Source: an optimization exercise on an open RTL-to-GDS flow (aim: small area). Production flows keep margins and buffers that such runs may drop. Where RTL was checked, it was by simulation tests only, not by an equivalence proof against the original. The series may have gaps, and a smaller design here may also do less where the tests do not look. Only the layout flow was run in runs 2 to 5 and 9; the RTL was not checked for function there. No activity file was given, so power comes from the tool's default toggle rates.

### Close-up of the layout, run 1

Window x 185 to 210, y 185 to 210 um. Cells in gray, sequential cells in the stronger gray; small squares are vias.
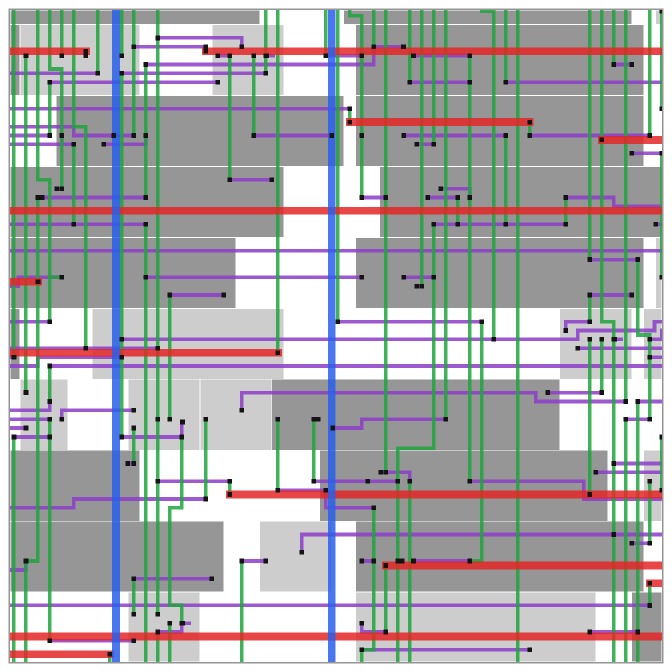
### Clock wires, drivers and flops, run 1

(1 px per um)
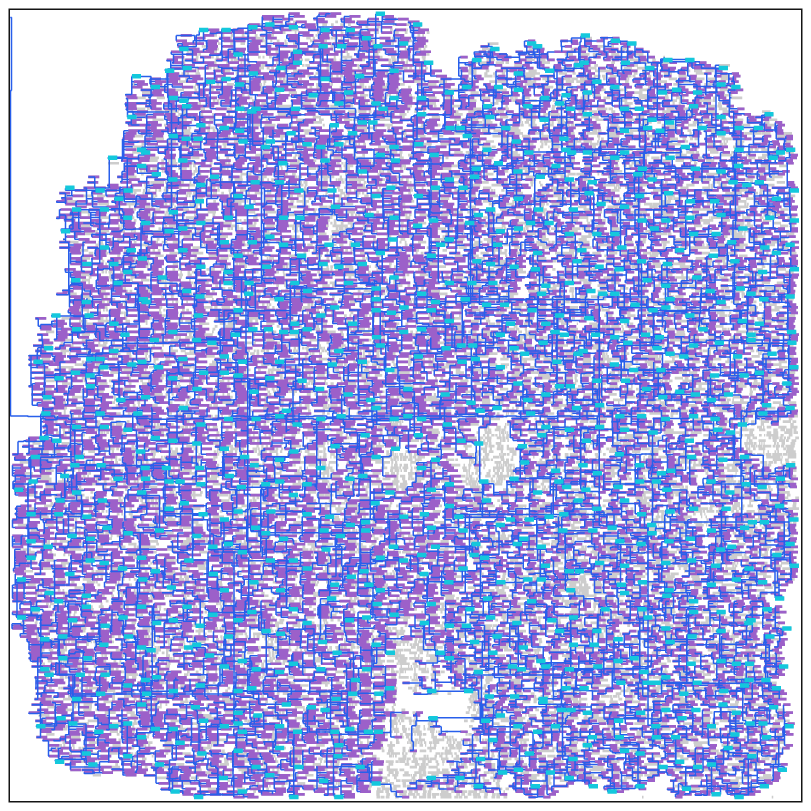
### Placement by cell class, run 1

(1 px per um)
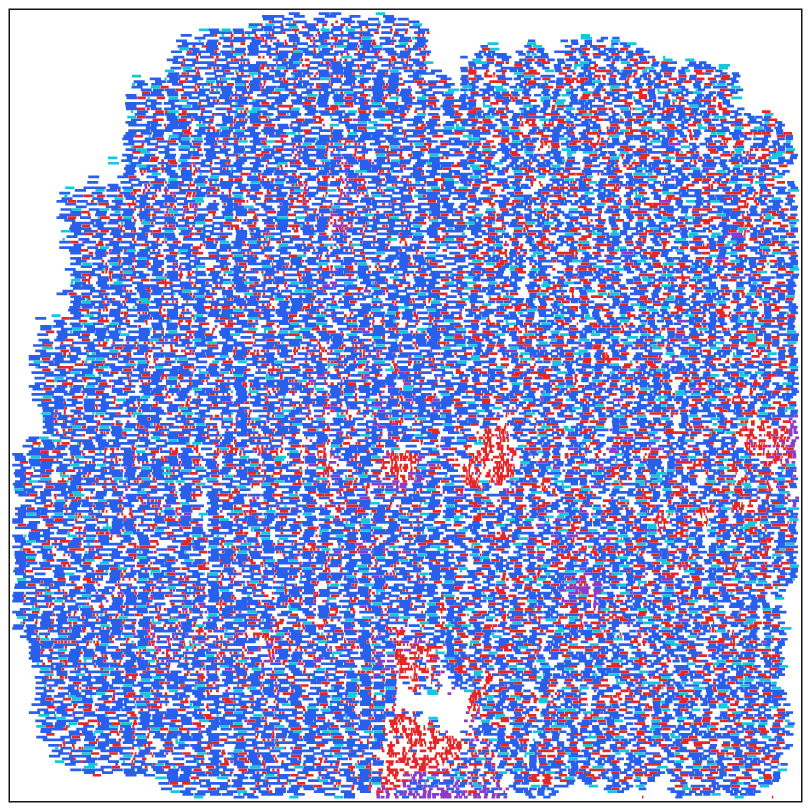
--- run.sh ---
#!/bin/bash
# synth_recipe.tcl (not shown) runs the flow's synth.tcl, then flattens the netlist and writes it again
# the make line also repeats each setting of config.mk as NAME=value (left out here)
make -C /OpenROAD-flow-scripts/flow DESIGN_CONFIG=/design/flow/config.mk WORK_HOME=/design/flow/orfs CLKGATE_MAP_FILE= SYNTH_SCRIPT=/design/flow/synth_recipe.tcl finish
--- config.mk ---
export PLATFORM = sky130hd
export DESIGN_NAME = myModule
export DESIGN_NICKNAME = myModule
export VERILOG_FILES = /design/flow/design.v
export SDC_FILE = /design/flow/constraint.sdc
export NUM_CORES = 8
export LEC_CHECK = 0
export CAP_MARGIN = 20
export CORE_MARGIN = 2
export CORE_UTILIZATION = 55
export PLACE_DENSITY = 0.65
export SLEW_MARGIN = 20
export SYNTH_MEMORY_MAX_BITS = 16384
--- constraint.sdc ---
create_clock -name core_clock -period 10.0 [get_ports {clk}]
set_input_delay 2.0000 -clock core_clock [delete_from_list [all_inputs] [get_ports {clk}]]
set_output_delay 2.0000 -clock core_clock [all_outputs]
set_load 0.01 [all_outputs]
--- design.v ---
module myModule (clk, reset,
		red_input, green_input, blue_input,
		x_pos, y_pos,
		f_val, d_val,
		data_out1, data_out2, hist_out, cumhist_out,
		grey_check, grey_delayed,
		yLine25, yLine50, yLine75);
	input clk, f_val, d_val, reset;
	input [11:0] red_input, green_input, blue_input;
	input [15:0] x_pos;
	input [15:0] y_pos;
	output [15:0] data_out1, data_out2;
	output [19:0] hist_out, cumhist_out;
	output reg [11:0] grey_check;
	output reg [11:0] grey_delayed;
	output reg [7:0] yLine25, yLine50, yLine75;
	reg [11:0] grey;
	always @(posedge clk) begin
		grey <= (red_input + green_input + blue_input) / 3;
		grey_check <= grey;
		grey_delayed <= grey_check;
	end
	assign data_out1 = {1'b0, grey[11:7], grey[11:2]};
	assign data_out2 = {1'b0, grey[6:2], grey[11:2]};
	reg in_frame;      
	reg pix_val;       
	reg sweeping;      
	reg publishing;    
	reg [7:0] k;       
	wire frame_end = reset & in_frame & ~f_val;
	reg [19:0] build [0:255];
	wire [7:0] baddr = sweeping ? k : grey[11:4];
	wire [19:0] bcount = build[baddr];
	always @(posedge clk) begin
		if (pix_val | sweeping)
			build[baddr] <= sweeping ? 20'd0 : bcount + 20'd1;
	end
	reg [20*256-1:0] ring;
	wire [19:0] stage0 = ring[19:0];
	wire [19:0] prevc = (k == 8'd0) ? 20'd0 : stage0;
	wire [19:0] cnext = prevc + bcount;
	always @(posedge clk)
		ring <= {ring[20*255-1:0], (sweeping & publishing) ? cnext : ring[20*256-1 -: 20]};
	always @(posedge clk) begin
		if (!reset) begin
			in_frame <= 1'b0;
			pix_val <= 1'b0;
			sweeping <= 1'b1;
			publishing <= 1'b0;
			k <= 8'd0;
			yLine25 <= 8'd0;
			yLine50 <= 8'd0;
			yLine75 <= 8'd0;
		end else begin
			in_frame <= f_val;
			pix_val <= in_frame & f_val & d_val;
			if (frame_end) begin
				sweeping <= 1'b1;
				publishing <= 1'b1;
				k <= 8'd0;
			end else begin
				k <= k + 8'd1;
				if (k == 8'd255) begin
					sweeping <= 1'b0;
					publishing <= 1'b0;
				end
			end
			if (sweeping & publishing) begin
				if (prevc <= 20'd96000 && cnext > 20'd96000) yLine25 <= k;
				if (prevc <= 20'd192000 && cnext > 20'd192000) yLine50 <= k;
				if (prevc <= 20'd288000 && cnext > 20'd288000) yLine75 <= k;
			end
		end
	end
	reg [7:0] pos;      
	reg a_zero;
	always @(posedge clk) begin
		pos <= k - y_pos[7:0];
		a_zero <= (y_pos[7:0] == 8'd0);
	end
	wire [6:0] oidx = pos[7:1];
	wire [6:0] eidx = pos[7:1] + {6'd0, pos[0]};
	wire [19:0] ev = ring[{eidx, 1'b0}*20 +: 20];
	wire [19:0] od = ring[{oidx, 1'b1}*20 +: 20];
	wire [19:0] c_a  = pos[0] ? od : ev;
	wire [19:0] c_am = a_zero ? 20'd0 : (pos[0] ? ev : od);
	assign cumhist_out = c_a;
	assign hist_out = c_a - c_am;
endmodule
==> out/metrics.csv, run 1 <==
stage,metric,value,unit
sta,period_needed,9700,ps
setup_path,cp_num_buf_inv,4,
placement,dp_cells,26600,
clock_network,cts_root_buf,sky130_fd_sc_hd__clkbuf_16,
route,drt-total-wl,900,mm
final_layout,regArea,258000,um2
status,outcome,finished clean,
synth,synth-edff-count,5120,
synth,most_instantiated_library_cell_after_synthesis,sky130_fd_sc_hd__dfxtp_1,
setup_path,cpPeakStageDelay,830,ps
power,peakVddDrop,0.225,mV
synth,synth_top_family_by_area,multiplexers,
final_layout,signal_buffers_share_of_area,2.57,%
route,routed-via-count,179000,
placement,pre_cts_ws,349,ps
route,first_iter_violations,19900,
final_layout,top_area_cell_class,flip-flops and latches,
synth,synth_ff_type,sky130_fd_sc_hd__dfxtp_1,
synth,netlist_instances,18700,
setup_path,reg2reg_from,k[0],
synth,yosys.area_share.adder,0.325,%
placement,gp_routability_congestion,0.874,
power,power_density,232,nW/um2
final_layout,multi_input_gate_share_of_total_cell_area,20.4,%
final_layout,design_area,390000,um2
sta,timing.fmax,103,MHz
sta,timing_hold_violations_final,0,
hold_path,worst_min_delay_path_class,reg2reg,
-- 'Close-up of the layout' (at the start) --
metal 1 -> purple
metal 4 -> blue
metal 2 -> green
metal 3 -> red
netlist names of flops here include = build (11)
most frequent = edfxtp_1 (11), a22oi_1 (4), buf_4 (2)
sequential cells in the window = 11
cells with their middle in the window = 21

-- 'Clock wires, drivers and flops' (at the start) --
flip-flops -> purple  # count 10321
clock wires -> blue  # length 106 mm
clock drivers -> cyan  # count 957
routed clock nets = 958
flops lie = all over the die

-- 'Placement by cell class' (at the start) --
flops -> blue  # cells 10321
combinational and other logic -> red  # cells 7163
clock drivers and dummy loads -> cyan  # cells 1767
other buffers and delay cells -> purple  # cells 994

## run 1: flip-flops by register name, indices dropped and copies added (netlist names)
name,count
sweeping,1
yLine25,8
k,8
in_frame,1
pix_val,1
grey_check,12
yLine50,8
grey,12
grey_delayed,12
build,5120
a_zero,1
ring,5120
publishing,1
pos,8
yLine75,8
## run 1: metal layers
layer | GRT usage, % | vias up | routed length (um)
met4 | 12.1 | 14 | 44400
met1 | 39.0 | 93200 | 358000
met2 | 45.2 | 8234 | 424000
met3 | 4.70 | 1719 | 73200
met5 | 0 | - | 97
li1 | - | 76000 | -
## run 1: placed cells by master (no fill, tap or decap), types with 117 or more instances in the layout
cell,count
sky130_fd_sc_hd__a21oi_1,1025
sky130_fd_sc_hd__a22oi_1,1731
sky130_fd_sc_hd__buf_4,674
sky130_fd_sc_hd__clkbuf_1,192
sky130_fd_sc_hd__clkbuf_16,981
sky130_fd_sc_hd__clkbuf_8,117
sky130_fd_sc_hd__clkdlybuf4s50_1,160
sky130_fd_sc_hd__clkinv_1,127
sky130_fd_sc_hd__clkinv_2,173
sky130_fd_sc_hd__dfxtp_1,5192
sky130_fd_sc_hd__edfxtp_1,5120
sky130_fd_sc_hd__mux2i_1,353
sky130_fd_sc_hd__mux4_2,1925
sky130_fd_sc_hd__nand2_1,162
sky130_fd_sc_hd__nor2_1,158
sky130_fd_sc_hd__nor2_2,215
sky130_fd_sc_hd__nor4_1,167
sky130_fd_sc_hd__o21ai_0,139
sky130_fd_sc_hd__o221ai_1,148
sky130_fd_sc_hd__o22ai_1,232
## run 1: final timing paths
kind	cells after the start	slack [ps]	endpoint
min	0	320	ring[408]
max	26	300	hist_out[18]
min reg2reg	0	320	ring[408]
max reg2reg	29	430	yLine25[6]
## run 1: timing repair
item / 4_1_cts / 5_1_grt
resized for setup: 58 / 18
pin swaps: 6 / 8
endpoints found under the setup margin: 9 / 10
setup buffers: 14 / 6
cloned: 14 / 0
## run 1: per-stage QoR
step           power (W)  utilization (%)
2_1_floorplan     0.0512                -
3_3_place_gp      0.0546             57.7
3_5_place_dp      0.0546             57.7
4_1_cts           0.0910             63.0
5_1_grt           0.0931             63.0
6_report          0.0906             63.0
## run 1: power breakdown
group | total (W) | switching, W | internal (W) | leakage (nW)
clock network | 0.0366 | 0.0156 | 0.0210 | 15.6
registers | 0.0445 | 0.000227 | 0.0443 | 81.3
logic | 0.00945 | 0.00561 | 0.00384 | 28.8
## Run 2: what changed since run 1
==> design.v (replaced) <==
module myModule (clk, reset,
							red_input, green_input, blue_input, 
							x_pos, y_pos, 
							f_val, d_val,
							data_out1, data_out2, hist_out, cumhist_out,
							grey_check, grey_delayed, 
							yLine25, yLine50, yLine75);
	input clk, f_val, d_val, reset;
	input	[11:0] red_input, green_input, blue_input;
	input [15:0] x_pos;
	input [15:0] y_pos;
	output [15:0] data_out1, data_out2;
	output [19:0] hist_out, cumhist_out; 
	output reg [11:0] grey_check;
	output reg [11:0] grey_delayed;
	output reg [7:0] yLine25, yLine50, yLine75;
	reg [11:0] grey, dgrey;
	always @(posedge clk) begin
		grey <= (red_input + green_input + blue_input)/3;
		grey_check <= grey;
		dgrey <= grey;
		grey_delayed <= dgrey;
	end
	assign data_out1 = {grey[11:7],grey[11:2]};
	assign data_out2 = {grey[6:2],grey[11:2]}; 
	reg [2:0] state;
	wire [19:0] count_read1;
	reg [19:0] count_write1, count_write2, count_write3, count_write_reg;
	reg [10:0] iter;
	reg [7:0] write_add1, write_add2, read_add1, write_add_reg;
	reg [7:0] last_add1;
	reg hist1_write, hist2_write;
	reg grey_val, read_val, last_write;
	wire [7:0] calc_raddr = (state == 2) ? iter[7:0] : grey[11:4];
	wire [19:0] count_base = (hist1_write && write_add1 == read_add1) ? count_write1 :
	                         (last_write && last_add1 == read_add1) ? count_write_reg :
	                         count_read1;
	wire [19:0] cum_next = count_write3 + count_read1;
	ram_hist1 calc(.data(count_write1), .read_addr(calc_raddr), .write_addr(write_add1), .we(hist1_write), .clk(clk), .q(count_read1));
	ram_hist1 disp(.data(count_write2), .read_addr(y_pos[7:0]), .write_addr(write_add2), .we(hist2_write), .clk(clk), .q(hist_out));
	ram_hist1 cumu(.data(count_write3), .read_addr(y_pos[7:0]), .write_addr(write_add2), .we(hist2_write), .clk(clk), .q(cumhist_out));
	always@(posedge clk)
	begin
		if(!reset)begin
			hist1_write <= 0;
			hist2_write <= 0;
			count_write1 <= 0;
			count_write2 <= 0;
			count_write3 <= 0;
			write_add1 <= 0;
			write_add2 <= 0;
			read_add1 <= 0;
			iter <= 0;
			count_write_reg <= 0;
			write_add_reg <= 0;
			last_add1 <= 0;
			grey_val <= 0;
			read_val <= 0;
			last_write <= 0;
			yLine25 <= 0;
			yLine50 <= 0;
			yLine75 <= 0;
			state <= 0;
		end
		else begin
			grey_val <= (state == 1) && f_val && d_val;
			read_val <= grey_val;
			read_add1 <= calc_raddr;
			last_write <= hist1_write;
			last_add1 <= write_add1;
			count_write_reg <= count_write1;
			case(state)
				0: begin
						hist1_write <= 1;
						hist2_write <= 0;
						write_add1 <= iter[7:0];
						count_write1 <= 0;
						if(iter == 256) iter <= 0;
						else iter <= iter+1;
						if(f_val) begin
							state <= 1;
							iter <= 0;
						end
						else state <= 0;
					end
				1: begin
						hist1_write <= read_val;
						write_add1 <= read_add1;
						count_write1 <= count_base + 1;
						if(!f_val) state <= 2;
					end
				2: begin
						hist1_write <= read_val;
						write_add1 <= read_add1;
						count_write1 <= count_base + 1;
						if(iter < 256)
						begin
							hist2_write <= 1;
							write_add2 <= iter[7:0];
							count_write2 <= 0;
							count_write3 <= 0;
						end
						else if (iter == 256) begin
							hist2_write <= 0;
						end
						else if (iter <= 512) begin
							hist2_write <= 1;
							write_add2 <= read_add1;
							count_write2 <= count_read1;
							count_write3 <= cum_next;
							if (count_write3 <= 288000 && cum_next > 288000) yLine75 <= read_add1;
							if (count_write3 <= 192000 && cum_next > 192000) yLine50 <= read_add1;
							if (count_write3 <= 96000 && cum_next > 96000) yLine25 <= read_add1;
						end
						if(iter == 513) begin
							state <= 0;
							iter <= 0;
							hist2_write <= 0;
						end
						else iter <= iter+1;
					end
				default: state <= 0;
			endcase
		end
	end
endmodule
module ram_hist1
#(parameter DATA_WIDTH=20, parameter ADDR_WIDTH=8)
(
	input [(DATA_WIDTH-1):0] data,
	input [(ADDR_WIDTH-1):0] read_addr, write_addr,
	input we, clk,
	output reg [(DATA_WIDTH-1):0] q
);
	reg [DATA_WIDTH-1:0] ram[2**ADDR_WIDTH-1:0];
	always @ (posedge clk)
	begin
		if (we)
			ram[write_addr] <= data;
		q <= ram[read_addr];
	end
endmodule
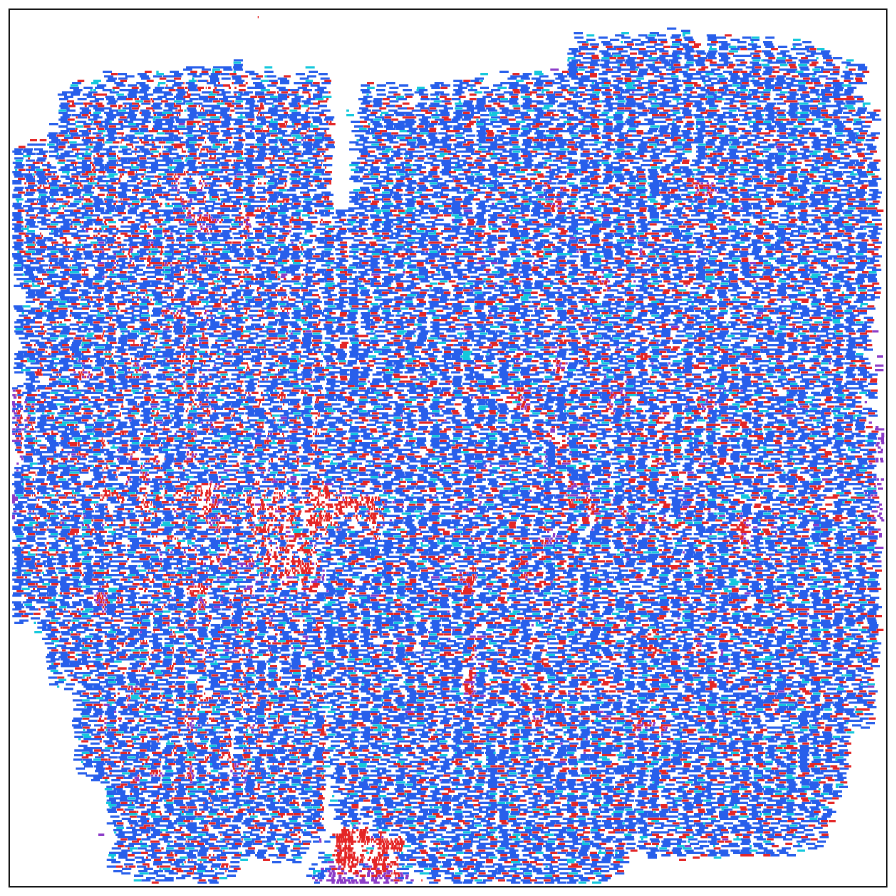
*Placement by cell class, run 2*
combinational and other logic -> red  # cells 8184
clock drivers and dummy loads -> cyan  # cells 2847
other buffers and delay cells -> purple  # cells 1175
flops -> blue  # cells 15610

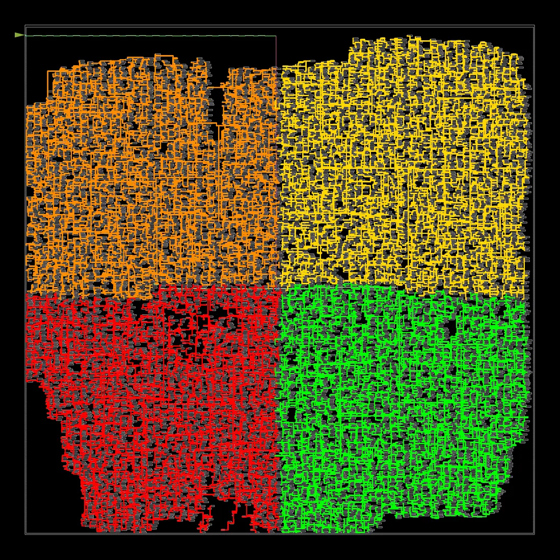
*Clock tree after CTS, run 2*
number of CTS-inserted buffers: 1609
CTS Root Cell: sky130_fd_sc_hd__clkbuf_16
number of flip-flops and latches: 15600
number of H-tree branching levels: 7

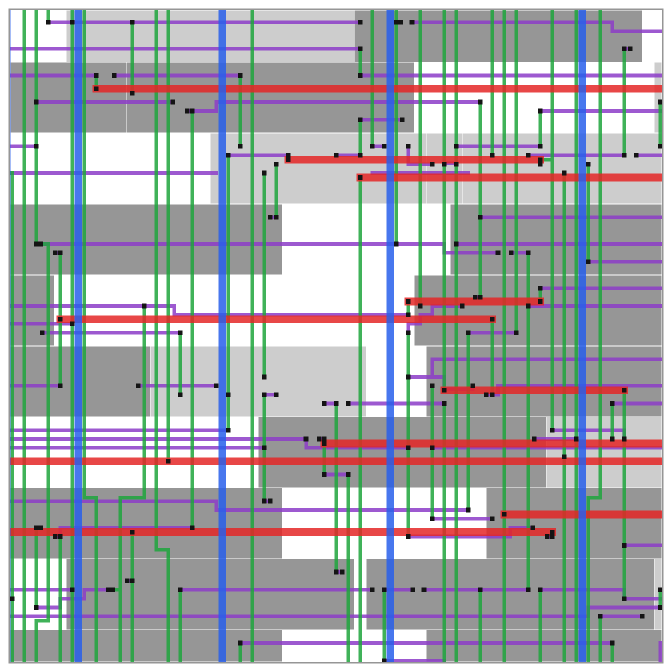
*Close-up of the layout, run 2*
Window x 249 to 274, y 249 to 274 um. Cells in gray, sequential cells in the stronger gray; small squares are vias.
metal 4 -> blue
metal 3 -> red
metal 2 -> green
metal 1 -> purple
netlist names of flops here include = calc.ram (11)
sequential cells in the window = 11
cells with their middle in the window = 17
most frequent = edfxtp_1 (11), mux4_2 (4)

==> run 2 against run 1 <==
  * Final area is 73% higher
  * Global-route usage is 0.75 points higher
  * Combinational power is 150% higher
  * Largest power group unchanged
  * Critical path depth is 7 higher
  * Still clean
  * Critical endpoint is now grey[0]
  * Total power is 69% higher
  * Die area is 75% higher
  * Critical path type is now in2reg
==> out/metrics.csv, run 2 <==
stage,metric,value,unit,change
sta,timing.max_slew.rel_slack,13.5,%,
final_layout,final_common_cell,sky130_fd_sc_hd__edfxtp_1,,
sta,timing.fmax,118,MHz,+15%
setup_path,cp_num_buf_inv,6,,+2
final_layout,design_area,675000,um2,+73%
sta,period_needed,8440,ps,-1260 ps
final_layout,total_area_of_multi_input_combinational_cells,128000,um2,
final_layout,regArea,466000,um2,+81%
synth,most_instantiated_library_cell_after_synthesis,sky130_fd_sc_hd__edfxtp_1,,
global_route,top_usage_layer,met2,,
route,first_iter_violations,41200,,+110%
power,power_density,228,nW/um2,-2.1%
global_route,grtUsageMet1,41.2,%,+2.3 points
final_layout,layout.cells.most_common_list,"15400 x sky130_fd_sc_hd__edfxtp_1, 4680 x sky130_fd_sc_hd__mux4_2, 1618 x sky130_fd_sc_hd__clkbuf_16",,
global_route,globalRouteMet3Util,5.06,%,+0.37 points
synth,netlist_instances,25300,,+35%
hold_path,worst_min_delay_path_class,reg2reg,,
setup_path,timing.reg2reg.setup_slack,3800,ps,+3370 ps
clock_network,ctsResizeCount,0,,-100%
placement,gp_routability_congestion,0.852,,-2.6%
clock_network,cts.reportedPaths.clkPinSlew,60,ps,
route,routed-via-count,284000,,+59%
synth,synth_ff_type,sky130_fd_sc_hd__edfxtp_1,,
synth,synth_common_cells,"15400 x sky130_fd_sc_hd__edfxtp_1, 4680 x sky130_fd_sc_hd__mux4_2, 1031 x sky130_fd_sc_hd__clkbuf_1",,
status,outcome,finished clean,,
global_route,gr_usage_total,29.1,%,
floorplanning,die_h,1.05,mm,
global_route,antenna_found_initial,123,,
power,peakVddDrop,0.294,mV,+31%
global_route,grt_use_met2,45.8,%,+0.54 points
synth,mappedNetlistArea,597000,um2,
setup_path,cpPeakStageDelay,550,ps,-280 ps
final_layout,layout_top_registers,"calc.ram (5120), cumu.ram (5120), disp.ram (5120)",,
sta,timing_hold_violations_final,0,,unchanged
clock_network,cts_setup_buffers,0,,-14
synth,synthDominantCellAreaShare,77.2,%,
route,drt-total-wl,1600,mm,+77%
route,post-route-drc-count,0,,
sta,worst_pin_slew,1300,ps,
==> run 2: changes by cell type in the layout (fill, tap and decap cells not counted), moves of 230 or more <==
cell,before,now
sky130_fd_sc_hd__nand2_1,162,867
sky130_fd_sc_hd__and2_1,28,363
sky130_fd_sc_hd__mux2i_1,353,62
sky130_fd_sc_hd__a22oi_1,1731,14
sky130_fd_sc_hd__clkbuf_16,981,1618
sky130_fd_sc_hd__edfxtp_1,5120,15360
sky130_fd_sc_hd__a211oi_1,73,440
sky130_fd_sc_hd__mux4_2,1925,4680
sky130_fd_sc_hd__o22ai_1,232,2
sky130_fd_sc_hd__dfxtp_1,5192,190
sky130_fd_sc_hd__a21oi_1,1025,179
==> run 2: path summary, 6_finish.rpt <==
kind | start | to | cells after the start
max | red_input[1] | grey[0] | 33
min | grey[0] | dgrey[0] | 0
max reg2reg | state[0] | calc.q[0] | 14
min reg2reg | grey[0] | dgrey[0] | 0
==> run 2: kinds of logic after synthesis <==
kind of cell / share of synthesized area [%]
buf+inv: 0.989
xor+xnor: 0.125
compound gates: 1.43
mux: 17.8
flops: 78.0
fa+ha+maj: 0.134
simple gates: 1.52
other cells: 0.000628
==> run 2: area by class of cell <==
type | count | share of cell area [%]
Sequential cell | 15600 | 69.1
Multi-Input combinational cell | 8143 | 19.0
Clock buffer | 1945 | 6.20
Tap cell | 14400 | 2.67
Timing Repair Buffer | 1175 | 1.62
Clock inverter | 902 | 1.26
Antenna cell | 154 | 0.0571
Inverter | 41 | 0.0228
==> run 2: per-layer routing <==
| layer | vias to the layer above | wire (um) |
|---|---|---|
| met3 | 2655 | 156000 |
| met1 | 155000 | 598000 |
| met2 | 15500 | 768000 |
| met4 | 26 | 74600 |
| met5 | - | 172 |
| li1 | 111000 | - |
==> run 2: where the power goes <==
part	switching [W]	internal, W	leakage (nW)
clock	0.0244	0.0336	24.6
sequential	0.000510	0.0717	142
combinational	0.0144	0.00884	42.4
total	0.0393	0.114	209
==> run 2: through the flow <==
step	setup slack, ps	power, W	utilization [%]	instances	hold slack, ps
global placement	412	0.0968	57.6	39400	333
finish	1560	0.154	62.3	42400	338
detailed placement	561	0.0969	57.6	39400	331
global route	1340	0.158	62.3	42300	347
CTS	1950	0.154	62.2	42200	342
floorplan	2000	0.0878	-	25300	310
==> run 3: a larger rewrite; changed files in full <==
==> design.v <==
module myModule (clk, reset,
		red_input, green_input, blue_input,
		x_pos, y_pos,
		f_val, d_val,
		data_out1, data_out2, hist_out, cumhist_out,
		grey_check, grey_delayed,
		yLine25, yLine50, yLine75);
	input clk, f_val, d_val, reset;
	input [11:0] red_input, green_input, blue_input;
	input [15:0] x_pos;
	input [15:0] y_pos;
	output [15:0] data_out1, data_out2;
	output [19:0] hist_out, cumhist_out;
	output reg [11:0] grey_check;
	output reg [11:0] grey_delayed;
	output reg [7:0] yLine25, yLine50, yLine75;
	localparam K = 4;
	localparam L = 16;
	localparam R = 16;
	localparam HW = 13;
	localparam NS = 15;
	reg [11:0] grey;
	always @(posedge clk) begin
		grey <= (red_input + green_input + blue_input) / 3;
		grey_check <= grey;
		grey_delayed <= grey_check;
	end
	assign data_out1 = {1'b0, grey[11:7], grey[11:2]};
	assign data_out2 = {1'b0, grey[6:2], grey[11:2]};
	reg in_frame;      
	reg pix_val;       
	reg sweeping;      
	reg publishing;    
	reg req_pub;       
	reg [7:0] k;       
	wire frame_end = reset & in_frame & ~f_val;
	wire [3:0] ph = k[3:0];
	wire gclr = sweeping & (k == 8'd255);
	wire [7:0] pbin = grey[11:4];
	reg [3:0] lo [0:255];
	reg [255:0] pd;
	reg [HW*L-1:0] ring [0:R-1];
	wire [HW-1:0] hsum [0:R-1];
	wire [R-1:0] ovf_req;
	wire [R-1:0] ovf_gnt;
	reg [7:0] tag [0:NS-1];
	reg [3:0] nsl;     
	genvar gb, gr;
	generate
		for (gb = 0; gb < 256; gb = gb + 1) begin : g_bin
			wire inc = pix_val & (pbin == gb);
			wire [3:0] lov = lo[gb];
			wire carry = inc & (&lov);
			always @(posedge clk) begin
				if (gclr) lo[gb] <= 4'd0;
				else if (inc) lo[gb] <= lo[gb] + 1'b1;
				pd[gb] <= carry | (pd[gb] & (ph != (gb % L)));
			end
		end
		for (gr = 0; gr < R; gr = gr + 1) begin : g_ring
			wire [L-1:0] pdr = pd[gr*L +: L];
			assign hsum[gr] = ring[gr][HW*L-1 -: HW] + pdr[ph];
			assign ovf_req[gr] = hsum[gr][HW-1] & ~sweeping;
			wire clr = sweeping & (k[7:4] == gr);
			wire [HW-1:0] st = clr ? {HW{1'b0}} :
			                   {hsum[gr][HW-1] & ~ovf_gnt[gr], hsum[gr][HW-2:0]};
			always @(posedge clk)
				ring[gr] <= {ring[gr][HW*(L-1)-1:0], st};
		end
	endgenerate
	assign ovf_gnt = ovf_req & ~(ovf_req - 1'b1);
	reg [3:0] gnt_r;
	integer gi;
	always @* begin
		gnt_r = 4'd0;
		for (gi = 0; gi < R; gi = gi + 1)
			if (ovf_gnt[gi]) gnt_r = gnt_r | gi[3:0];
	end
	always @(posedge clk) begin
		if (gclr) nsl <= 4'd0;
		else if (|ovf_req) nsl <= nsl + 1'b1;
	end
	genvar gs;
	generate
		for (gs = 0; gs < NS; gs = gs + 1) begin : g_slot
			always @(posedge clk)
				if ((|ovf_req) && nsl == gs) tag[gs] <= {gnt_r, ph};
		end
	endgenerate
	wire [HW-1:0] hk = hsum[k[7:4]];
	reg [3:0] slots_k;
	integer si;
	always @* begin
		slots_k = {3'd0, hk[HW-1]};
		for (si = 0; si < NS; si = si + 1)
			if (si < nsl && tag[si] == k) slots_k = slots_k + 1'b1;
	end
	wire [19:0] bcount = {slots_k, hk[HW-2:0], lo[k]};
	reg [16*256-1:0] pring;
	reg [3:0] hacc;
	reg [8:0] mk [0:14];
	wire [19:0] prevc = (k == 8'd0) ? 20'd0 : {hacc, pring[15:0]};
	wire [19:0] cnext = prevc + bcount;
	always @(posedge clk)
		pring <= {pring[16*255-1:0], publishing ? cnext[15:0] : pring[16*256-1 -: 16]};
	genvar gv;
	generate
		for (gv = 1; gv <= 15; gv = gv + 1) begin : g_mk
			always @(posedge clk)
				if (publishing) begin
					if (cnext[19:16] < gv) mk[gv-1] <= {1'b0, k} + 9'd1;
					else if (k == 8'd0) mk[gv-1] <= 9'd0;
				end
		end
	endgenerate
	always @(posedge clk) begin
		if (publishing) hacc <= cnext[19:16];
		if (!reset) begin
			in_frame <= 1'b0;
			pix_val <= 1'b0;
			sweeping <= 1'b1;
			publishing <= 1'b0;
			req_pub <= 1'b0;
			k <= 8'd0;
			yLine25 <= 8'd0;
			yLine50 <= 8'd0;
			yLine75 <= 8'd0;
		end else begin
			in_frame <= f_val;
			pix_val <= in_frame & f_val & d_val;
			k <= k + 8'd1;
			if (k == 8'd255) begin
				sweeping <= req_pub | frame_end;
				publishing <= req_pub | frame_end;
				req_pub <= 1'b0;
			end else if (frame_end)
				req_pub <= 1'b1;
			if (publishing) begin
				if (prevc <= 20'd96000 && cnext > 20'd96000) yLine25 <= k;
				if (prevc <= 20'd192000 && cnext > 20'd192000) yLine50 <= k;
				if (prevc <= 20'd288000 && cnext > 20'd288000) yLine75 <= k;
			end
		end
	end
	reg [7:0] pos;      
	reg [7:0] ra;       
	always @(posedge clk) begin
		pos <= k - y_pos[7:0];
		ra <= y_pos[7:0];
	end
	wire [6:0] oidx = pos[7:1];
	wire [6:0] eidx = pos[7:1] + {6'd0, pos[0]};
	reg [15:0] ev, od;
	integer i;
	always @* begin
		ev = 16'd0;
		od = 16'd0;
		for (i = 0; i < 128; i = i + 1) begin
			ev = ev | (pring[(2*i)*16 +: 16] & {16{eidx == i}});
			od = od | (pring[(2*i+1)*16 +: 16] & {16{oidx == i}});
		end
	end
	reg [3:0] hi_a, hi_am;
	integer vi;
	always @* begin
		hi_a = 4'd0;
		hi_am = 4'd0;
		for (vi = 0; vi < 15; vi = vi + 1) begin
			if (mk[vi] <= {1'b0, ra}) hi_a = hi_a + 1'b1;
			if (mk[vi] < {1'b0, ra}) hi_am = hi_am + 1'b1;
		end
	end
	wire a_zero = (ra == 8'd0);
	wire [19:0] c_a  = {hi_a, pos[0] ? od : ev};
	wire [19:0] c_am = a_zero ? 20'd0 : {hi_am, pos[0] ? ev : od};
	assign cumhist_out = c_a;
	assign hist_out = c_a - c_am;
endmodule
==> config.mk <==
export PLATFORM = sky130hd
export DESIGN_NAME = myModule
export DESIGN_NICKNAME = myModule
export VERILOG_FILES = /design/flow/design.v
export SDC_FILE = /design/flow/constraint.sdc
export NUM_CORES = 8
export LEC_CHECK = 0
export CAP_MARGIN = 20
export CORE_MARGIN = 2
export CORE_UTILIZATION = 55
export CTS_CLUSTER_DIAMETER = 100
export CTS_CLUSTER_SIZE = 40
export GPL_TIMING_DRIVEN = 0
export PLACE_DENSITY = 0.65
export SLEW_MARGIN = 20
export SYNTH_MEMORY_MAX_BITS = 16384
==> run 3 against run 2 <==
  * The run now fails in 5_1_grt
  * Synthesized area fell by 56%
  * Synthesized cell count is 17% lower
==> out/metrics.csv, run 3 <==
stage,metric,value,unit,change
status,outcome,stopped before the end,,
status,failed_stage,5_1_grt,,
status,firstError,[ERROR GRT-0116] Global routing finished with congestion. Check the congestion regions in the DRC Viewer.,,
clock_network,tritoncts.num_buffers,277,,-83%
clock_network,cts_root_buf,sky130_fd_sc_hd__clkbuf_16,,
synth,muxShareOfSynthArea,1.47,%,-16 points
synth,most_instantiated_library_cell_after_synthesis,sky130_fd_sc_hd__dfxtp_1,,
placement,pre_cts_ws,-7580,ps,-8140 ps
synth,netlist_instances,20900,,-17%
synth,synth_top_family_by_area,compound AO/OA/AOI/OAI gates,,
synth,synth_warnings,5,,
floorplanning,initial_utilization,55.3,%,
clock_network,clock_path_buffers,4,,
global_route,largest_net_degree_at_the_start_of_global_routing,42,,
synth,yosys-top-cells-area,"sky130_fd_sc_hd__dfxtp_1 68%, sky130_fd_sc_hd__edfxtp_1 3.0%, sky130_fd_sc_hd__nor2_1 2.8%",,
synth,mappedNetlistArea,261000,um2,-56%
synth,yosys.area_share.adder,2.61,%,+2.5 points
placement,dp_cells,27800,,-29%
clock_network,cts_htree_levels,5,,-2
global_route,grt_remaining_overflow,182,,
synth,ys_seq_elements,9056,,
floorplanning,core.rowCount,252,,
synth,post_synth.cell_area_avg,12.5,um2,
global_route,gr_usage_total,73.2,%,
placement,port-buffer-count,165,,
global_route,first_pass_grt_wire_length,2280,mm,
synth,synth-simple-area-share,9.04,%,+7.5 points
placement,gp_routability_congestion,1.29,,+51%
placement,post_dp_hpwl,1270,mm,
synth,synth_cell_types,96,,
floorplanning,chip_width,693,um,
synth,synth_common_cells,"8797 x sky130_fd_sc_hd__dfxtp_1, 1926 x sky130_fd_sc_hd__nor2_1, 1266 x sky130_fd_sc_hd__nand2_1",,
synth,synth_area_in_compound_gates,10.6,%,+9.2 points
synth,synthDominantCellAreaShare,67.5,%,-9.7 points
synth,post_synth_xor_area_fraction,4.22,%,+4.1 points
floorplanning,io_pins,192,,
synth,synth-edff-count,259,,
global_route,via_count_of_the_first_global_routing_pass,212000,,
synth,synthDominantAreaCellType,sky130_fd_sc_hd__dfxtp_1,,
synth,synth-seq-area-share,70.5,%,
synth,synth_ff_type,sky130_fd_sc_hd__dfxtp_1,,
floorplanning,die_h,693,um,-34%
clock_network,clock-sinks,9056,,
synth,async_flop_share,0,%,
run 3: cell types whose count changed after synthesis, moves of 681 or more:
cell	previous run	this run
sky130_fd_sc_hd__edfxtp_1	15360	259
sky130_fd_sc_hd__a22o_1	0	697
sky130_fd_sc_hd__a22oi_1	14	961
sky130_fd_sc_hd__a221oi_1	3	698
sky130_fd_sc_hd__xor2_1	28	709
sky130_fd_sc_hd__nor2_1	588	1926
sky130_fd_sc_hd__dfxtp_1	250	8797
sky130_fd_sc_hd__nand4_1	7	847
sky130_fd_sc_hd__mux4_2	4680	84
run 3: cell families after synthesis:
family / count (synthesis)
other: 1
muxes: 274
buffers and inverters: 994
xor gates and xnor gates: 1245
and+or+nand+nor: 5125
adders and majority gates: 534
DFF: 9056
AOI/OAI and AO/OA: 3653
run 3: per-stage QoR:
step	hold slack (ps)	cell area, um2
floorplan	310	262000
global placement	309	272000
detailed placement	312	288000
CTS	276	299000
run 3: how the worst min path moves through the flow:
stage	from	to	slack [ps]	cells after the start
3_5_place_dp	ring[14][191]	ring[14][204]	310	0
2_1_floorplan	grey[0]	grey_check[0]	310	0
4_1_cts	ring[3][28]	ring[3][41]	280	0
3_3_place_gp	ring[9][30]	ring[9][43]	310	0
run 3: metal layers:
layer / overflow / global-route usage, %
met1: 8 / 76.1
met2: 85 / 86.0
met3: 13 / 60.4
met4: 76 / 65.7
met5: 0 / 42.7
run 3: power by group through the flow:
stage / registers [W] / logic [W] / clock network [W]
2_1_floorplan: 0.0373 / 0.00146 / 0
3_3_place_gp: 0.0374 / 0.00323 / 0
3_5_place_dp: 0.0374 / 0.00370 / 0
4_1_cts: 0.0366 / 0.00386 / 0.0164
run 3: timing repair:
action	CTS
cloned	22
resized for setup	325
pin swaps	75
hold buffers	0
endpoints found under the setup margin	347
setup buffers	140
## Run 4: what changed since run 3
--- a/config.mk
+++ b/config.mk
@@ -8,9 +8,8 @@
 export CAP_MARGIN = 20
 export CORE_MARGIN = 2
-export CORE_UTILIZATION = 55
-export CTS_CLUSTER_DIAMETER = 100
-export CTS_CLUSTER_SIZE = 40
+export CORE_UTILIZATION = 65
+export CTS_CLUSTER_SIZE = 24
 export GPL_TIMING_DRIVEN = 0
-export PLACE_DENSITY = 0.65
+export PLACE_DENSITY = 0.75
 export SLEW_MARGIN = 20
 export SYNTH_MEMORY_MAX_BITS = 16384
==> run 4 against run 3 <==
  * The run again fails in 5_1_grt
  * Synthesized cell count did not move
  * Synthesized area unchanged
==> out/metrics.csv, run 4 <==
stage,metric,value,unit,change
status,outcome,stopped before the end,,
status,failed_stage,5_1_grt,,
status,firstError,[ERROR GRT-0116] Global routing finished with congestion. Check the congestion regions in the DRC Viewer.,,
synth,ys_seq_elements,9056,,unchanged
synth,most_instantiated_library_cell_after_synthesis,sky130_fd_sc_hd__dfxtp_1,,
synth,synth_cell_types,96,,unchanged
synth,async_flop_share,0,%,unchanged
placement,gp_routability_congestion,1.43,,+11%
placement,pre_cts_ws,-7850,ps,-270 ps
synth,synth-seq-area-share,70.5,%,unchanged
global_route,via_count_of_the_first_global_routing_pass,262000,,
clock_network,cts_root_buf,sky130_fd_sc_hd__clkbuf_16,,
placement,port-buffer-count,165,,unchanged
synth,mappedNetlistArea,261000,um2,unchanged
floorplanning,chip_width,637,um,-8.0%
clock_network,cts_hold_buf,0,,unchanged
floorplanning,initial_utilization,65.3,%,+10 points
floorplanning,io_pins,192,,unchanged
synth,synth_ff_type,sky130_fd_sc_hd__dfxtp_1,,
synth,synth_common_cells,"8797 x sky130_fd_sc_hd__dfxtp_1, 1926 x sky130_fd_sc_hd__nor2_1, 1266 x sky130_fd_sc_hd__nand2_1",,
global_route,first_pass_grt_wire_length,2670,mm,
synth,synthDominantAreaCellType,sky130_fd_sc_hd__dfxtp_1,,
placement,post_dp_hpwl,1180,mm,-7.0%
clock_network,tritoncts.num_buffers,781,,+180%
synth,netlist_instances,20900,,unchanged
synth,synth-edff-count,259,,unchanged
clock_network,clock_path_buffers,4,,unchanged
synth,synth_warnings,5,,unchanged
global_route,gr_usage_total,96.2,%,
global_route,grt_remaining_overflow,19800,,
placement,dp_cells,26800,,-3.8%
synth,yosys-top-cells-area,"sky130_fd_sc_hd__dfxtp_1 68%, sky130_fd_sc_hd__edfxtp_1 3.0%, sky130_fd_sc_hd__nor2_1 2.8%",,
synth,post_synth.cell_area_avg,12.5,um2,unchanged
floorplanning,die_h,637,um,-8.0%
clock_network,clock-sinks,9056,,unchanged
clock_network,cts_htree_levels,6,,+1
global_route,largest_net_degree_at_the_start_of_global_routing,20,,
synth,synthDominantCellAreaShare,67.5,%,unchanged
floorplanning,core.rowCount,232,,-7.9%
[run 4: routing by layer]
metal	GRT overflow	GRT usage [%]
met3	2632	87.9
met1	3399	93.7
met5	309	74.0
met2	10300	109
met4	3173	93.9
[run 4: worst max-delay path by stage]
stage               startpoint    endpoint
floorplan                 k[0]    mk[0][0]
global placement          k[7]  yLine75[7]
detailed placement        k[2]  yLine75[4]
CTS                       k[0]    mk[0][2]
[run 4: per-stage QoR]
step	cell area [um2]	power (W)
2_1_floorplan	262000	0.0388
3_3_place_gp	270000	0.0405
3_5_place_dp	285000	0.0409
4_1_cts	315000	0.0729
[run 4: cell families after synthesis]
kind of cell    Yosys count  share of synthesized area [%]
compound gates         3653                           10.6
xor+xnor               1245                           4.22
buf+inv                 994                           1.49
other cells               1                        0.00144
mux                     274                           1.47
simple gates           5125                           9.04
flops                  9056                           70.5
fa+ha+maj               534                           2.61
[run 4: what timing repair did]
| item | CTS |
|---|---|
| buffers inserted | 128 |
| endpoints found under the setup margin | 350 |
| pin swaps | 75 |
| gates cloned | 24 |
| gates resized for setup | 356 |
[run 4: power groups by stage]
stage,Combinational [W],Clock [W],Sequential (W)
after detailed placement,0.00349,0,0.0374
after CTS,0.00365,0.0327,0.0366
after floorplan,0.00146,0,0.0373
after global placement,0.00304,0,0.0374
## Run 5: what changed since run 4
--- a/design.v
+++ b/design.v
@@ -20,4 +20,28 @@
 	localparam HW = 13;
 	localparam NS = 15;
+	function [3:0] popc16(input [15:0] x);
+		reg [1:0] a0, a1, a2, a3, a4, a5, a6, a7;
+		reg [2:0] b0, b1, b2, b3;
+		reg [3:0] c0, c1;
+		begin
+			a0 = x[0] + x[1];   a1 = x[2] + x[3];
+			a2 = x[4] + x[5];   a3 = x[6] + x[7];
+			a4 = x[8] + x[9];   a5 = x[10] + x[11];
+			a6 = x[12] + x[13]; a7 = x[14] + x[15];
+			b0 = a0 + a1; b1 = a2 + a3; b2 = a4 + a5; b3 = a6 + a7;
+			c0 = b0 + b1; c1 = b2 + b3;
+			popc16 = c0 + c1;
+		end
+	endfunction
+	function [3:0] therm(input [15:0] t);
+		reg [3:0] n;
+		begin
+			n[3] = t[8];
+			n[2] = n[3] ? t[12] : t[4];
+			n[1] = t[{n[3:2], 2'b10}];
+			n[0] = t[{n[3:1], 1'b1}];
+			therm = n;
+		end
+	endfunction
 	reg [11:0] grey;
 	always @(posedge clk) begin
@@ -89,11 +113,10 @@
 	endgenerate
 	wire [HW-1:0] hk = hsum[k[7:4]];
-	reg [3:0] slots_k;
+	reg [NS-1:0] hit;
 	integer si;
-	always @* begin
-		slots_k = {3'd0, hk[HW-1]};
+	always @*
 		for (si = 0; si < NS; si = si + 1)
-			if (si < nsl && tag[si] == k) slots_k = slots_k + 1'b1;
-	end
+			hit[si] = (si < nsl) && (tag[si] == k);
+	wire [3:0] slots_k = popc16({hit, hk[HW-1]});
 	wire [19:0] bcount = {slots_k, hk[HW-2:0], lo[k]};
 	reg [16*256-1:0] pring;
@@ -104,12 +127,16 @@
 	always @(posedge clk)
 		pring <= {pring[16*255-1:0], publishing ? cnext[15:0] : pring[16*256-1 -: 16]};
+	reg pub_d;
+	reg [2:0] done;
+	wire [8:0] kk = {pub_d & ~publishing, k};
+	wire [7:0] km1 = k - 8'd1;
+	wire pub_first = publishing & ~pub_d;
+	wire [19:0] cprev = {hacc, pring[15:0]};
 	genvar gv;
 	generate
 		for (gv = 1; gv <= 15; gv = gv + 1) begin : g_mk
 			always @(posedge clk)
-				if (publishing) begin
-					if (cnext[19:16] < gv) mk[gv-1] <= {1'b0, k} + 9'd1;
-					else if (k == 8'd0) mk[gv-1] <= 9'd0;
-				end
+				if (pub_first) mk[gv-1] <= 9'd0;
+				else if (pub_d && hacc < gv) mk[gv-1] <= kk;
 		end
 	endgenerate
@@ -121,4 +148,5 @@
 			sweeping <= 1'b1;
 			publishing <= 1'b0;
+			pub_d <= 1'b0;
 			req_pub <= 1'b0;
 			k <= 8'd0;
@@ -129,4 +157,5 @@
 			in_frame <= f_val;
 			pix_val <= in_frame & f_val & d_val;
+			pub_d <= publishing;
 			k <= k + 8'd1;
 			if (k == 8'd255) begin
@@ -136,8 +165,9 @@
 			end else if (frame_end)
 				req_pub <= 1'b1;
-			if (publishing) begin
-				if (prevc <= 20'd96000 && cnext > 20'd96000) yLine25 <= k;
-				if (prevc <= 20'd192000 && cnext > 20'd192000) yLine50 <= k;
-				if (prevc <= 20'd288000 && cnext > 20'd288000) yLine75 <= k;
+			if (pub_first) done <= 3'b000;
+			else if (pub_d) begin
+				if (!done[0] && cprev > 20'd96000) begin yLine25 <= km1; done[0] <= 1'b1; end
+				if (!done[1] && cprev > 20'd192000) begin yLine50 <= km1; done[1] <= 1'b1; end
+				if (!done[2] && cprev > 20'd288000) begin yLine75 <= km1; done[2] <= 1'b1; end
 			end
 		end
@@ -151,24 +181,18 @@
 	wire [6:0] oidx = pos[7:1];
 	wire [6:0] eidx = pos[7:1] + {6'd0, pos[0]};
-	reg [15:0] ev, od;
-	integer i;
-	always @* begin
-		ev = 16'd0;
-		od = 16'd0;
-		for (i = 0; i < 128; i = i + 1) begin
-			ev = ev | (pring[(2*i)*16 +: 16] & {16{eidx == i}});
-			od = od | (pring[(2*i+1)*16 +: 16] & {16{oidx == i}});
-		end
-	end
-	reg [3:0] hi_a, hi_am;
+	wire [15:0] ev = pring[{eidx, 1'b0}*16 +: 16];
+	wire [15:0] od = pring[{oidx, 1'b1}*16 +: 16];
+	reg [15:0] ta, tam;
 	integer vi;
 	always @* begin
-		hi_a = 4'd0;
-		hi_am = 4'd0;
+		ta[0] = 1'b1;
+		tam[0] = 1'b1;
 		for (vi = 0; vi < 15; vi = vi + 1) begin
-			if (mk[vi] <= {1'b0, ra}) hi_a = hi_a + 1'b1;
-			if (mk[vi] < {1'b0, ra}) hi_am = hi_am + 1'b1;
-		end
-	end
+			ta[vi+1] = (mk[vi] <= {1'b0, ra});
+			tam[vi+1] = (mk[vi] < {1'b0, ra});
+		end
+	end
+	wire [3:0] hi_a = therm(ta);
+	wire [3:0] hi_am = therm(tam);
 	wire a_zero = (ra == 8'd0);
 	wire [19:0] c_a  = {hi_a, pos[0] ? od : ev};
--- a/config.mk
+++ b/config.mk
@@ -8,8 +8,8 @@
 export CAP_MARGIN = 20
 export CORE_MARGIN = 2
-export CORE_UTILIZATION = 65
-export CTS_CLUSTER_SIZE = 24
-export GPL_TIMING_DRIVEN = 0
-export PLACE_DENSITY = 0.75
+export CORE_UTILIZATION = 55
+export CTS_CLUSTER_DIAMETER = 70
+export CTS_CLUSTER_SIZE = 35
+export PLACE_DENSITY = 0.65
 export SLEW_MARGIN = 20
 export SYNTH_MEMORY_MAX_BITS = 16384
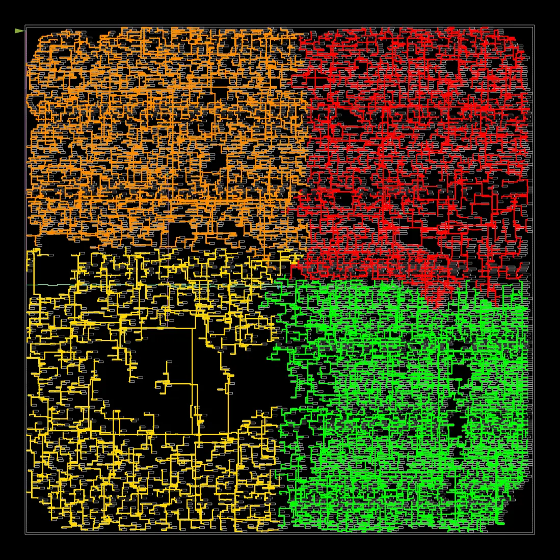
*Clock tree after CTS, run 5*
number of H-tree branching levels: 5
number of flip-flops and latches: 9060

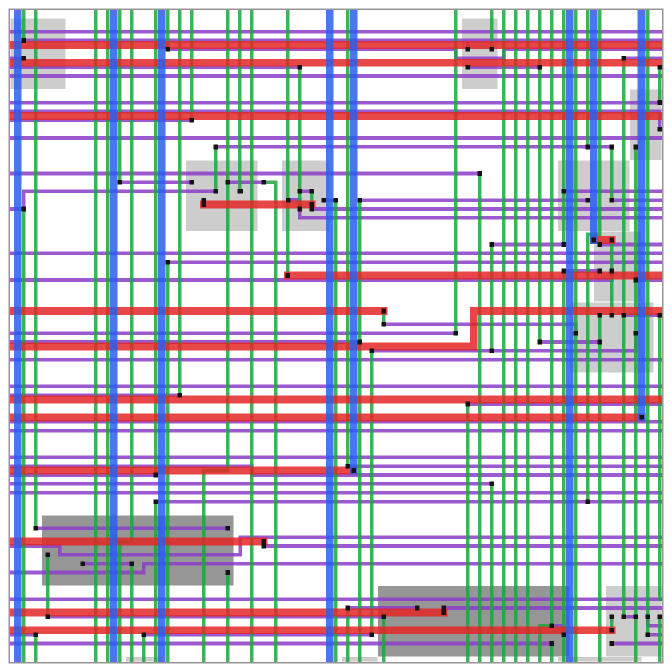
*Close-up of the layout, run 5*
Window x 163 to 188, y 163 to 188 um. Cells in gray, sequential cells in the stronger gray; small squares are vias.
metal 1 -> purple
metal 3 -> red
metal 2 -> green
metal 4 -> blue
netlist names of flops here include = lo (2)
most frequent = a22oi_1 (2), dfxtp_1 (2), buf_4 (2)
cells with their middle in the window = 10
sequential cells in the window = 2

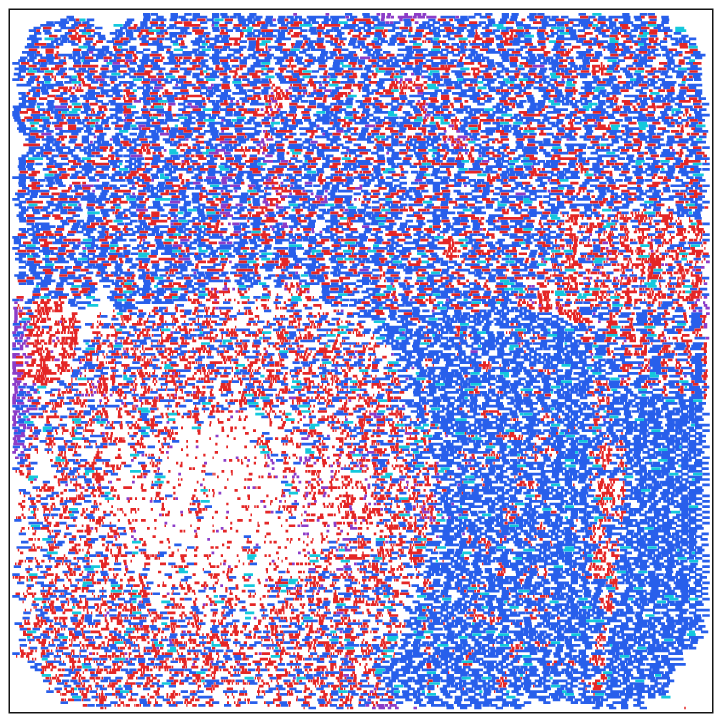
*Placement by cell class, run 5*
(1 px per um)
combinational and other logic -> red  # cells 10049
clock drivers and dummy loads -> cyan  # cells 781
other buffers and delay cells -> purple  # cells 718
flops -> blue  # cells 9060

==> run 5 against run 4 <==
  * The run now finishes clean
  * Synthesized cell count down 3.9%
  * Synthesized area up 2.8%
==> out/metrics.csv, run 5 <==
stage,metric,value,unit,change
status,outcome,finished clean,,
power,peakVddDrop,0.201,mV,
global_route,first_pass_grt_wire_length,1120,mm,
synth,synthDominantAreaCellType,sky130_fd_sc_hd__dfxtp_1,,
synth,most_instantiated_library_cell_after_synthesis,sky130_fd_sc_hd__dfxtp_1,,
floorplanning,io_pins,192,,unchanged
placement,port-buffer-count,165,,unchanged
synth,synth-seq-area-share,68.1,%,-2.4 points
floorplanning,core.rowCount,256,,+10%
synth,yosys-top-cells-area,"sky130_fd_sc_hd__dfxtp_1 67%, sky130_fd_sc_hd__mux4_2 9.0%, sky130_fd_sc_hd__mux2i_1 2.3%",,
synth,netlist_instances,20100,,-3.9%
floorplanning,chip_width,702,um,+10%
global_route,via_count_of_the_first_global_routing_pass,151000,,
clock_network,clock_path_buffers,4,,unchanged
floorplanning,initial_utilization,55.2,%,-10 points
synth,synth_warnings,5,,unchanged
synth,post_synth.cell_area_avg,13.4,um2,+6.9%
synth,synth_ff_type,sky130_fd_sc_hd__dfxtp_1,,
clock_network,cts_hold_buf,0,,unchanged
final_layout,design_area,296000,um2,
placement,post_dp_hpwl,551,mm,-53%
synth,async_flop_share,0,%,unchanged
placement,placed_inst_area,279000,um2,-2.0%
synth,ys_seq_elements,9060,,+0.044%
synth,mappedNetlistArea,268000,um2,+2.8%
placement,gp_routability_congestion,1.07,,-25%
clock_network,clock-sinks,9060,,+0.044%
setup_path,crit_start,k[1],,
synth,synth-edff-count,127,,-51%
clock_network,tritoncts.num_buffers,428,,-45%
synth,synth_common_cells,"8933 x sky130_fd_sc_hd__dfxtp_1, 1653 x sky130_fd_sc_hd__nor2_1, 1469 x sky130_fd_sc_hd__nand2_1",,
global_route,gr_usage_total,31.7,%,
sta,worst_pin_slew,1360,ps,
global_route,grt_remaining_overflow,0,,
synth,synthDominantCellAreaShare,66.7,%,-0.82 points
==> run 5: where the power goes <==
part,switching (W),total (W),internal (W)
registers,0.000250,0.0365,0.0363
logic,0.00410,0.00675,0.00266
clock network,0.0130,0.0225,0.00954
total,0.0173,0.0658,0.0485
==> run 5: critical path: cells and delay by family (launching register included) <==
| kind | cells | cell delay, ps |
|---|---|---|
| AND/OR/NAND/NOR | 8 | 3950 |
| AO/OA/AOI/OAI | 17 | 3090 |
| flip-flops | 1 | 990 |
| adder cells (fa/ha/maj) | 2 | 860 |
| buffers and inverters | 2 | 480 |
| XOR/XNOR | 1 | 80 |
==> run 5: path summary, 6_finish.rpt <==
| path | end | slack, ps | cells past startpoint |
|---|---|---|---|
| min | ring[1][154] | 290 | 0 |
| max reg2reg | hacc[3] | 220 | 30 |
| max | hacc[3] | 220 | 30 |
| min reg2reg | ring[1][154] | 290 | 0 |
==> run 5: final cells by class <==
cell class	instances	area share (%)
clock inverter	322	1.74
timing repair buffer	718	2.37
clock buffer	459	3.74
sequential	9060	61.7
inverter	112	0.144
multi-input combinational	9937	27.6
tap	6450	2.72
antenna	36	0.0304
==> run 5: logic make-up (layout without fill, tap and decap cells) <==
logic type,Yosys count,count (layout),share of synthesized area (%)
compound gates,2163,2163,5.41
xor+xnor,1139,1139,3.72
fa+ha+maj,507,507,2.44
buf+inv,1078,1611,1.57
flops,9060,9060,68.1
mux,1721,1721,11.5
other cells,1,38,0.00140
simple gates,4405,4405,7.25
==> run 5: per-stage QoR <==
stage	std cells	setup WS [ps]	hold slack [ps]
2_1_floorplan	20100	963	310
3_3_place_gp	26200	-255	310
3_5_place_dp	26200	-102	312
4_1_cts	27000	-130	272
5_1_grt	27100	-39.0	253
6_report	27100	215	285
==> run 5: what timing repair did <==
| item | 4_1_cts | 5_1_grt |
|---|---|---|
| cloned | 8 | 7 |
| setup buffers | 20 | 7 |
| pin swaps | 12 | 17 |
| setup endpoints to repair | 9 | 8 |
| gates resized for setup | 54 | 52 |
==> run 5: layer usage <==
layer	share of wire, %	up-vias	GRT usage, %
met4	5.9	40	15.4
met1	44	79200	45.8
li1	-	71000	-
met2	41	6389	45.3
met5	0.035	-	0
met3	8.6	1665	6.75
## Run 6: what changed since run 5
--- a/design.v
+++ b/design.v
@@ -119,17 +119,30 @@
 			hit[si] = (si < nsl) && (tag[si] == k);
 	wire [3:0] slots_k = popc16({hit, hk[HW-1]});
-	wire [19:0] bcount = {slots_k, hk[HW-2:0], lo[k]};
+	wire [7:0] lsel = 8'd1 << k[2:0];
+	reg [4*32-1:0] lgrp;
+	integer li, lj;
+	always @* begin
+		lgrp = {4*32{1'b0}};
+		for (li = 0; li < 32; li = li + 1)
+			for (lj = 0; lj < 8; lj = lj + 1)
+				lgrp[li*4 +: 4] = lgrp[li*4 +: 4] | (lo[8*li+lj] & {4{lsel[lj]}});
+	end
+	wire [3:0] lo_k = lgrp[k[7:3]*4 +: 4];
+	wire [19:0] bcount = {slots_k, hk[HW-2:0], lo_k};
 	reg [16*256-1:0] pring;
 	reg [3:0] hacc;
 	reg [8:0] mk [0:14];
-	wire [19:0] prevc = (k == 8'd0) ? 20'd0 : {hacc, pring[15:0]};
-	wire [19:0] cnext = prevc + bcount;
+	reg [19:0] bq;
+	reg pub1;
+	always @(posedge clk) bq <= bcount;
+	wire [19:0] prevc = (k == 8'd1) ? 20'd0 : {hacc, pring[15:0]};
+	wire [19:0] cnext = prevc + bq;
 	always @(posedge clk)
-		pring <= {pring[16*255-1:0], publishing ? cnext[15:0] : pring[16*256-1 -: 16]};
+		pring <= {pring[16*255-1:0], pub1 ? cnext[15:0] : pring[16*256-1 -: 16]};
 	reg pub_d;
 	reg [2:0] done;
-	wire [8:0] kk = {pub_d & ~publishing, k};
-	wire [7:0] km1 = k - 8'd1;
-	wire pub_first = publishing & ~pub_d;
+	wire [8:0] kk = {pub_d & ~pub1, k - 8'd1};
+	wire [7:0] km2 = k - 8'd2;
+	wire pub_first = pub1 & ~pub_d;
 	wire [19:0] cprev = {hacc, pring[15:0]};
 	genvar gv;
@@ -142,5 +155,5 @@
 	endgenerate
 	always @(posedge clk) begin
-		if (publishing) hacc <= cnext[19:16];
+		if (pub1) hacc <= cnext[19:16];
 		if (!reset) begin
 			in_frame <= 1'b0;
@@ -149,4 +162,5 @@
 			publishing <= 1'b0;
 			pub_d <= 1'b0;
+			pub1 <= 1'b0;
 			req_pub <= 1'b0;
 			k <= 8'd0;
@@ -157,5 +171,6 @@
 			in_frame <= f_val;
 			pix_val <= in_frame & f_val & d_val;
-			pub_d <= publishing;
+			pub1 <= publishing;
+			pub_d <= pub1;
 			k <= k + 8'd1;
 			if (k == 8'd255) begin
@@ -167,7 +182,7 @@
 			if (pub_first) done <= 3'b000;
 			else if (pub_d) begin
-				if (!done[0] && cprev > 20'd96000) begin yLine25 <= km1; done[0] <= 1'b1; end
-				if (!done[1] && cprev > 20'd192000) begin yLine50 <= km1; done[1] <= 1'b1; end
-				if (!done[2] && cprev > 20'd288000) begin yLine75 <= km1; done[2] <= 1'b1; end
+				if (!done[0] && cprev > 20'd96000) begin yLine25 <= km2; done[0] <= 1'b1; end
+				if (!done[1] && cprev > 20'd192000) begin yLine50 <= km2; done[1] <= 1'b1; end
+				if (!done[2] && cprev > 20'd288000) begin yLine75 <= km2; done[2] <= 1'b1; end
 			end
 		end
@@ -176,11 +191,24 @@
 	reg [7:0] ra;       
 	always @(posedge clk) begin
-		pos <= k - y_pos[7:0];
+		pos <= k - y_pos[7:0] - 8'd1;
 		ra <= y_pos[7:0];
 	end
 	wire [6:0] oidx = pos[7:1];
 	wire [6:0] eidx = pos[7:1] + {6'd0, pos[0]};
-	wire [15:0] ev = pring[{eidx, 1'b0}*16 +: 16];
-	wire [15:0] od = pring[{oidx, 1'b1}*16 +: 16];
+	wire [7:0] esel = 8'd1 << eidx[2:0];
+	wire [7:0] osel = 8'd1 << oidx[2:0];
+	reg [16*16-1:0] egrp, ogrp;
+	integer gi2, gj;
+	always @* begin
+		egrp = {16*16{1'b0}};
+		ogrp = {16*16{1'b0}};
+		for (gi2 = 0; gi2 < 16; gi2 = gi2 + 1)
+			for (gj = 0; gj < 8; gj = gj + 1) begin
+				egrp[gi2*16 +: 16] = egrp[gi2*16 +: 16] | (pring[(2*(8*gi2+gj))*16 +: 16] & {16{esel[gj]}});
+				ogrp[gi2*16 +: 16] = ogrp[gi2*16 +: 16] | (pring[(2*(8*gi2+gj)+1)*16 +: 16] & {16{osel[gj]}});
+			end
+	end
+	wire [15:0] ev = egrp[eidx[6:3]*16 +: 16];
+	wire [15:0] od = ogrp[oidx[6:3]*16 +: 16];
 	reg [15:0] ta, tam;
 	integer vi;
==> flow/run.sh (new file) <==
#!/bin/bash
export CTS_ARGS="-sink_clustering_enable -repair_clock_nets -dont_use_dummy_load -sink_clustering_size 40 -sink_clustering_max_diameter 50"
bash standard.sh > standard.log 2>&1
==> standard.sh (new file) <==
#!/bin/bash
# synth_recipe.tcl (not shown) runs the flow's synth.tcl, then flattens the netlist and writes it again
# the make line also repeats each setting of config.mk as NAME=value (left out here)
make -C /OpenROAD-flow-scripts/flow DESIGN_CONFIG=/design/flow/config.mk WORK_HOME=/design/flow/orfs CLKGATE_MAP_FILE= SYNTH_SCRIPT=/design/flow/synth_recipe.tcl "${@:-finish}"
--- a/config.mk
+++ b/config.mk
@@ -9,6 +9,4 @@
 export CORE_MARGIN = 2
 export CORE_UTILIZATION = 55
-export CTS_CLUSTER_DIAMETER = 70
-export CTS_CLUSTER_SIZE = 35
 export PLACE_DENSITY = 0.65
 export SLEW_MARGIN = 20
removed: run.sh
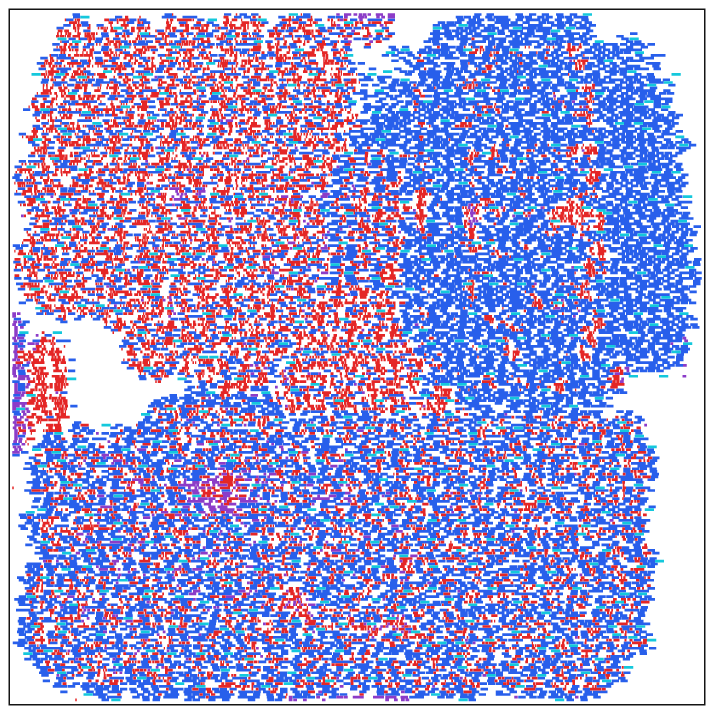
*Placement by cell class, run 6*
(1 px per um)
combinational and other logic -> red  # cells 11261
other buffers and delay cells -> purple  # cells 718
flops -> blue  # cells 9081
clock drivers -> cyan  # cells 589

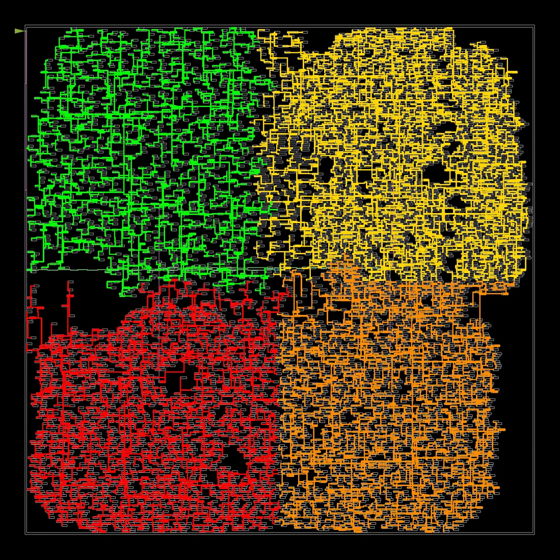
*Clock tree after CTS, run 6*
number of clock sinks: 9081
number of CTS-inserted buffers: 589
number of H-tree branching levels: 6

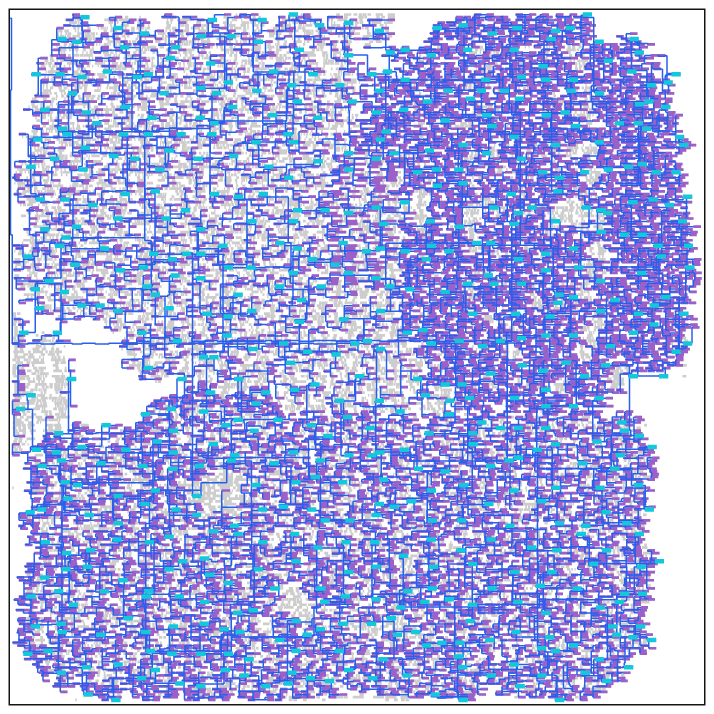
*Clock wires, drivers and flops, run 6*
(1 px per um)
clock drivers -> cyan  # count 589
flip-flops -> purple  # count 9081
clock wires -> blue  # length 83.9 mm
flops lie = all over the die

==> run 6 against run 5 <==
  * Still clean on timing, DRC and antenna
  * Critical endpoint is now hist_out[19]
  * Synthesized area fell by 2.3%
  * Count of clock-buffer cells in the layout grew 130
  * First-iteration DRC count is 10% lower
  * Critical path type is now reg2out
  * Sequential power barely moved
  * Total power decreased by 1.6%
  * Largest cell class unchanged
==> out/metrics.csv, run 6 <==
stage,metric,value,unit,change
synth,ys_seq_elements,9081,,+0.23%
synth,synth-edff-count,127,,unchanged
synth,muxShareOfSynthArea,2.79,%,-8.7 points
synth,synth_area_in_compound_gates,10.5,%,+5.1 points
synth,most_instantiated_library_cell_after_synthesis,sky130_fd_sc_hd__dfxtp_1,,
floorplanning,core.rowCount,253,,-1.2%
floorplanning,chip_width,694,um,-1.1%
global_route,via_count_of_the_first_global_routing_pass,157000,,+3.8%
synth,synth_warnings,5,,unchanged
final_layout,design_area,288000,um2,-2.8%
synth,mappedNetlistArea,262000,um2,-2.3%
global_route,gr_usage_total,27.6,%,-4.1 points
status,outcome,finished clean,,
synth,yosys.area_share.adder,2.53,%,+0.087 points
placement,gp_routability_congestion,0.864,,-19%
synth,synth_top_family_by_area,compound AO/OA/AOI/OAI gates,,
power,peakVddDrop,0.201,mV,about the same
synth,synth-seq-area-share,69.9,%,+1.8 points
sta,postLayoutSetupSlackWorst,163,ps,-52.0 ps
sta,holdWs,274,ps,-10.5 ps
setup_path,timing.reg2reg.setup_slack,1740,ps,+1520 ps
floorplanning,io_pins,192,,unchanged
clock_network,clock_path_buffers,4,,unchanged
global_route,first_pass_grt_wire_length,1010,mm,-9.8%
global_route,grt_remaining_overflow,0,,unchanged
final_layout,finalNonFillerCells,27900,,+3.0%
synth,synth-simple-area-share,8.59,%,+1.3 points
route,routed-via-count,163000,,
placement,pre_cts_ws,-420,ps,-318 ps
floorplanning,initial_utilization,55.2,%,about the same
synth,synth_common_cells,"8954 x sky130_fd_sc_hd__dfxtp_1, 1795 x sky130_fd_sc_hd__nor2_1, 1611 x sky130_fd_sc_hd__nand2_1",,
synth,yosys-top-cells-area,"sky130_fd_sc_hd__dfxtp_1 68%, sky130_fd_sc_hd__a22oi_1 3.6%, sky130_fd_sc_hd__nor2_1 2.6%",,
clock_network,cts_hold_buf,0,,unchanged
synth,netlist_instances,21500,,+6.9%
synth,post_synth.cell_area_avg,12.2,um2,-8.6%
placement,placed_inst_area,272000,um2,-2.4%
[run 6: changes by cell type after synthesis, sizes merged, moves of 173 or more]
| cell | previous run | this run |
|---|---|---|
| mux4 | 1076 | 144 |
| a22o | 43 | 253 |
| nand4 | 588 | 869 |
| o21ai | 376 | 646 |
| mux2i | 624 | 259 |
| a22oi | 264 | 1257 |
| o22ai | 294 | 72 |
| o221ai | 224 | 10 |
| clkbuf | 700 | 873 |
| a221oi | 39 | 340 |
[run 6: routing by layer]
metal | part of all wire (%) | GRT usage (%) | wire length (um)
met1 | 45 | 40.0 | 312000
met2 | 43 | 42.2 | 299000
met3 | 7.8 | 4.41 | 53500
met4 | 3.5 | 8.84 | 23800
met5 | 0.0055 | 0 | 38
[run 6: worst max-delay path, delay by kind of cell, from the launching register on]
kind            cells  cell delay [ps]
buf+inv             6             1070
compound gates     18             2770
simple gates        3              650
flops               1              380
fa+ha+maj           3              710
mux                 1              630
xor+xnor            2              540
[run 6: layout make-up]
cell class              count  area (um2)
diodes                     18        45.0
clock buffers             589       14700
fillers                 37600      186000
inverters                 117         442
multi-input cells       11100       74700
flip-flops and latches   9081      183000
well taps                6247        7820
repair buffers            718        7160
[run 6: path summary, 6_finish.rpt]
| kind | endpoint | cells past startpoint | from |
|---|---|---|---|
| setup reg to reg | bq[18] | 23 | k[0] |
| setup / recovery | hist_out[19] | 33 | pos[1] |
| hold / removal | ring[11][47] | 0 | ring[11][34] |
| hold reg to reg | ring[11][47] | 0 | ring[11][34] |
[run 6: logic make-up after synthesis]
kind of cell,after synthesis
flops,9081
xor+xnor,1138
other cells,1
compound gates,3930
mux,534
buf+inv,1244
fa+ha+maj,513
simple gates,5026
[run 6: where the power goes]
part | internal (W) | switching [W] | total, W
sequential | 0.0364 | 0.000227 | 0.0366
clock | 0.0104 | 0.0113 | 0.0217
combinational | 0.00200 | 0.00450 | 0.00650
[run 6: repair_timing]
item	CTS	global route
endpoints found under the setup margin	10	7
pin swaps	21	14
resized for setup	65	47
gates cloned	4	4
setup buffers	27	4
## Run 7: what changed since run 6
==> flow/run.sh (replaced) <==
#!/bin/bash
export CTS_ARGS="-sink_clustering_enable -repair_clock_nets -dont_use_dummy_load -sink_clustering_size 30 -sink_clustering_max_diameter 70"
bash standard.sh > standard.log 2>&1
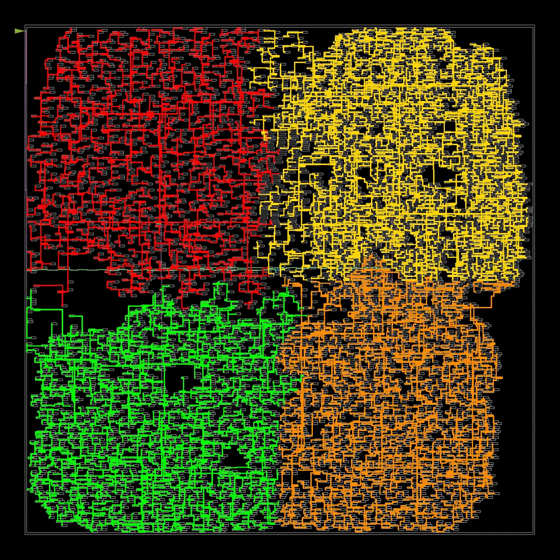
*Clock tree after CTS, run 7*
number of flip-flops and latches: 9081
number of H-tree branching levels: 5
number of CTS-inserted buffers: 428

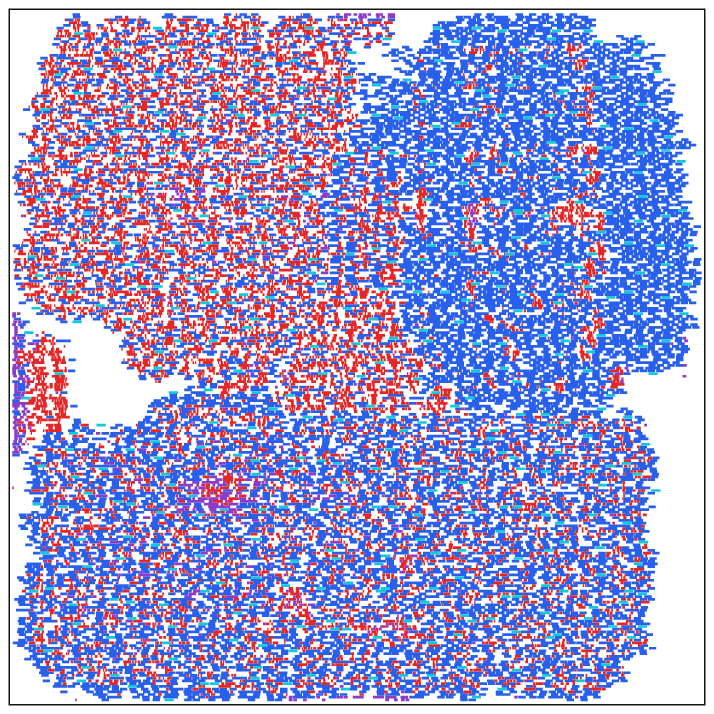
*Placement by cell class, run 7*
(1 px per um)
flops -> blue  # cells 9081
clock drivers -> cyan  # cells 428
combinational and other logic -> red  # cells 11262
other buffers and delay cells -> purple  # cells 727

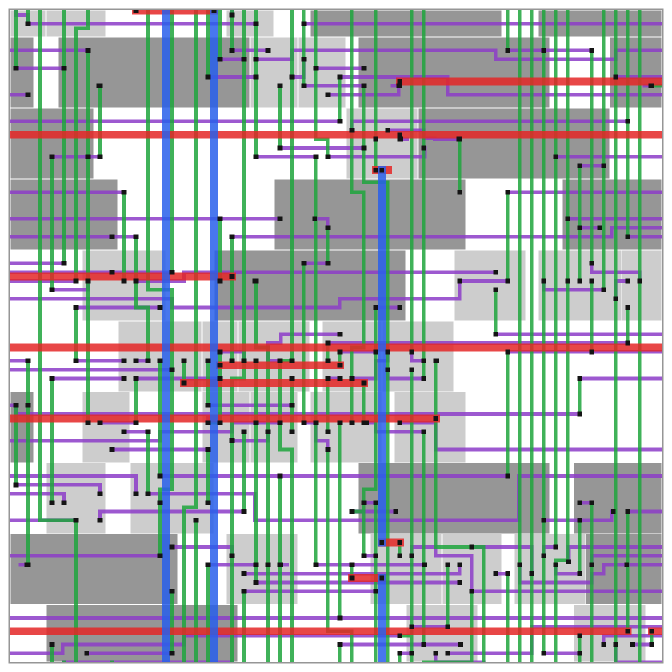
*Close-up of the layout, run 7*
Window x 161 to 186, y 161 to 186 um. Cells in gray, sequential cells in the stronger gray; small squares are vias.
metal 2 -> green
metal 4 -> blue
metal 1 -> purple
metal 3 -> red
cells with their middle in the window = 34
netlist names of flops here include = pring (10)
most frequent = dfxtp_1 (10), a22oi_1 (8), nand4_1 (3)
sequential cells in the window = 10

==> run 7 against run 6 <==
  * Clock power decreased by 16%
  * First-iteration DRC count is 4.1% higher
  * Via count decreased by 0.69%
  * Setup slack better by 42 ps
  * Critical endpoint unchanged
  * Sequential share of layout area grew 0.89 points
  * Count of clock-buffer cells in the layout is 161 lower
  * Sequential power barely moved
  * Clock skew shrank 2.8 ps
  * Total power is 5.2% lower
  * Routed wire length is 0.45% lower
  * Final area shrank 1.4%
==> out/metrics.csv, run 7 <==
stage,metric,value,unit,change
setup_path,cpPeakStageDelay,550,ps,
placement,port-buffer-count,165,,
setup_path,worst_setup_path_endpoint,hist_out[19],,
synth,synth-seq-area-share,69.9,%,unchanged
synth,synth_top_family_by_area,compound AO/OA/AOI/OAI gates,,
global_route,grt_remaining_overflow,0,,unchanged
final_layout,design_area,284000,um2,-1.4%
synth,yosys-top-cells-area,"sky130_fd_sc_hd__dfxtp_1 68%, sky130_fd_sc_hd__a22oi_1 3.6%, sky130_fd_sc_hd__nor2_1 2.6%",,
floorplanning,io_pins,192,,unchanged
setup_path,crit_path_end_kind,primary output,,
placement,gp_routability_congestion,0.864,,unchanged
clock_network,insertion_delay,1060,ps,
synth,muxShareOfSynthArea,2.79,%,unchanged
setup_path,timing.critical_path.max_delay_family,buffers and inverters,,
synth,mappedNetlistArea,262000,um2,unchanged
synth,synth_warnings,5,,unchanged
synth,post_synth.cell_area_avg,12.2,um2,unchanged
placement,placed_inst_area,272000,um2,unchanged
sta,holdWs,265,ps,-9.99 ps
synth,synth_area_in_compound_gates,10.5,%,unchanged
setup_path,reg2reg_from,k[0],,
synth,synth-edff-count,127,,unchanged
global_route,first_pass_grt_wire_length,1000,mm,-0.44%
hold_path,hold_start,ring[8][151],,
clock_network,clock_path_buffers,4,,unchanged
clock_network,clock-sinks,9081,,unchanged
final_layout,fraction_of_layout_cells_with_a_size_suffix_above_1,6.70,%,
global_route,gr_usage_total,27.4,%,-0.11 points
setup_path,r2r_cells,23,,unchanged
synth,ys_seq_elements,9081,,unchanged
setup_path,critical_path_depth,27,,-18%
global_route,via_count_of_the_first_global_routing_pass,156000,,-0.99%
synth,yosys.area_share.adder,2.53,%,unchanged
setup_path,crit_start,pos[1],,
setup_path,critical_path.reg2reg.endpoint,bq[18],,
power,peakVddDrop,0.179,mV,-11%
floorplanning,core.rowCount,253,,unchanged
route,routed-via-count,162000,,-0.69%
synth,most_instantiated_library_cell_after_synthesis,sky130_fd_sc_hd__dfxtp_1,,
floorplanning,chip_width,694,um,unchanged
power,power.switching,0.0154,W,-3.5%
power,power.share.switching,25.1,%,+0.44 points
power,comb_power_share,10.6,%,+0.6 points
setup_path,cp_num_buf_inv,8,,+2
power,power.internal,0.0460,W,-5.7%
status,outcome,finished clean,,
setup_path,timing.reg2reg.setup_slack,1770,ps,+30 ps
==> run 7: metal layers <==
layer | share of wire (%) | vias up | track usage [%] | wire length, um
li1 | - | 75000 | - | -
met1 | 46 | 79700 | 40.1 | 312000
met2 | 43 | 5862 | 42.1 | 297000
met3 | 7.5 | 1113 | 3.93 | 51300
met4 | 3.5 | 4 | 8.77 | 24100
met5 | 0.0042 | - | 0 | 29
==> run 7: area by class of cell <==
class / count / area (um2)
diodes: 8 / 20.0
multi-input cells: 11100 / 74700
fillers: 38000 / 190000
inverters: 117 / 442
repair buffers: 727 / 7250
flip-flops and latches: 9081 / 183000
well taps: 6247 / 7820
clock buffers: 428 / 10700
==> run 7: kinds of logic (layout without fill, tap and decap cells) <==
logic type / after synthesis / after routing
muxes: 534 / 534
adders and majority gates: 513 / 513
buffers and inverters: 1244 / 1272
xor gates and xnor gates: 1138 / 1138
DFF: 9081 / 9081
other: 1 / 10
AOI/OAI and AO/OA: 3930 / 3930
and+or+nand+nor: 5026 / 5028
==> run 7: timing repair <==
item                                    CTS  global route
gates cloned                              6             3
buffers inserted                         36             3
hold buffers                              0             0
endpoints found under the setup margin    9             7
pin swaps                                21            16
resized for setup                        75            38
==> run 7: worst min-delay path by stage <==
stage,end,slack (ps),depth (start not counted)
after floorplan,grey_check[0],310,0
after global placement,ring[5][113],310,0
after CTS,ring[8][164],270,0
after detailed placement,ring[0][166],310,0
after global routing,ring[8][164],270,0
final,ring[8][164],260,0
==> run 7: power groups by stage <==
| stage | Clock (W) | Sequential (W) | Combinational (W) |
|---|---|---|---|
| floorplan | 0 | 0.0373 | 0.00302 |
| global placement | 0 | 0.0374 | 0.00616 |
| detailed placement | 0 | 0.0374 | 0.00617 |
| CTS | 0.0186 | 0.0366 | 0.00636 |
| global route | 0.0198 | 0.0366 | 0.00675 |
| finish | 0.0183 | 0.0366 | 0.00652 |
==> run 7: metrics by stage <==
step / setup WS [ps] / utilization [%] / total power (W) / std cells / setup TNS [ps]
after floorplan: 1100 / - / 0.0404 / 21500 / 0
after global placement: -488 / 57.4 / 0.0436 / 27300 / -935
after detailed placement: -420 / 57.4 / 0.0436 / 27300 / -429
after CTS: -19.1 / 59.8 / 0.0616 / 27700 / -19.1
after global routing: -10.8 / 59.9 / 0.0632 / 27700 / -10.8
final: 205 / 59.9 / 0.0614 / 27800 / 0
## Run 8: what changed since run 7
==> flow/run.sh (replaced) <==
#!/bin/bash
export CTS_ARGS="-sink_clustering_enable -repair_clock_nets -dont_use_dummy_load -sink_clustering_size 30 -sink_clustering_max_diameter 60"
bash standard.sh > standard.log 2>&1
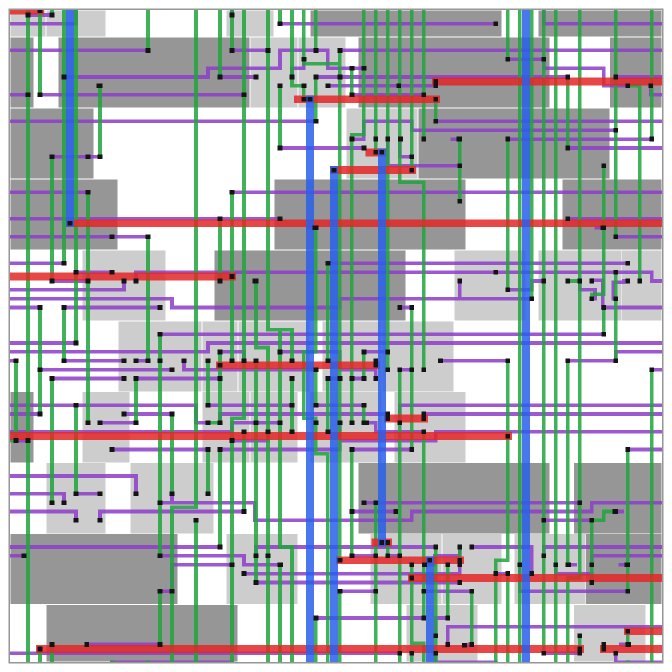
*Close-up of the layout, run 8*
Window x 161 to 186, y 161 to 186 um. Cells in gray, sequential cells in the stronger gray; small squares are vias.
metal 4 -> blue
metal 1 -> purple
metal 3 -> red
metal 2 -> green
netlist names of flops here include = pring (10)
sequential cells in the window = 10
cells with their middle in the window = 34
most frequent = dfxtp_1 (10), a22oi_1 (8), nand4_1 (3)

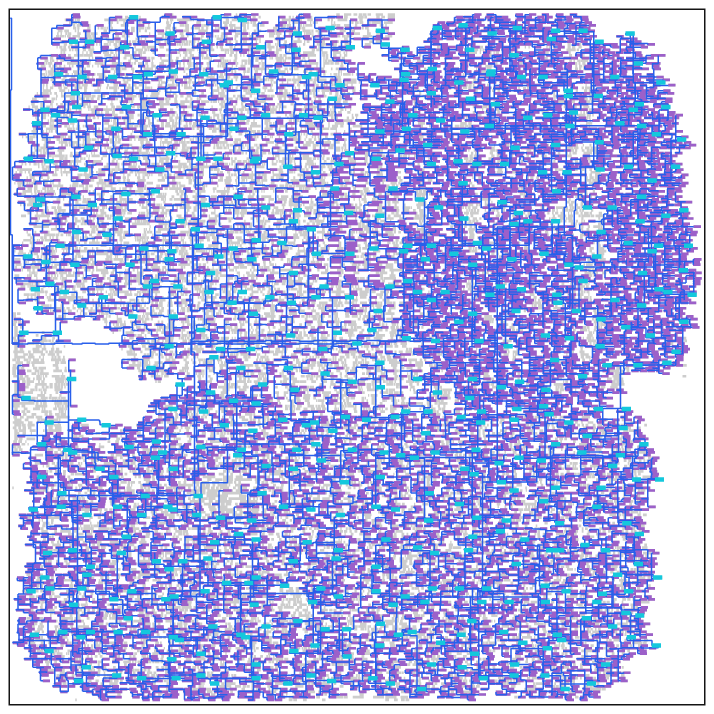
*Clock wires, drivers and flops, run 8*
(1 px per um)
clock drivers -> cyan  # count 528
flip-flops -> purple  # count 9081
clock wires -> blue  # length 82.6 mm
flops lie = all over the die
routed clock nets = 529

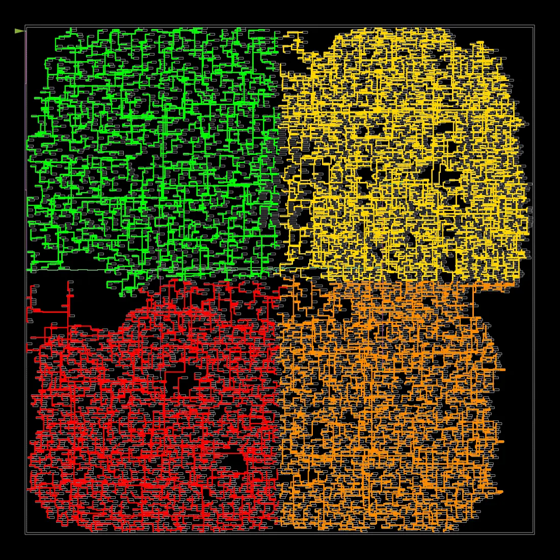
*Clock tree after CTS, run 8*
number of H-tree branching levels: 6
number of CTS-inserted buffers: 528

==> run 8 against run 7 <==
  * Combinational power shrank 0.6%
  * Worst hold slack gained 5.7 ps
  * Final cell count grew 0.36%
  * Utilization grew 0.50 points
  * Global-route usage grew 0.068 points
  * Critical endpoint is now hist_out[18]
  * Largest cell class unchanged
==> out/metrics.csv, run 8 <==
stage,metric,value,unit,change
status,outcome,finished clean,,
power,dominant_power_group,sequential cells,,
floorplanning,core.rowCount,253,,unchanged
global_route,grt_remaining_overflow,0,,unchanged
floorplanning,chip_width,694,um,unchanged
power,pg_comb,0.00648,W,-0.6%
global_route,gr_usage_total,27.5,%,+0.068 points
placement,placed_inst_area,272000,um2,unchanged
final_layout,design_area,286000,um2,+0.84%
sta,holdWs,270,ps,+5.68 ps
placement,gp_routability_congestion,0.864,,unchanged
synth,mappedNetlistArea,262000,um2,unchanged
setup_path,timing.reg2reg.setup_slack,1730,ps,-40 ps
power,comb_power_share,10.2,%,-0.4 points
power,power.internal,0.0477,W,+3.8%
synth,synth-seq-area-share,69.9,%,unchanged
power,clock_power,0.0204,W,+11%
synth,most_instantiated_library_cell_after_synthesis,sky130_fd_sc_hd__dfxtp_1,,
placement,port-buffer-count,165,,unchanged
power,p_seq,0.0366,W,about the same
clock_network,insertion_delay,1070,ps,about the same
global_route,via_count_of_the_first_global_routing_pass,157000,,+0.75%
setup_path,r2r_cells,23,,unchanged
synth,synth_warnings,5,,unchanged
power,power.share.switching,24.8,%,-0.32 points
final_layout,fraction_of_layout_cells_with_a_size_suffix_above_1,7.10,%,+0.40 points
synth,post_synth.cell_area_avg,12.2,um2,unchanged
setup_path,cpPeakStageDelay,540,ps,about the same
power,power.switching,0.0157,W,+2.0%
clock_network,cts_hold_buf,0,,unchanged
setup_path,crit_path_end_kind,primary output,,
synth,yosys-top-cells-area,"sky130_fd_sc_hd__dfxtp_1 68%, sky130_fd_sc_hd__a22oi_1 3.6%, sky130_fd_sc_hd__nor2_1 2.6%",,
synth,synth-edff-count,127,,unchanged
route,routed-via-count,162000,,+0.34%
hold_path,min_delay_path_depth,0,,unchanged
-- run 8: cell counts after synthesis --
No cell type changed its count.
-- run 8: per-stage QoR --
| step | setup WS [ps] | total power, W | setup TNS, ps | instances | util (%) |
|---|---|---|---|---|---|
| after floorplan | 1100 | 0.0404 | 0 | 21500 | - |
| after global placement | -488 | 0.0436 | -935 | 27300 | 57.4 |
| after detailed placement | -420 | 0.0436 | -429 | 27300 | 57.4 |
| after CTS | -11.9 | 0.0637 | -11.9 | 27800 | 60.3 |
| after global routing | -104 | 0.0653 | -104 | 27800 | 60.4 |
| final | 250 | 0.0635 | 0 | 27900 | 60.4 |
-- run 8: kinds of logic after synthesis --
logic type | count (synthesis) | share of synthesized area [%]
DFF | 9081 | 69.9
adders and majority gates | 513 | 2.53
muxes | 534 | 2.79
and+or+nand+nor | 5026 | 8.59
buffers and inverters | 1244 | 1.83
xor gates and xnor gates | 1138 | 3.81
AOI/OAI and AO/OA | 3930 | 10.5
other | 1 | 0.00143
-- run 8: critical path: cells and delay by family, from the launching register on --
family / cells / cell delay (ps)
AO/OA/AOI/OAI: 19 / 3210
flip-flops: 1 / 410
multiplexers: 2 / 830
AND/OR/NAND/NOR: 3 / 440
adder cells (fa/ha/maj): 2 / 530
buffers and inverters: 7 / 1150
XOR/XNOR: 1 / 100
-- run 8: metal layers --
layer | track usage, % | routed length, um | share of wire [%] | vias up
met5 | 0 | 55 | 0.0080 | -
met4 | 8.94 | 23600 | 3.4 | 8
met3 | 4.14 | 53200 | 7.8 | 1144
met2 | 42.1 | 298000 | 43 | 6042
met1 | 40.1 | 311000 | 45 | 79700
li1 | - | - | - | 75300
-- run 8: worst paths after layout --
kind | endpoint | from
worst max-delay path | hist_out[18] | pos[2]
worst min-delay path | ring[8][104] | ring[8][91]
worst max register to register | bq[18] | k[0]
worst min register to register | ring[8][104] | ring[8][91]
-- run 8: layout make-up --
type | count | area [um2]
fillers | 37800 | 188000
flip-flops and latches | 9081 | 183000
multi-input cells | 11100 | 74700
clock buffers | 528 | 13200
well taps | 6247 | 7820
repair buffers | 724 | 7140
inverters | 117 | 442
diodes | 12 | 30.0
-- run 8: timing repair --
item / in CTS / in global routing
setup buffers: 37 / 2
setup endpoints to repair: 10 / 7
gates cloned: 5 / 0
pin swaps: 23 / 10
resized for setup: 79 / 25
## Run 9: what changed since run 8
--- a/design.v
+++ b/design.v
@@ -44,7 +44,24 @@
 		end
 	endfunction
+	function [11:0] div3(input [13:0] x);
+		reg [1:0] r;
+		reg [2:0] t;
+		integer i;
+		begin
+			r = 2'd0;
+			div3 = 12'd0;
+			for (i = 13; i >= 0; i = i - 1) begin
+				t = {r, x[i]};
+				if (t >= 3'd3) begin
+					if (i < 12) div3[i] = 1'b1;
+					r = t - 3'd3;
+				end else
+					r = t[1:0];
+			end
+		end
+	endfunction
 	reg [11:0] grey;
 	always @(posedge clk) begin
-		grey <= (red_input + green_input + blue_input) / 3;
+		grey <= div3(red_input + green_input + blue_input);
 		grey_check <= grey;
 		grey_delayed <= grey_check;
--- a/config.mk
+++ b/config.mk
@@ -8,6 +8,6 @@
 export CAP_MARGIN = 20
 export CORE_MARGIN = 2
-export CORE_UTILIZATION = 55
-export PLACE_DENSITY = 0.65
+export CORE_UTILIZATION = 68
+export PLACE_DENSITY = 0.75
 export SLEW_MARGIN = 20
 export SYNTH_MEMORY_MAX_BITS = 16384
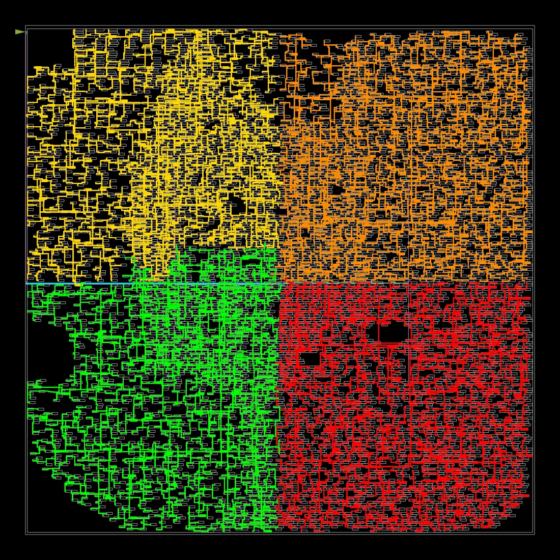
*Clock tree after CTS, run 9*
number of H-tree branching levels: 5
number of CTS-inserted buffers: 474

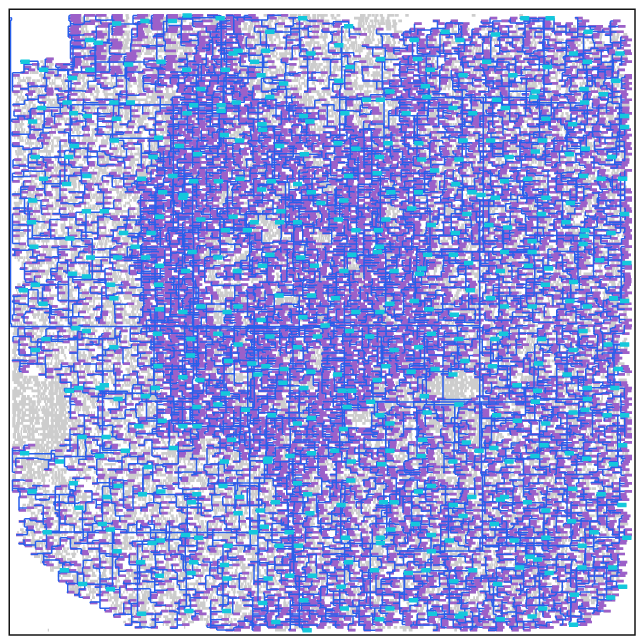
*Clock wires, drivers and flops, run 9*
(1 px per um)
flip-flops -> purple  # count 9081
clock drivers -> cyan  # count 474
clock wires -> blue  # length 77.9 mm
routed clock nets = 475

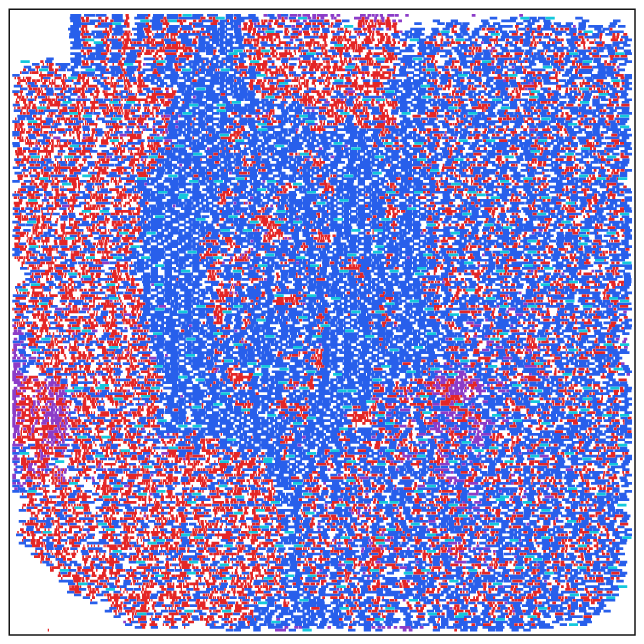
*Placement by cell class, run 9*
(1 px per um)
clock drivers -> cyan  # cells 474
combinational and other logic -> red  # cells 11250
flops -> blue  # cells 9081
other buffers and delay cells -> purple  # cells 852

==> run 9 against run 8 <==
  * The layout now fails its checks (setup timing)
  * Sequential cell count did not move
  * Total power increased by 4.8%
  * Highest routed layer unchanged
  * Die area fell by 19%
  * Clock skew is 15 ps higher
  * Final cell count is 4.1% lower
==> out/metrics.csv, run 9 <==
stage,metric,value,unit,change
status,outcome,finished with violations,,
status,violations,setup timing,,
synth,synth-seq-area-share,70.0,%,+0.073 points
sta,finish_stage_setup_viols,3,,
synth,post_synth.cell_area_avg,12.2,um2,about the same
setup_path,timing.reg2reg.setup_slack,1420,ps,-310 ps
setup_path,reg2reg_from,k[1],,
synth,most_instantiated_library_cell_after_synthesis,sky130_fd_sc_hd__dfxtp_1,,
global_route,gr_usage_total,34.3,%,+6.8 points
route,detailroute.wirelength.met2,315,mm,+5.9%
power,finalPower,0.0666,W,+4.8%
sta,holdWs,263,ps,-7.15 ps
setup_path,critical_path_depth,73,,+110%
setup_path,cp_num_buf_inv,56,,+49
setup_path,cpPeakStageDelay,540,ps,about the same
synth,synth_warnings,5,,unchanged
setup_path,critical_path.reg2reg.endpoint,bq[17],,
synth,yosys-top-cells-area,"sky130_fd_sc_hd__dfxtp_1 69%, sky130_fd_sc_hd__a22oi_1 3.5%, sky130_fd_sc_hd__nor2_1 2.6%",,
final_layout,nFillCells,25200,,-33%
clock_network,insertion_delay,1040,ps,-30 ps
setup_path,crit_path_end_kind,flop,,
sta,postLayoutSetupSlackWorst,-1030,ps,-1280 ps
placement,gp_routability_congestion,0.883,,+2.2%
synth,synth-edff-count,127,,unchanged
floorplanning,core.rowCount,227,,-10%
placement,port-buffer-count,165,,unchanged
final_layout,fraction_of_layout_cells_with_a_size_suffix_above_1,7.70,%,+0.60 points
global_route,via_count_of_the_first_global_routing_pass,161000,,+2.9%
run 9: area by class of cell:
class | instances | area [um2] | area share, %
flip-flops and latches | 9081 | 183000 | 64.3
multi-input cells | 11100 | 74900 | 26.3
clock buffers | 474 | 11900 | 4.16
repair buffers | 852 | 8160 | 2.86
well taps | 5038 | 6300 | 2.21
inverters | 131 | 503 | 0.177
diodes | 12 | 30.0 | 0.0105
run 9: how the worst max path moves through the flow:
stage | startpoint | end | slack (ps)
3_3_place_gp | blue_input[1] | grey[0] | -2290
6_report | blue_input[1] | grey[9] | -1030
5_1_grt | blue_input[1] | grey[0] | -1220
3_5_place_dp | blue_input[1] | grey[0] | -2300
4_1_cts | blue_input[1] | grey[0] | -710
2_1_floorplan | blue_input[1] | grey[0] | -1620
run 9: through the flow:
stage               utilization [%]  setup WS (ps)  TNS, ps  instance area (um2)  std cells
floorplan                         -          -1620    -3360               262000      21400
global placement               70.8          -2290    -6650               271000      26100
detailed placement             70.8          -2300    -7250               271000      26100
CTS                            74.2           -710    -1830               284000      26600
global route                   74.5          -1220    -3730               285000      26700
finish                         74.5          -1030    -2400               285000      26700
run 9: kinds of logic after synthesis:
| kind of cell | count (synthesis) | synth area share, % |
|---|---|---|
| other cells | 1 | 0.00143 |
| fa+ha+maj | 522 | 2.57 |
| buf+inv | 1249 | 1.84 |
| mux | 529 | 2.78 |
| flops | 9081 | 70.0 |
| simple gates | 5034 | 8.59 |
| compound gates | 3896 | 10.4 |
| xor+xnor | 1135 | 3.80 |
run 9: repair_timing:
action                                  CTS  global route
setup buffers                            89            52
gates cloned                              2             7
endpoints found under the setup margin   13            12
pin swaps                                46            61
gates resized for setup                 122           117
run 9: report_power, final:
part	total [W]	internal (W)	switching, W
clock	0.0192	0.00839	0.0108
sequential	0.0366	0.0364	0.000183
combinational	0.0108	0.00470	0.00612
total	0.0666	0.0495	0.0171
run 9: metal layers:
| metal | vias to the layer above | GRT usage [%] |
|---|---|---|
| met1 | 80700 | 45.3 |
| met4 | 12 | 18.4 |
| met3 | 1761 | 4.64 |
| li1 | 75200 | - |
| met2 | 7555 | 55.3 |
| met5 | - | 0 |

## Gallery

Clock wires, drivers and flops.
(a)
(1 px per um)
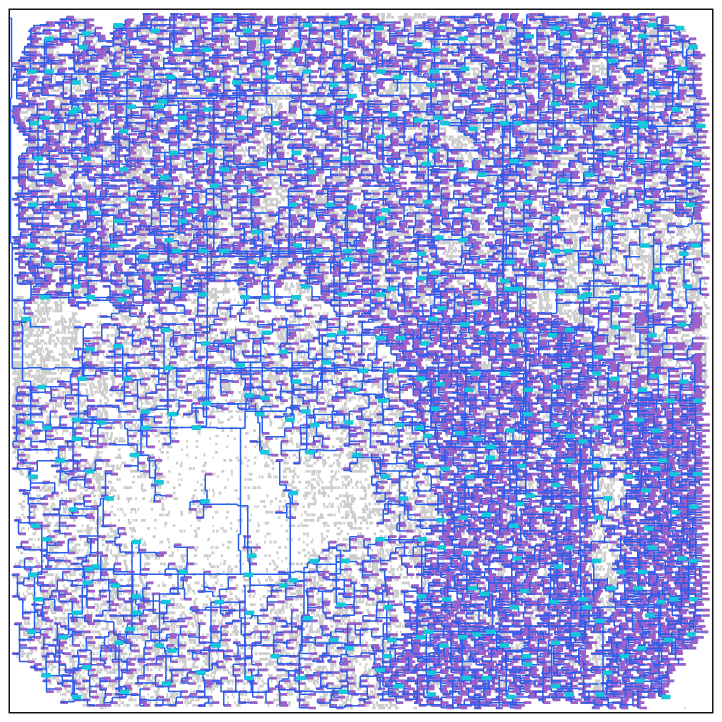
(b)
(1 px per um)
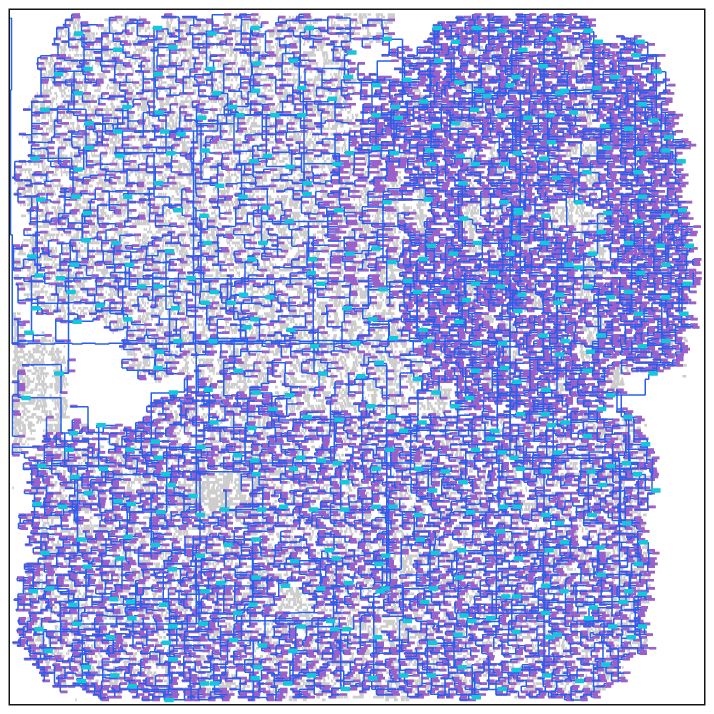
(c)
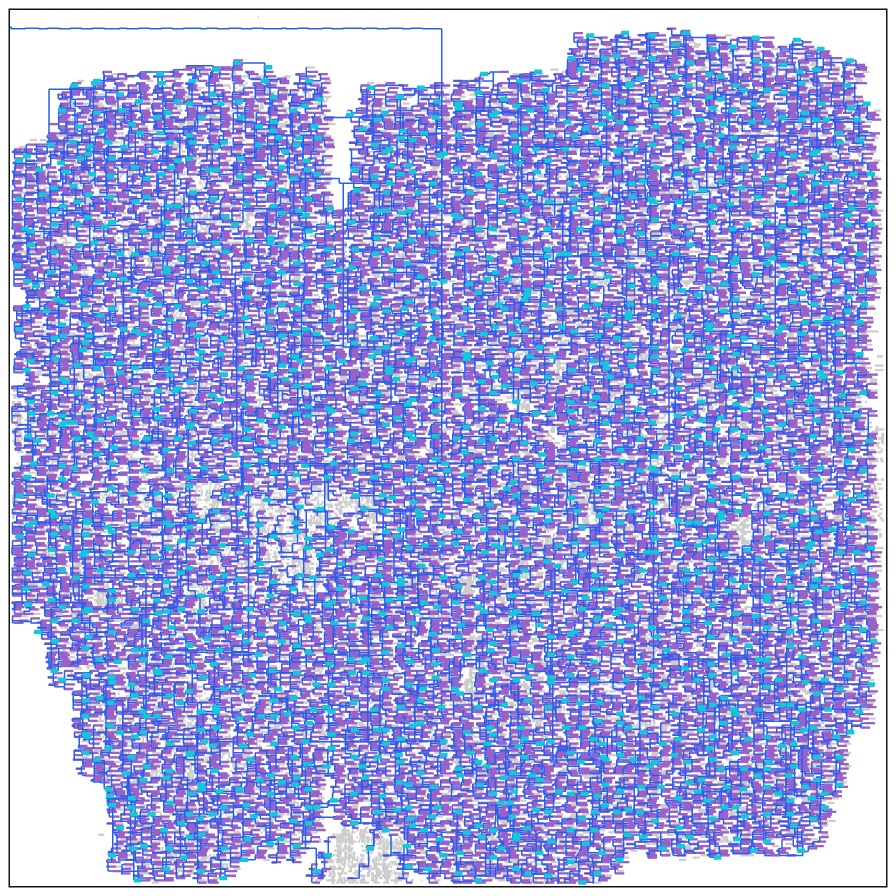
run 2 -> (c)
run 5 -> (a)
run 7 -> (b)
The one with the most sequential cells is (c).

[separate check: timing with driven ports]
No port has a modelled driver above. Below, the same layouts with a new extraction and two added sets of constraints. Step 1: set_driving_cell puts a clkbuf_16 on clk and a buf_2 on each other input, an assumption about the parent block. Step 2 times the ports against the registers' clock, not the clock port: input delays grow and output delays shrink by t, the midpoint of the rising clock arrivals with the driver on. a / b / c = ideal / step 1 / step 2; a / b = the first two.
run	t, ns	slack for setup (ns)	worst setup path after step 2	worst data-port slew with drivers (ns)
run 1	1.285	0.300 / 0.164 / 0.429	register to register	0.10
run 2	1.432	1.559 / 1.691 / 0.260	input to register	0.41
run 5	1.167	0.215 / 0.114 / 0.215	register to register	0.07
run 6	1.155	0.163 / 0.046 / 0.652	input to register	0.25
run 7	1.126	0.205 / 0.085 / 0.671	input to register	0.23
run 8	1.151	0.250 / 0.131 / 0.677	input to register	0.24
run 9	1.109	-1.034 / -0.976 / -2.085	input to register	0.16
The setup slack of run 2, which loses most, moves by +0.132 ns with the drivers and by -1.299 ns with both steps.
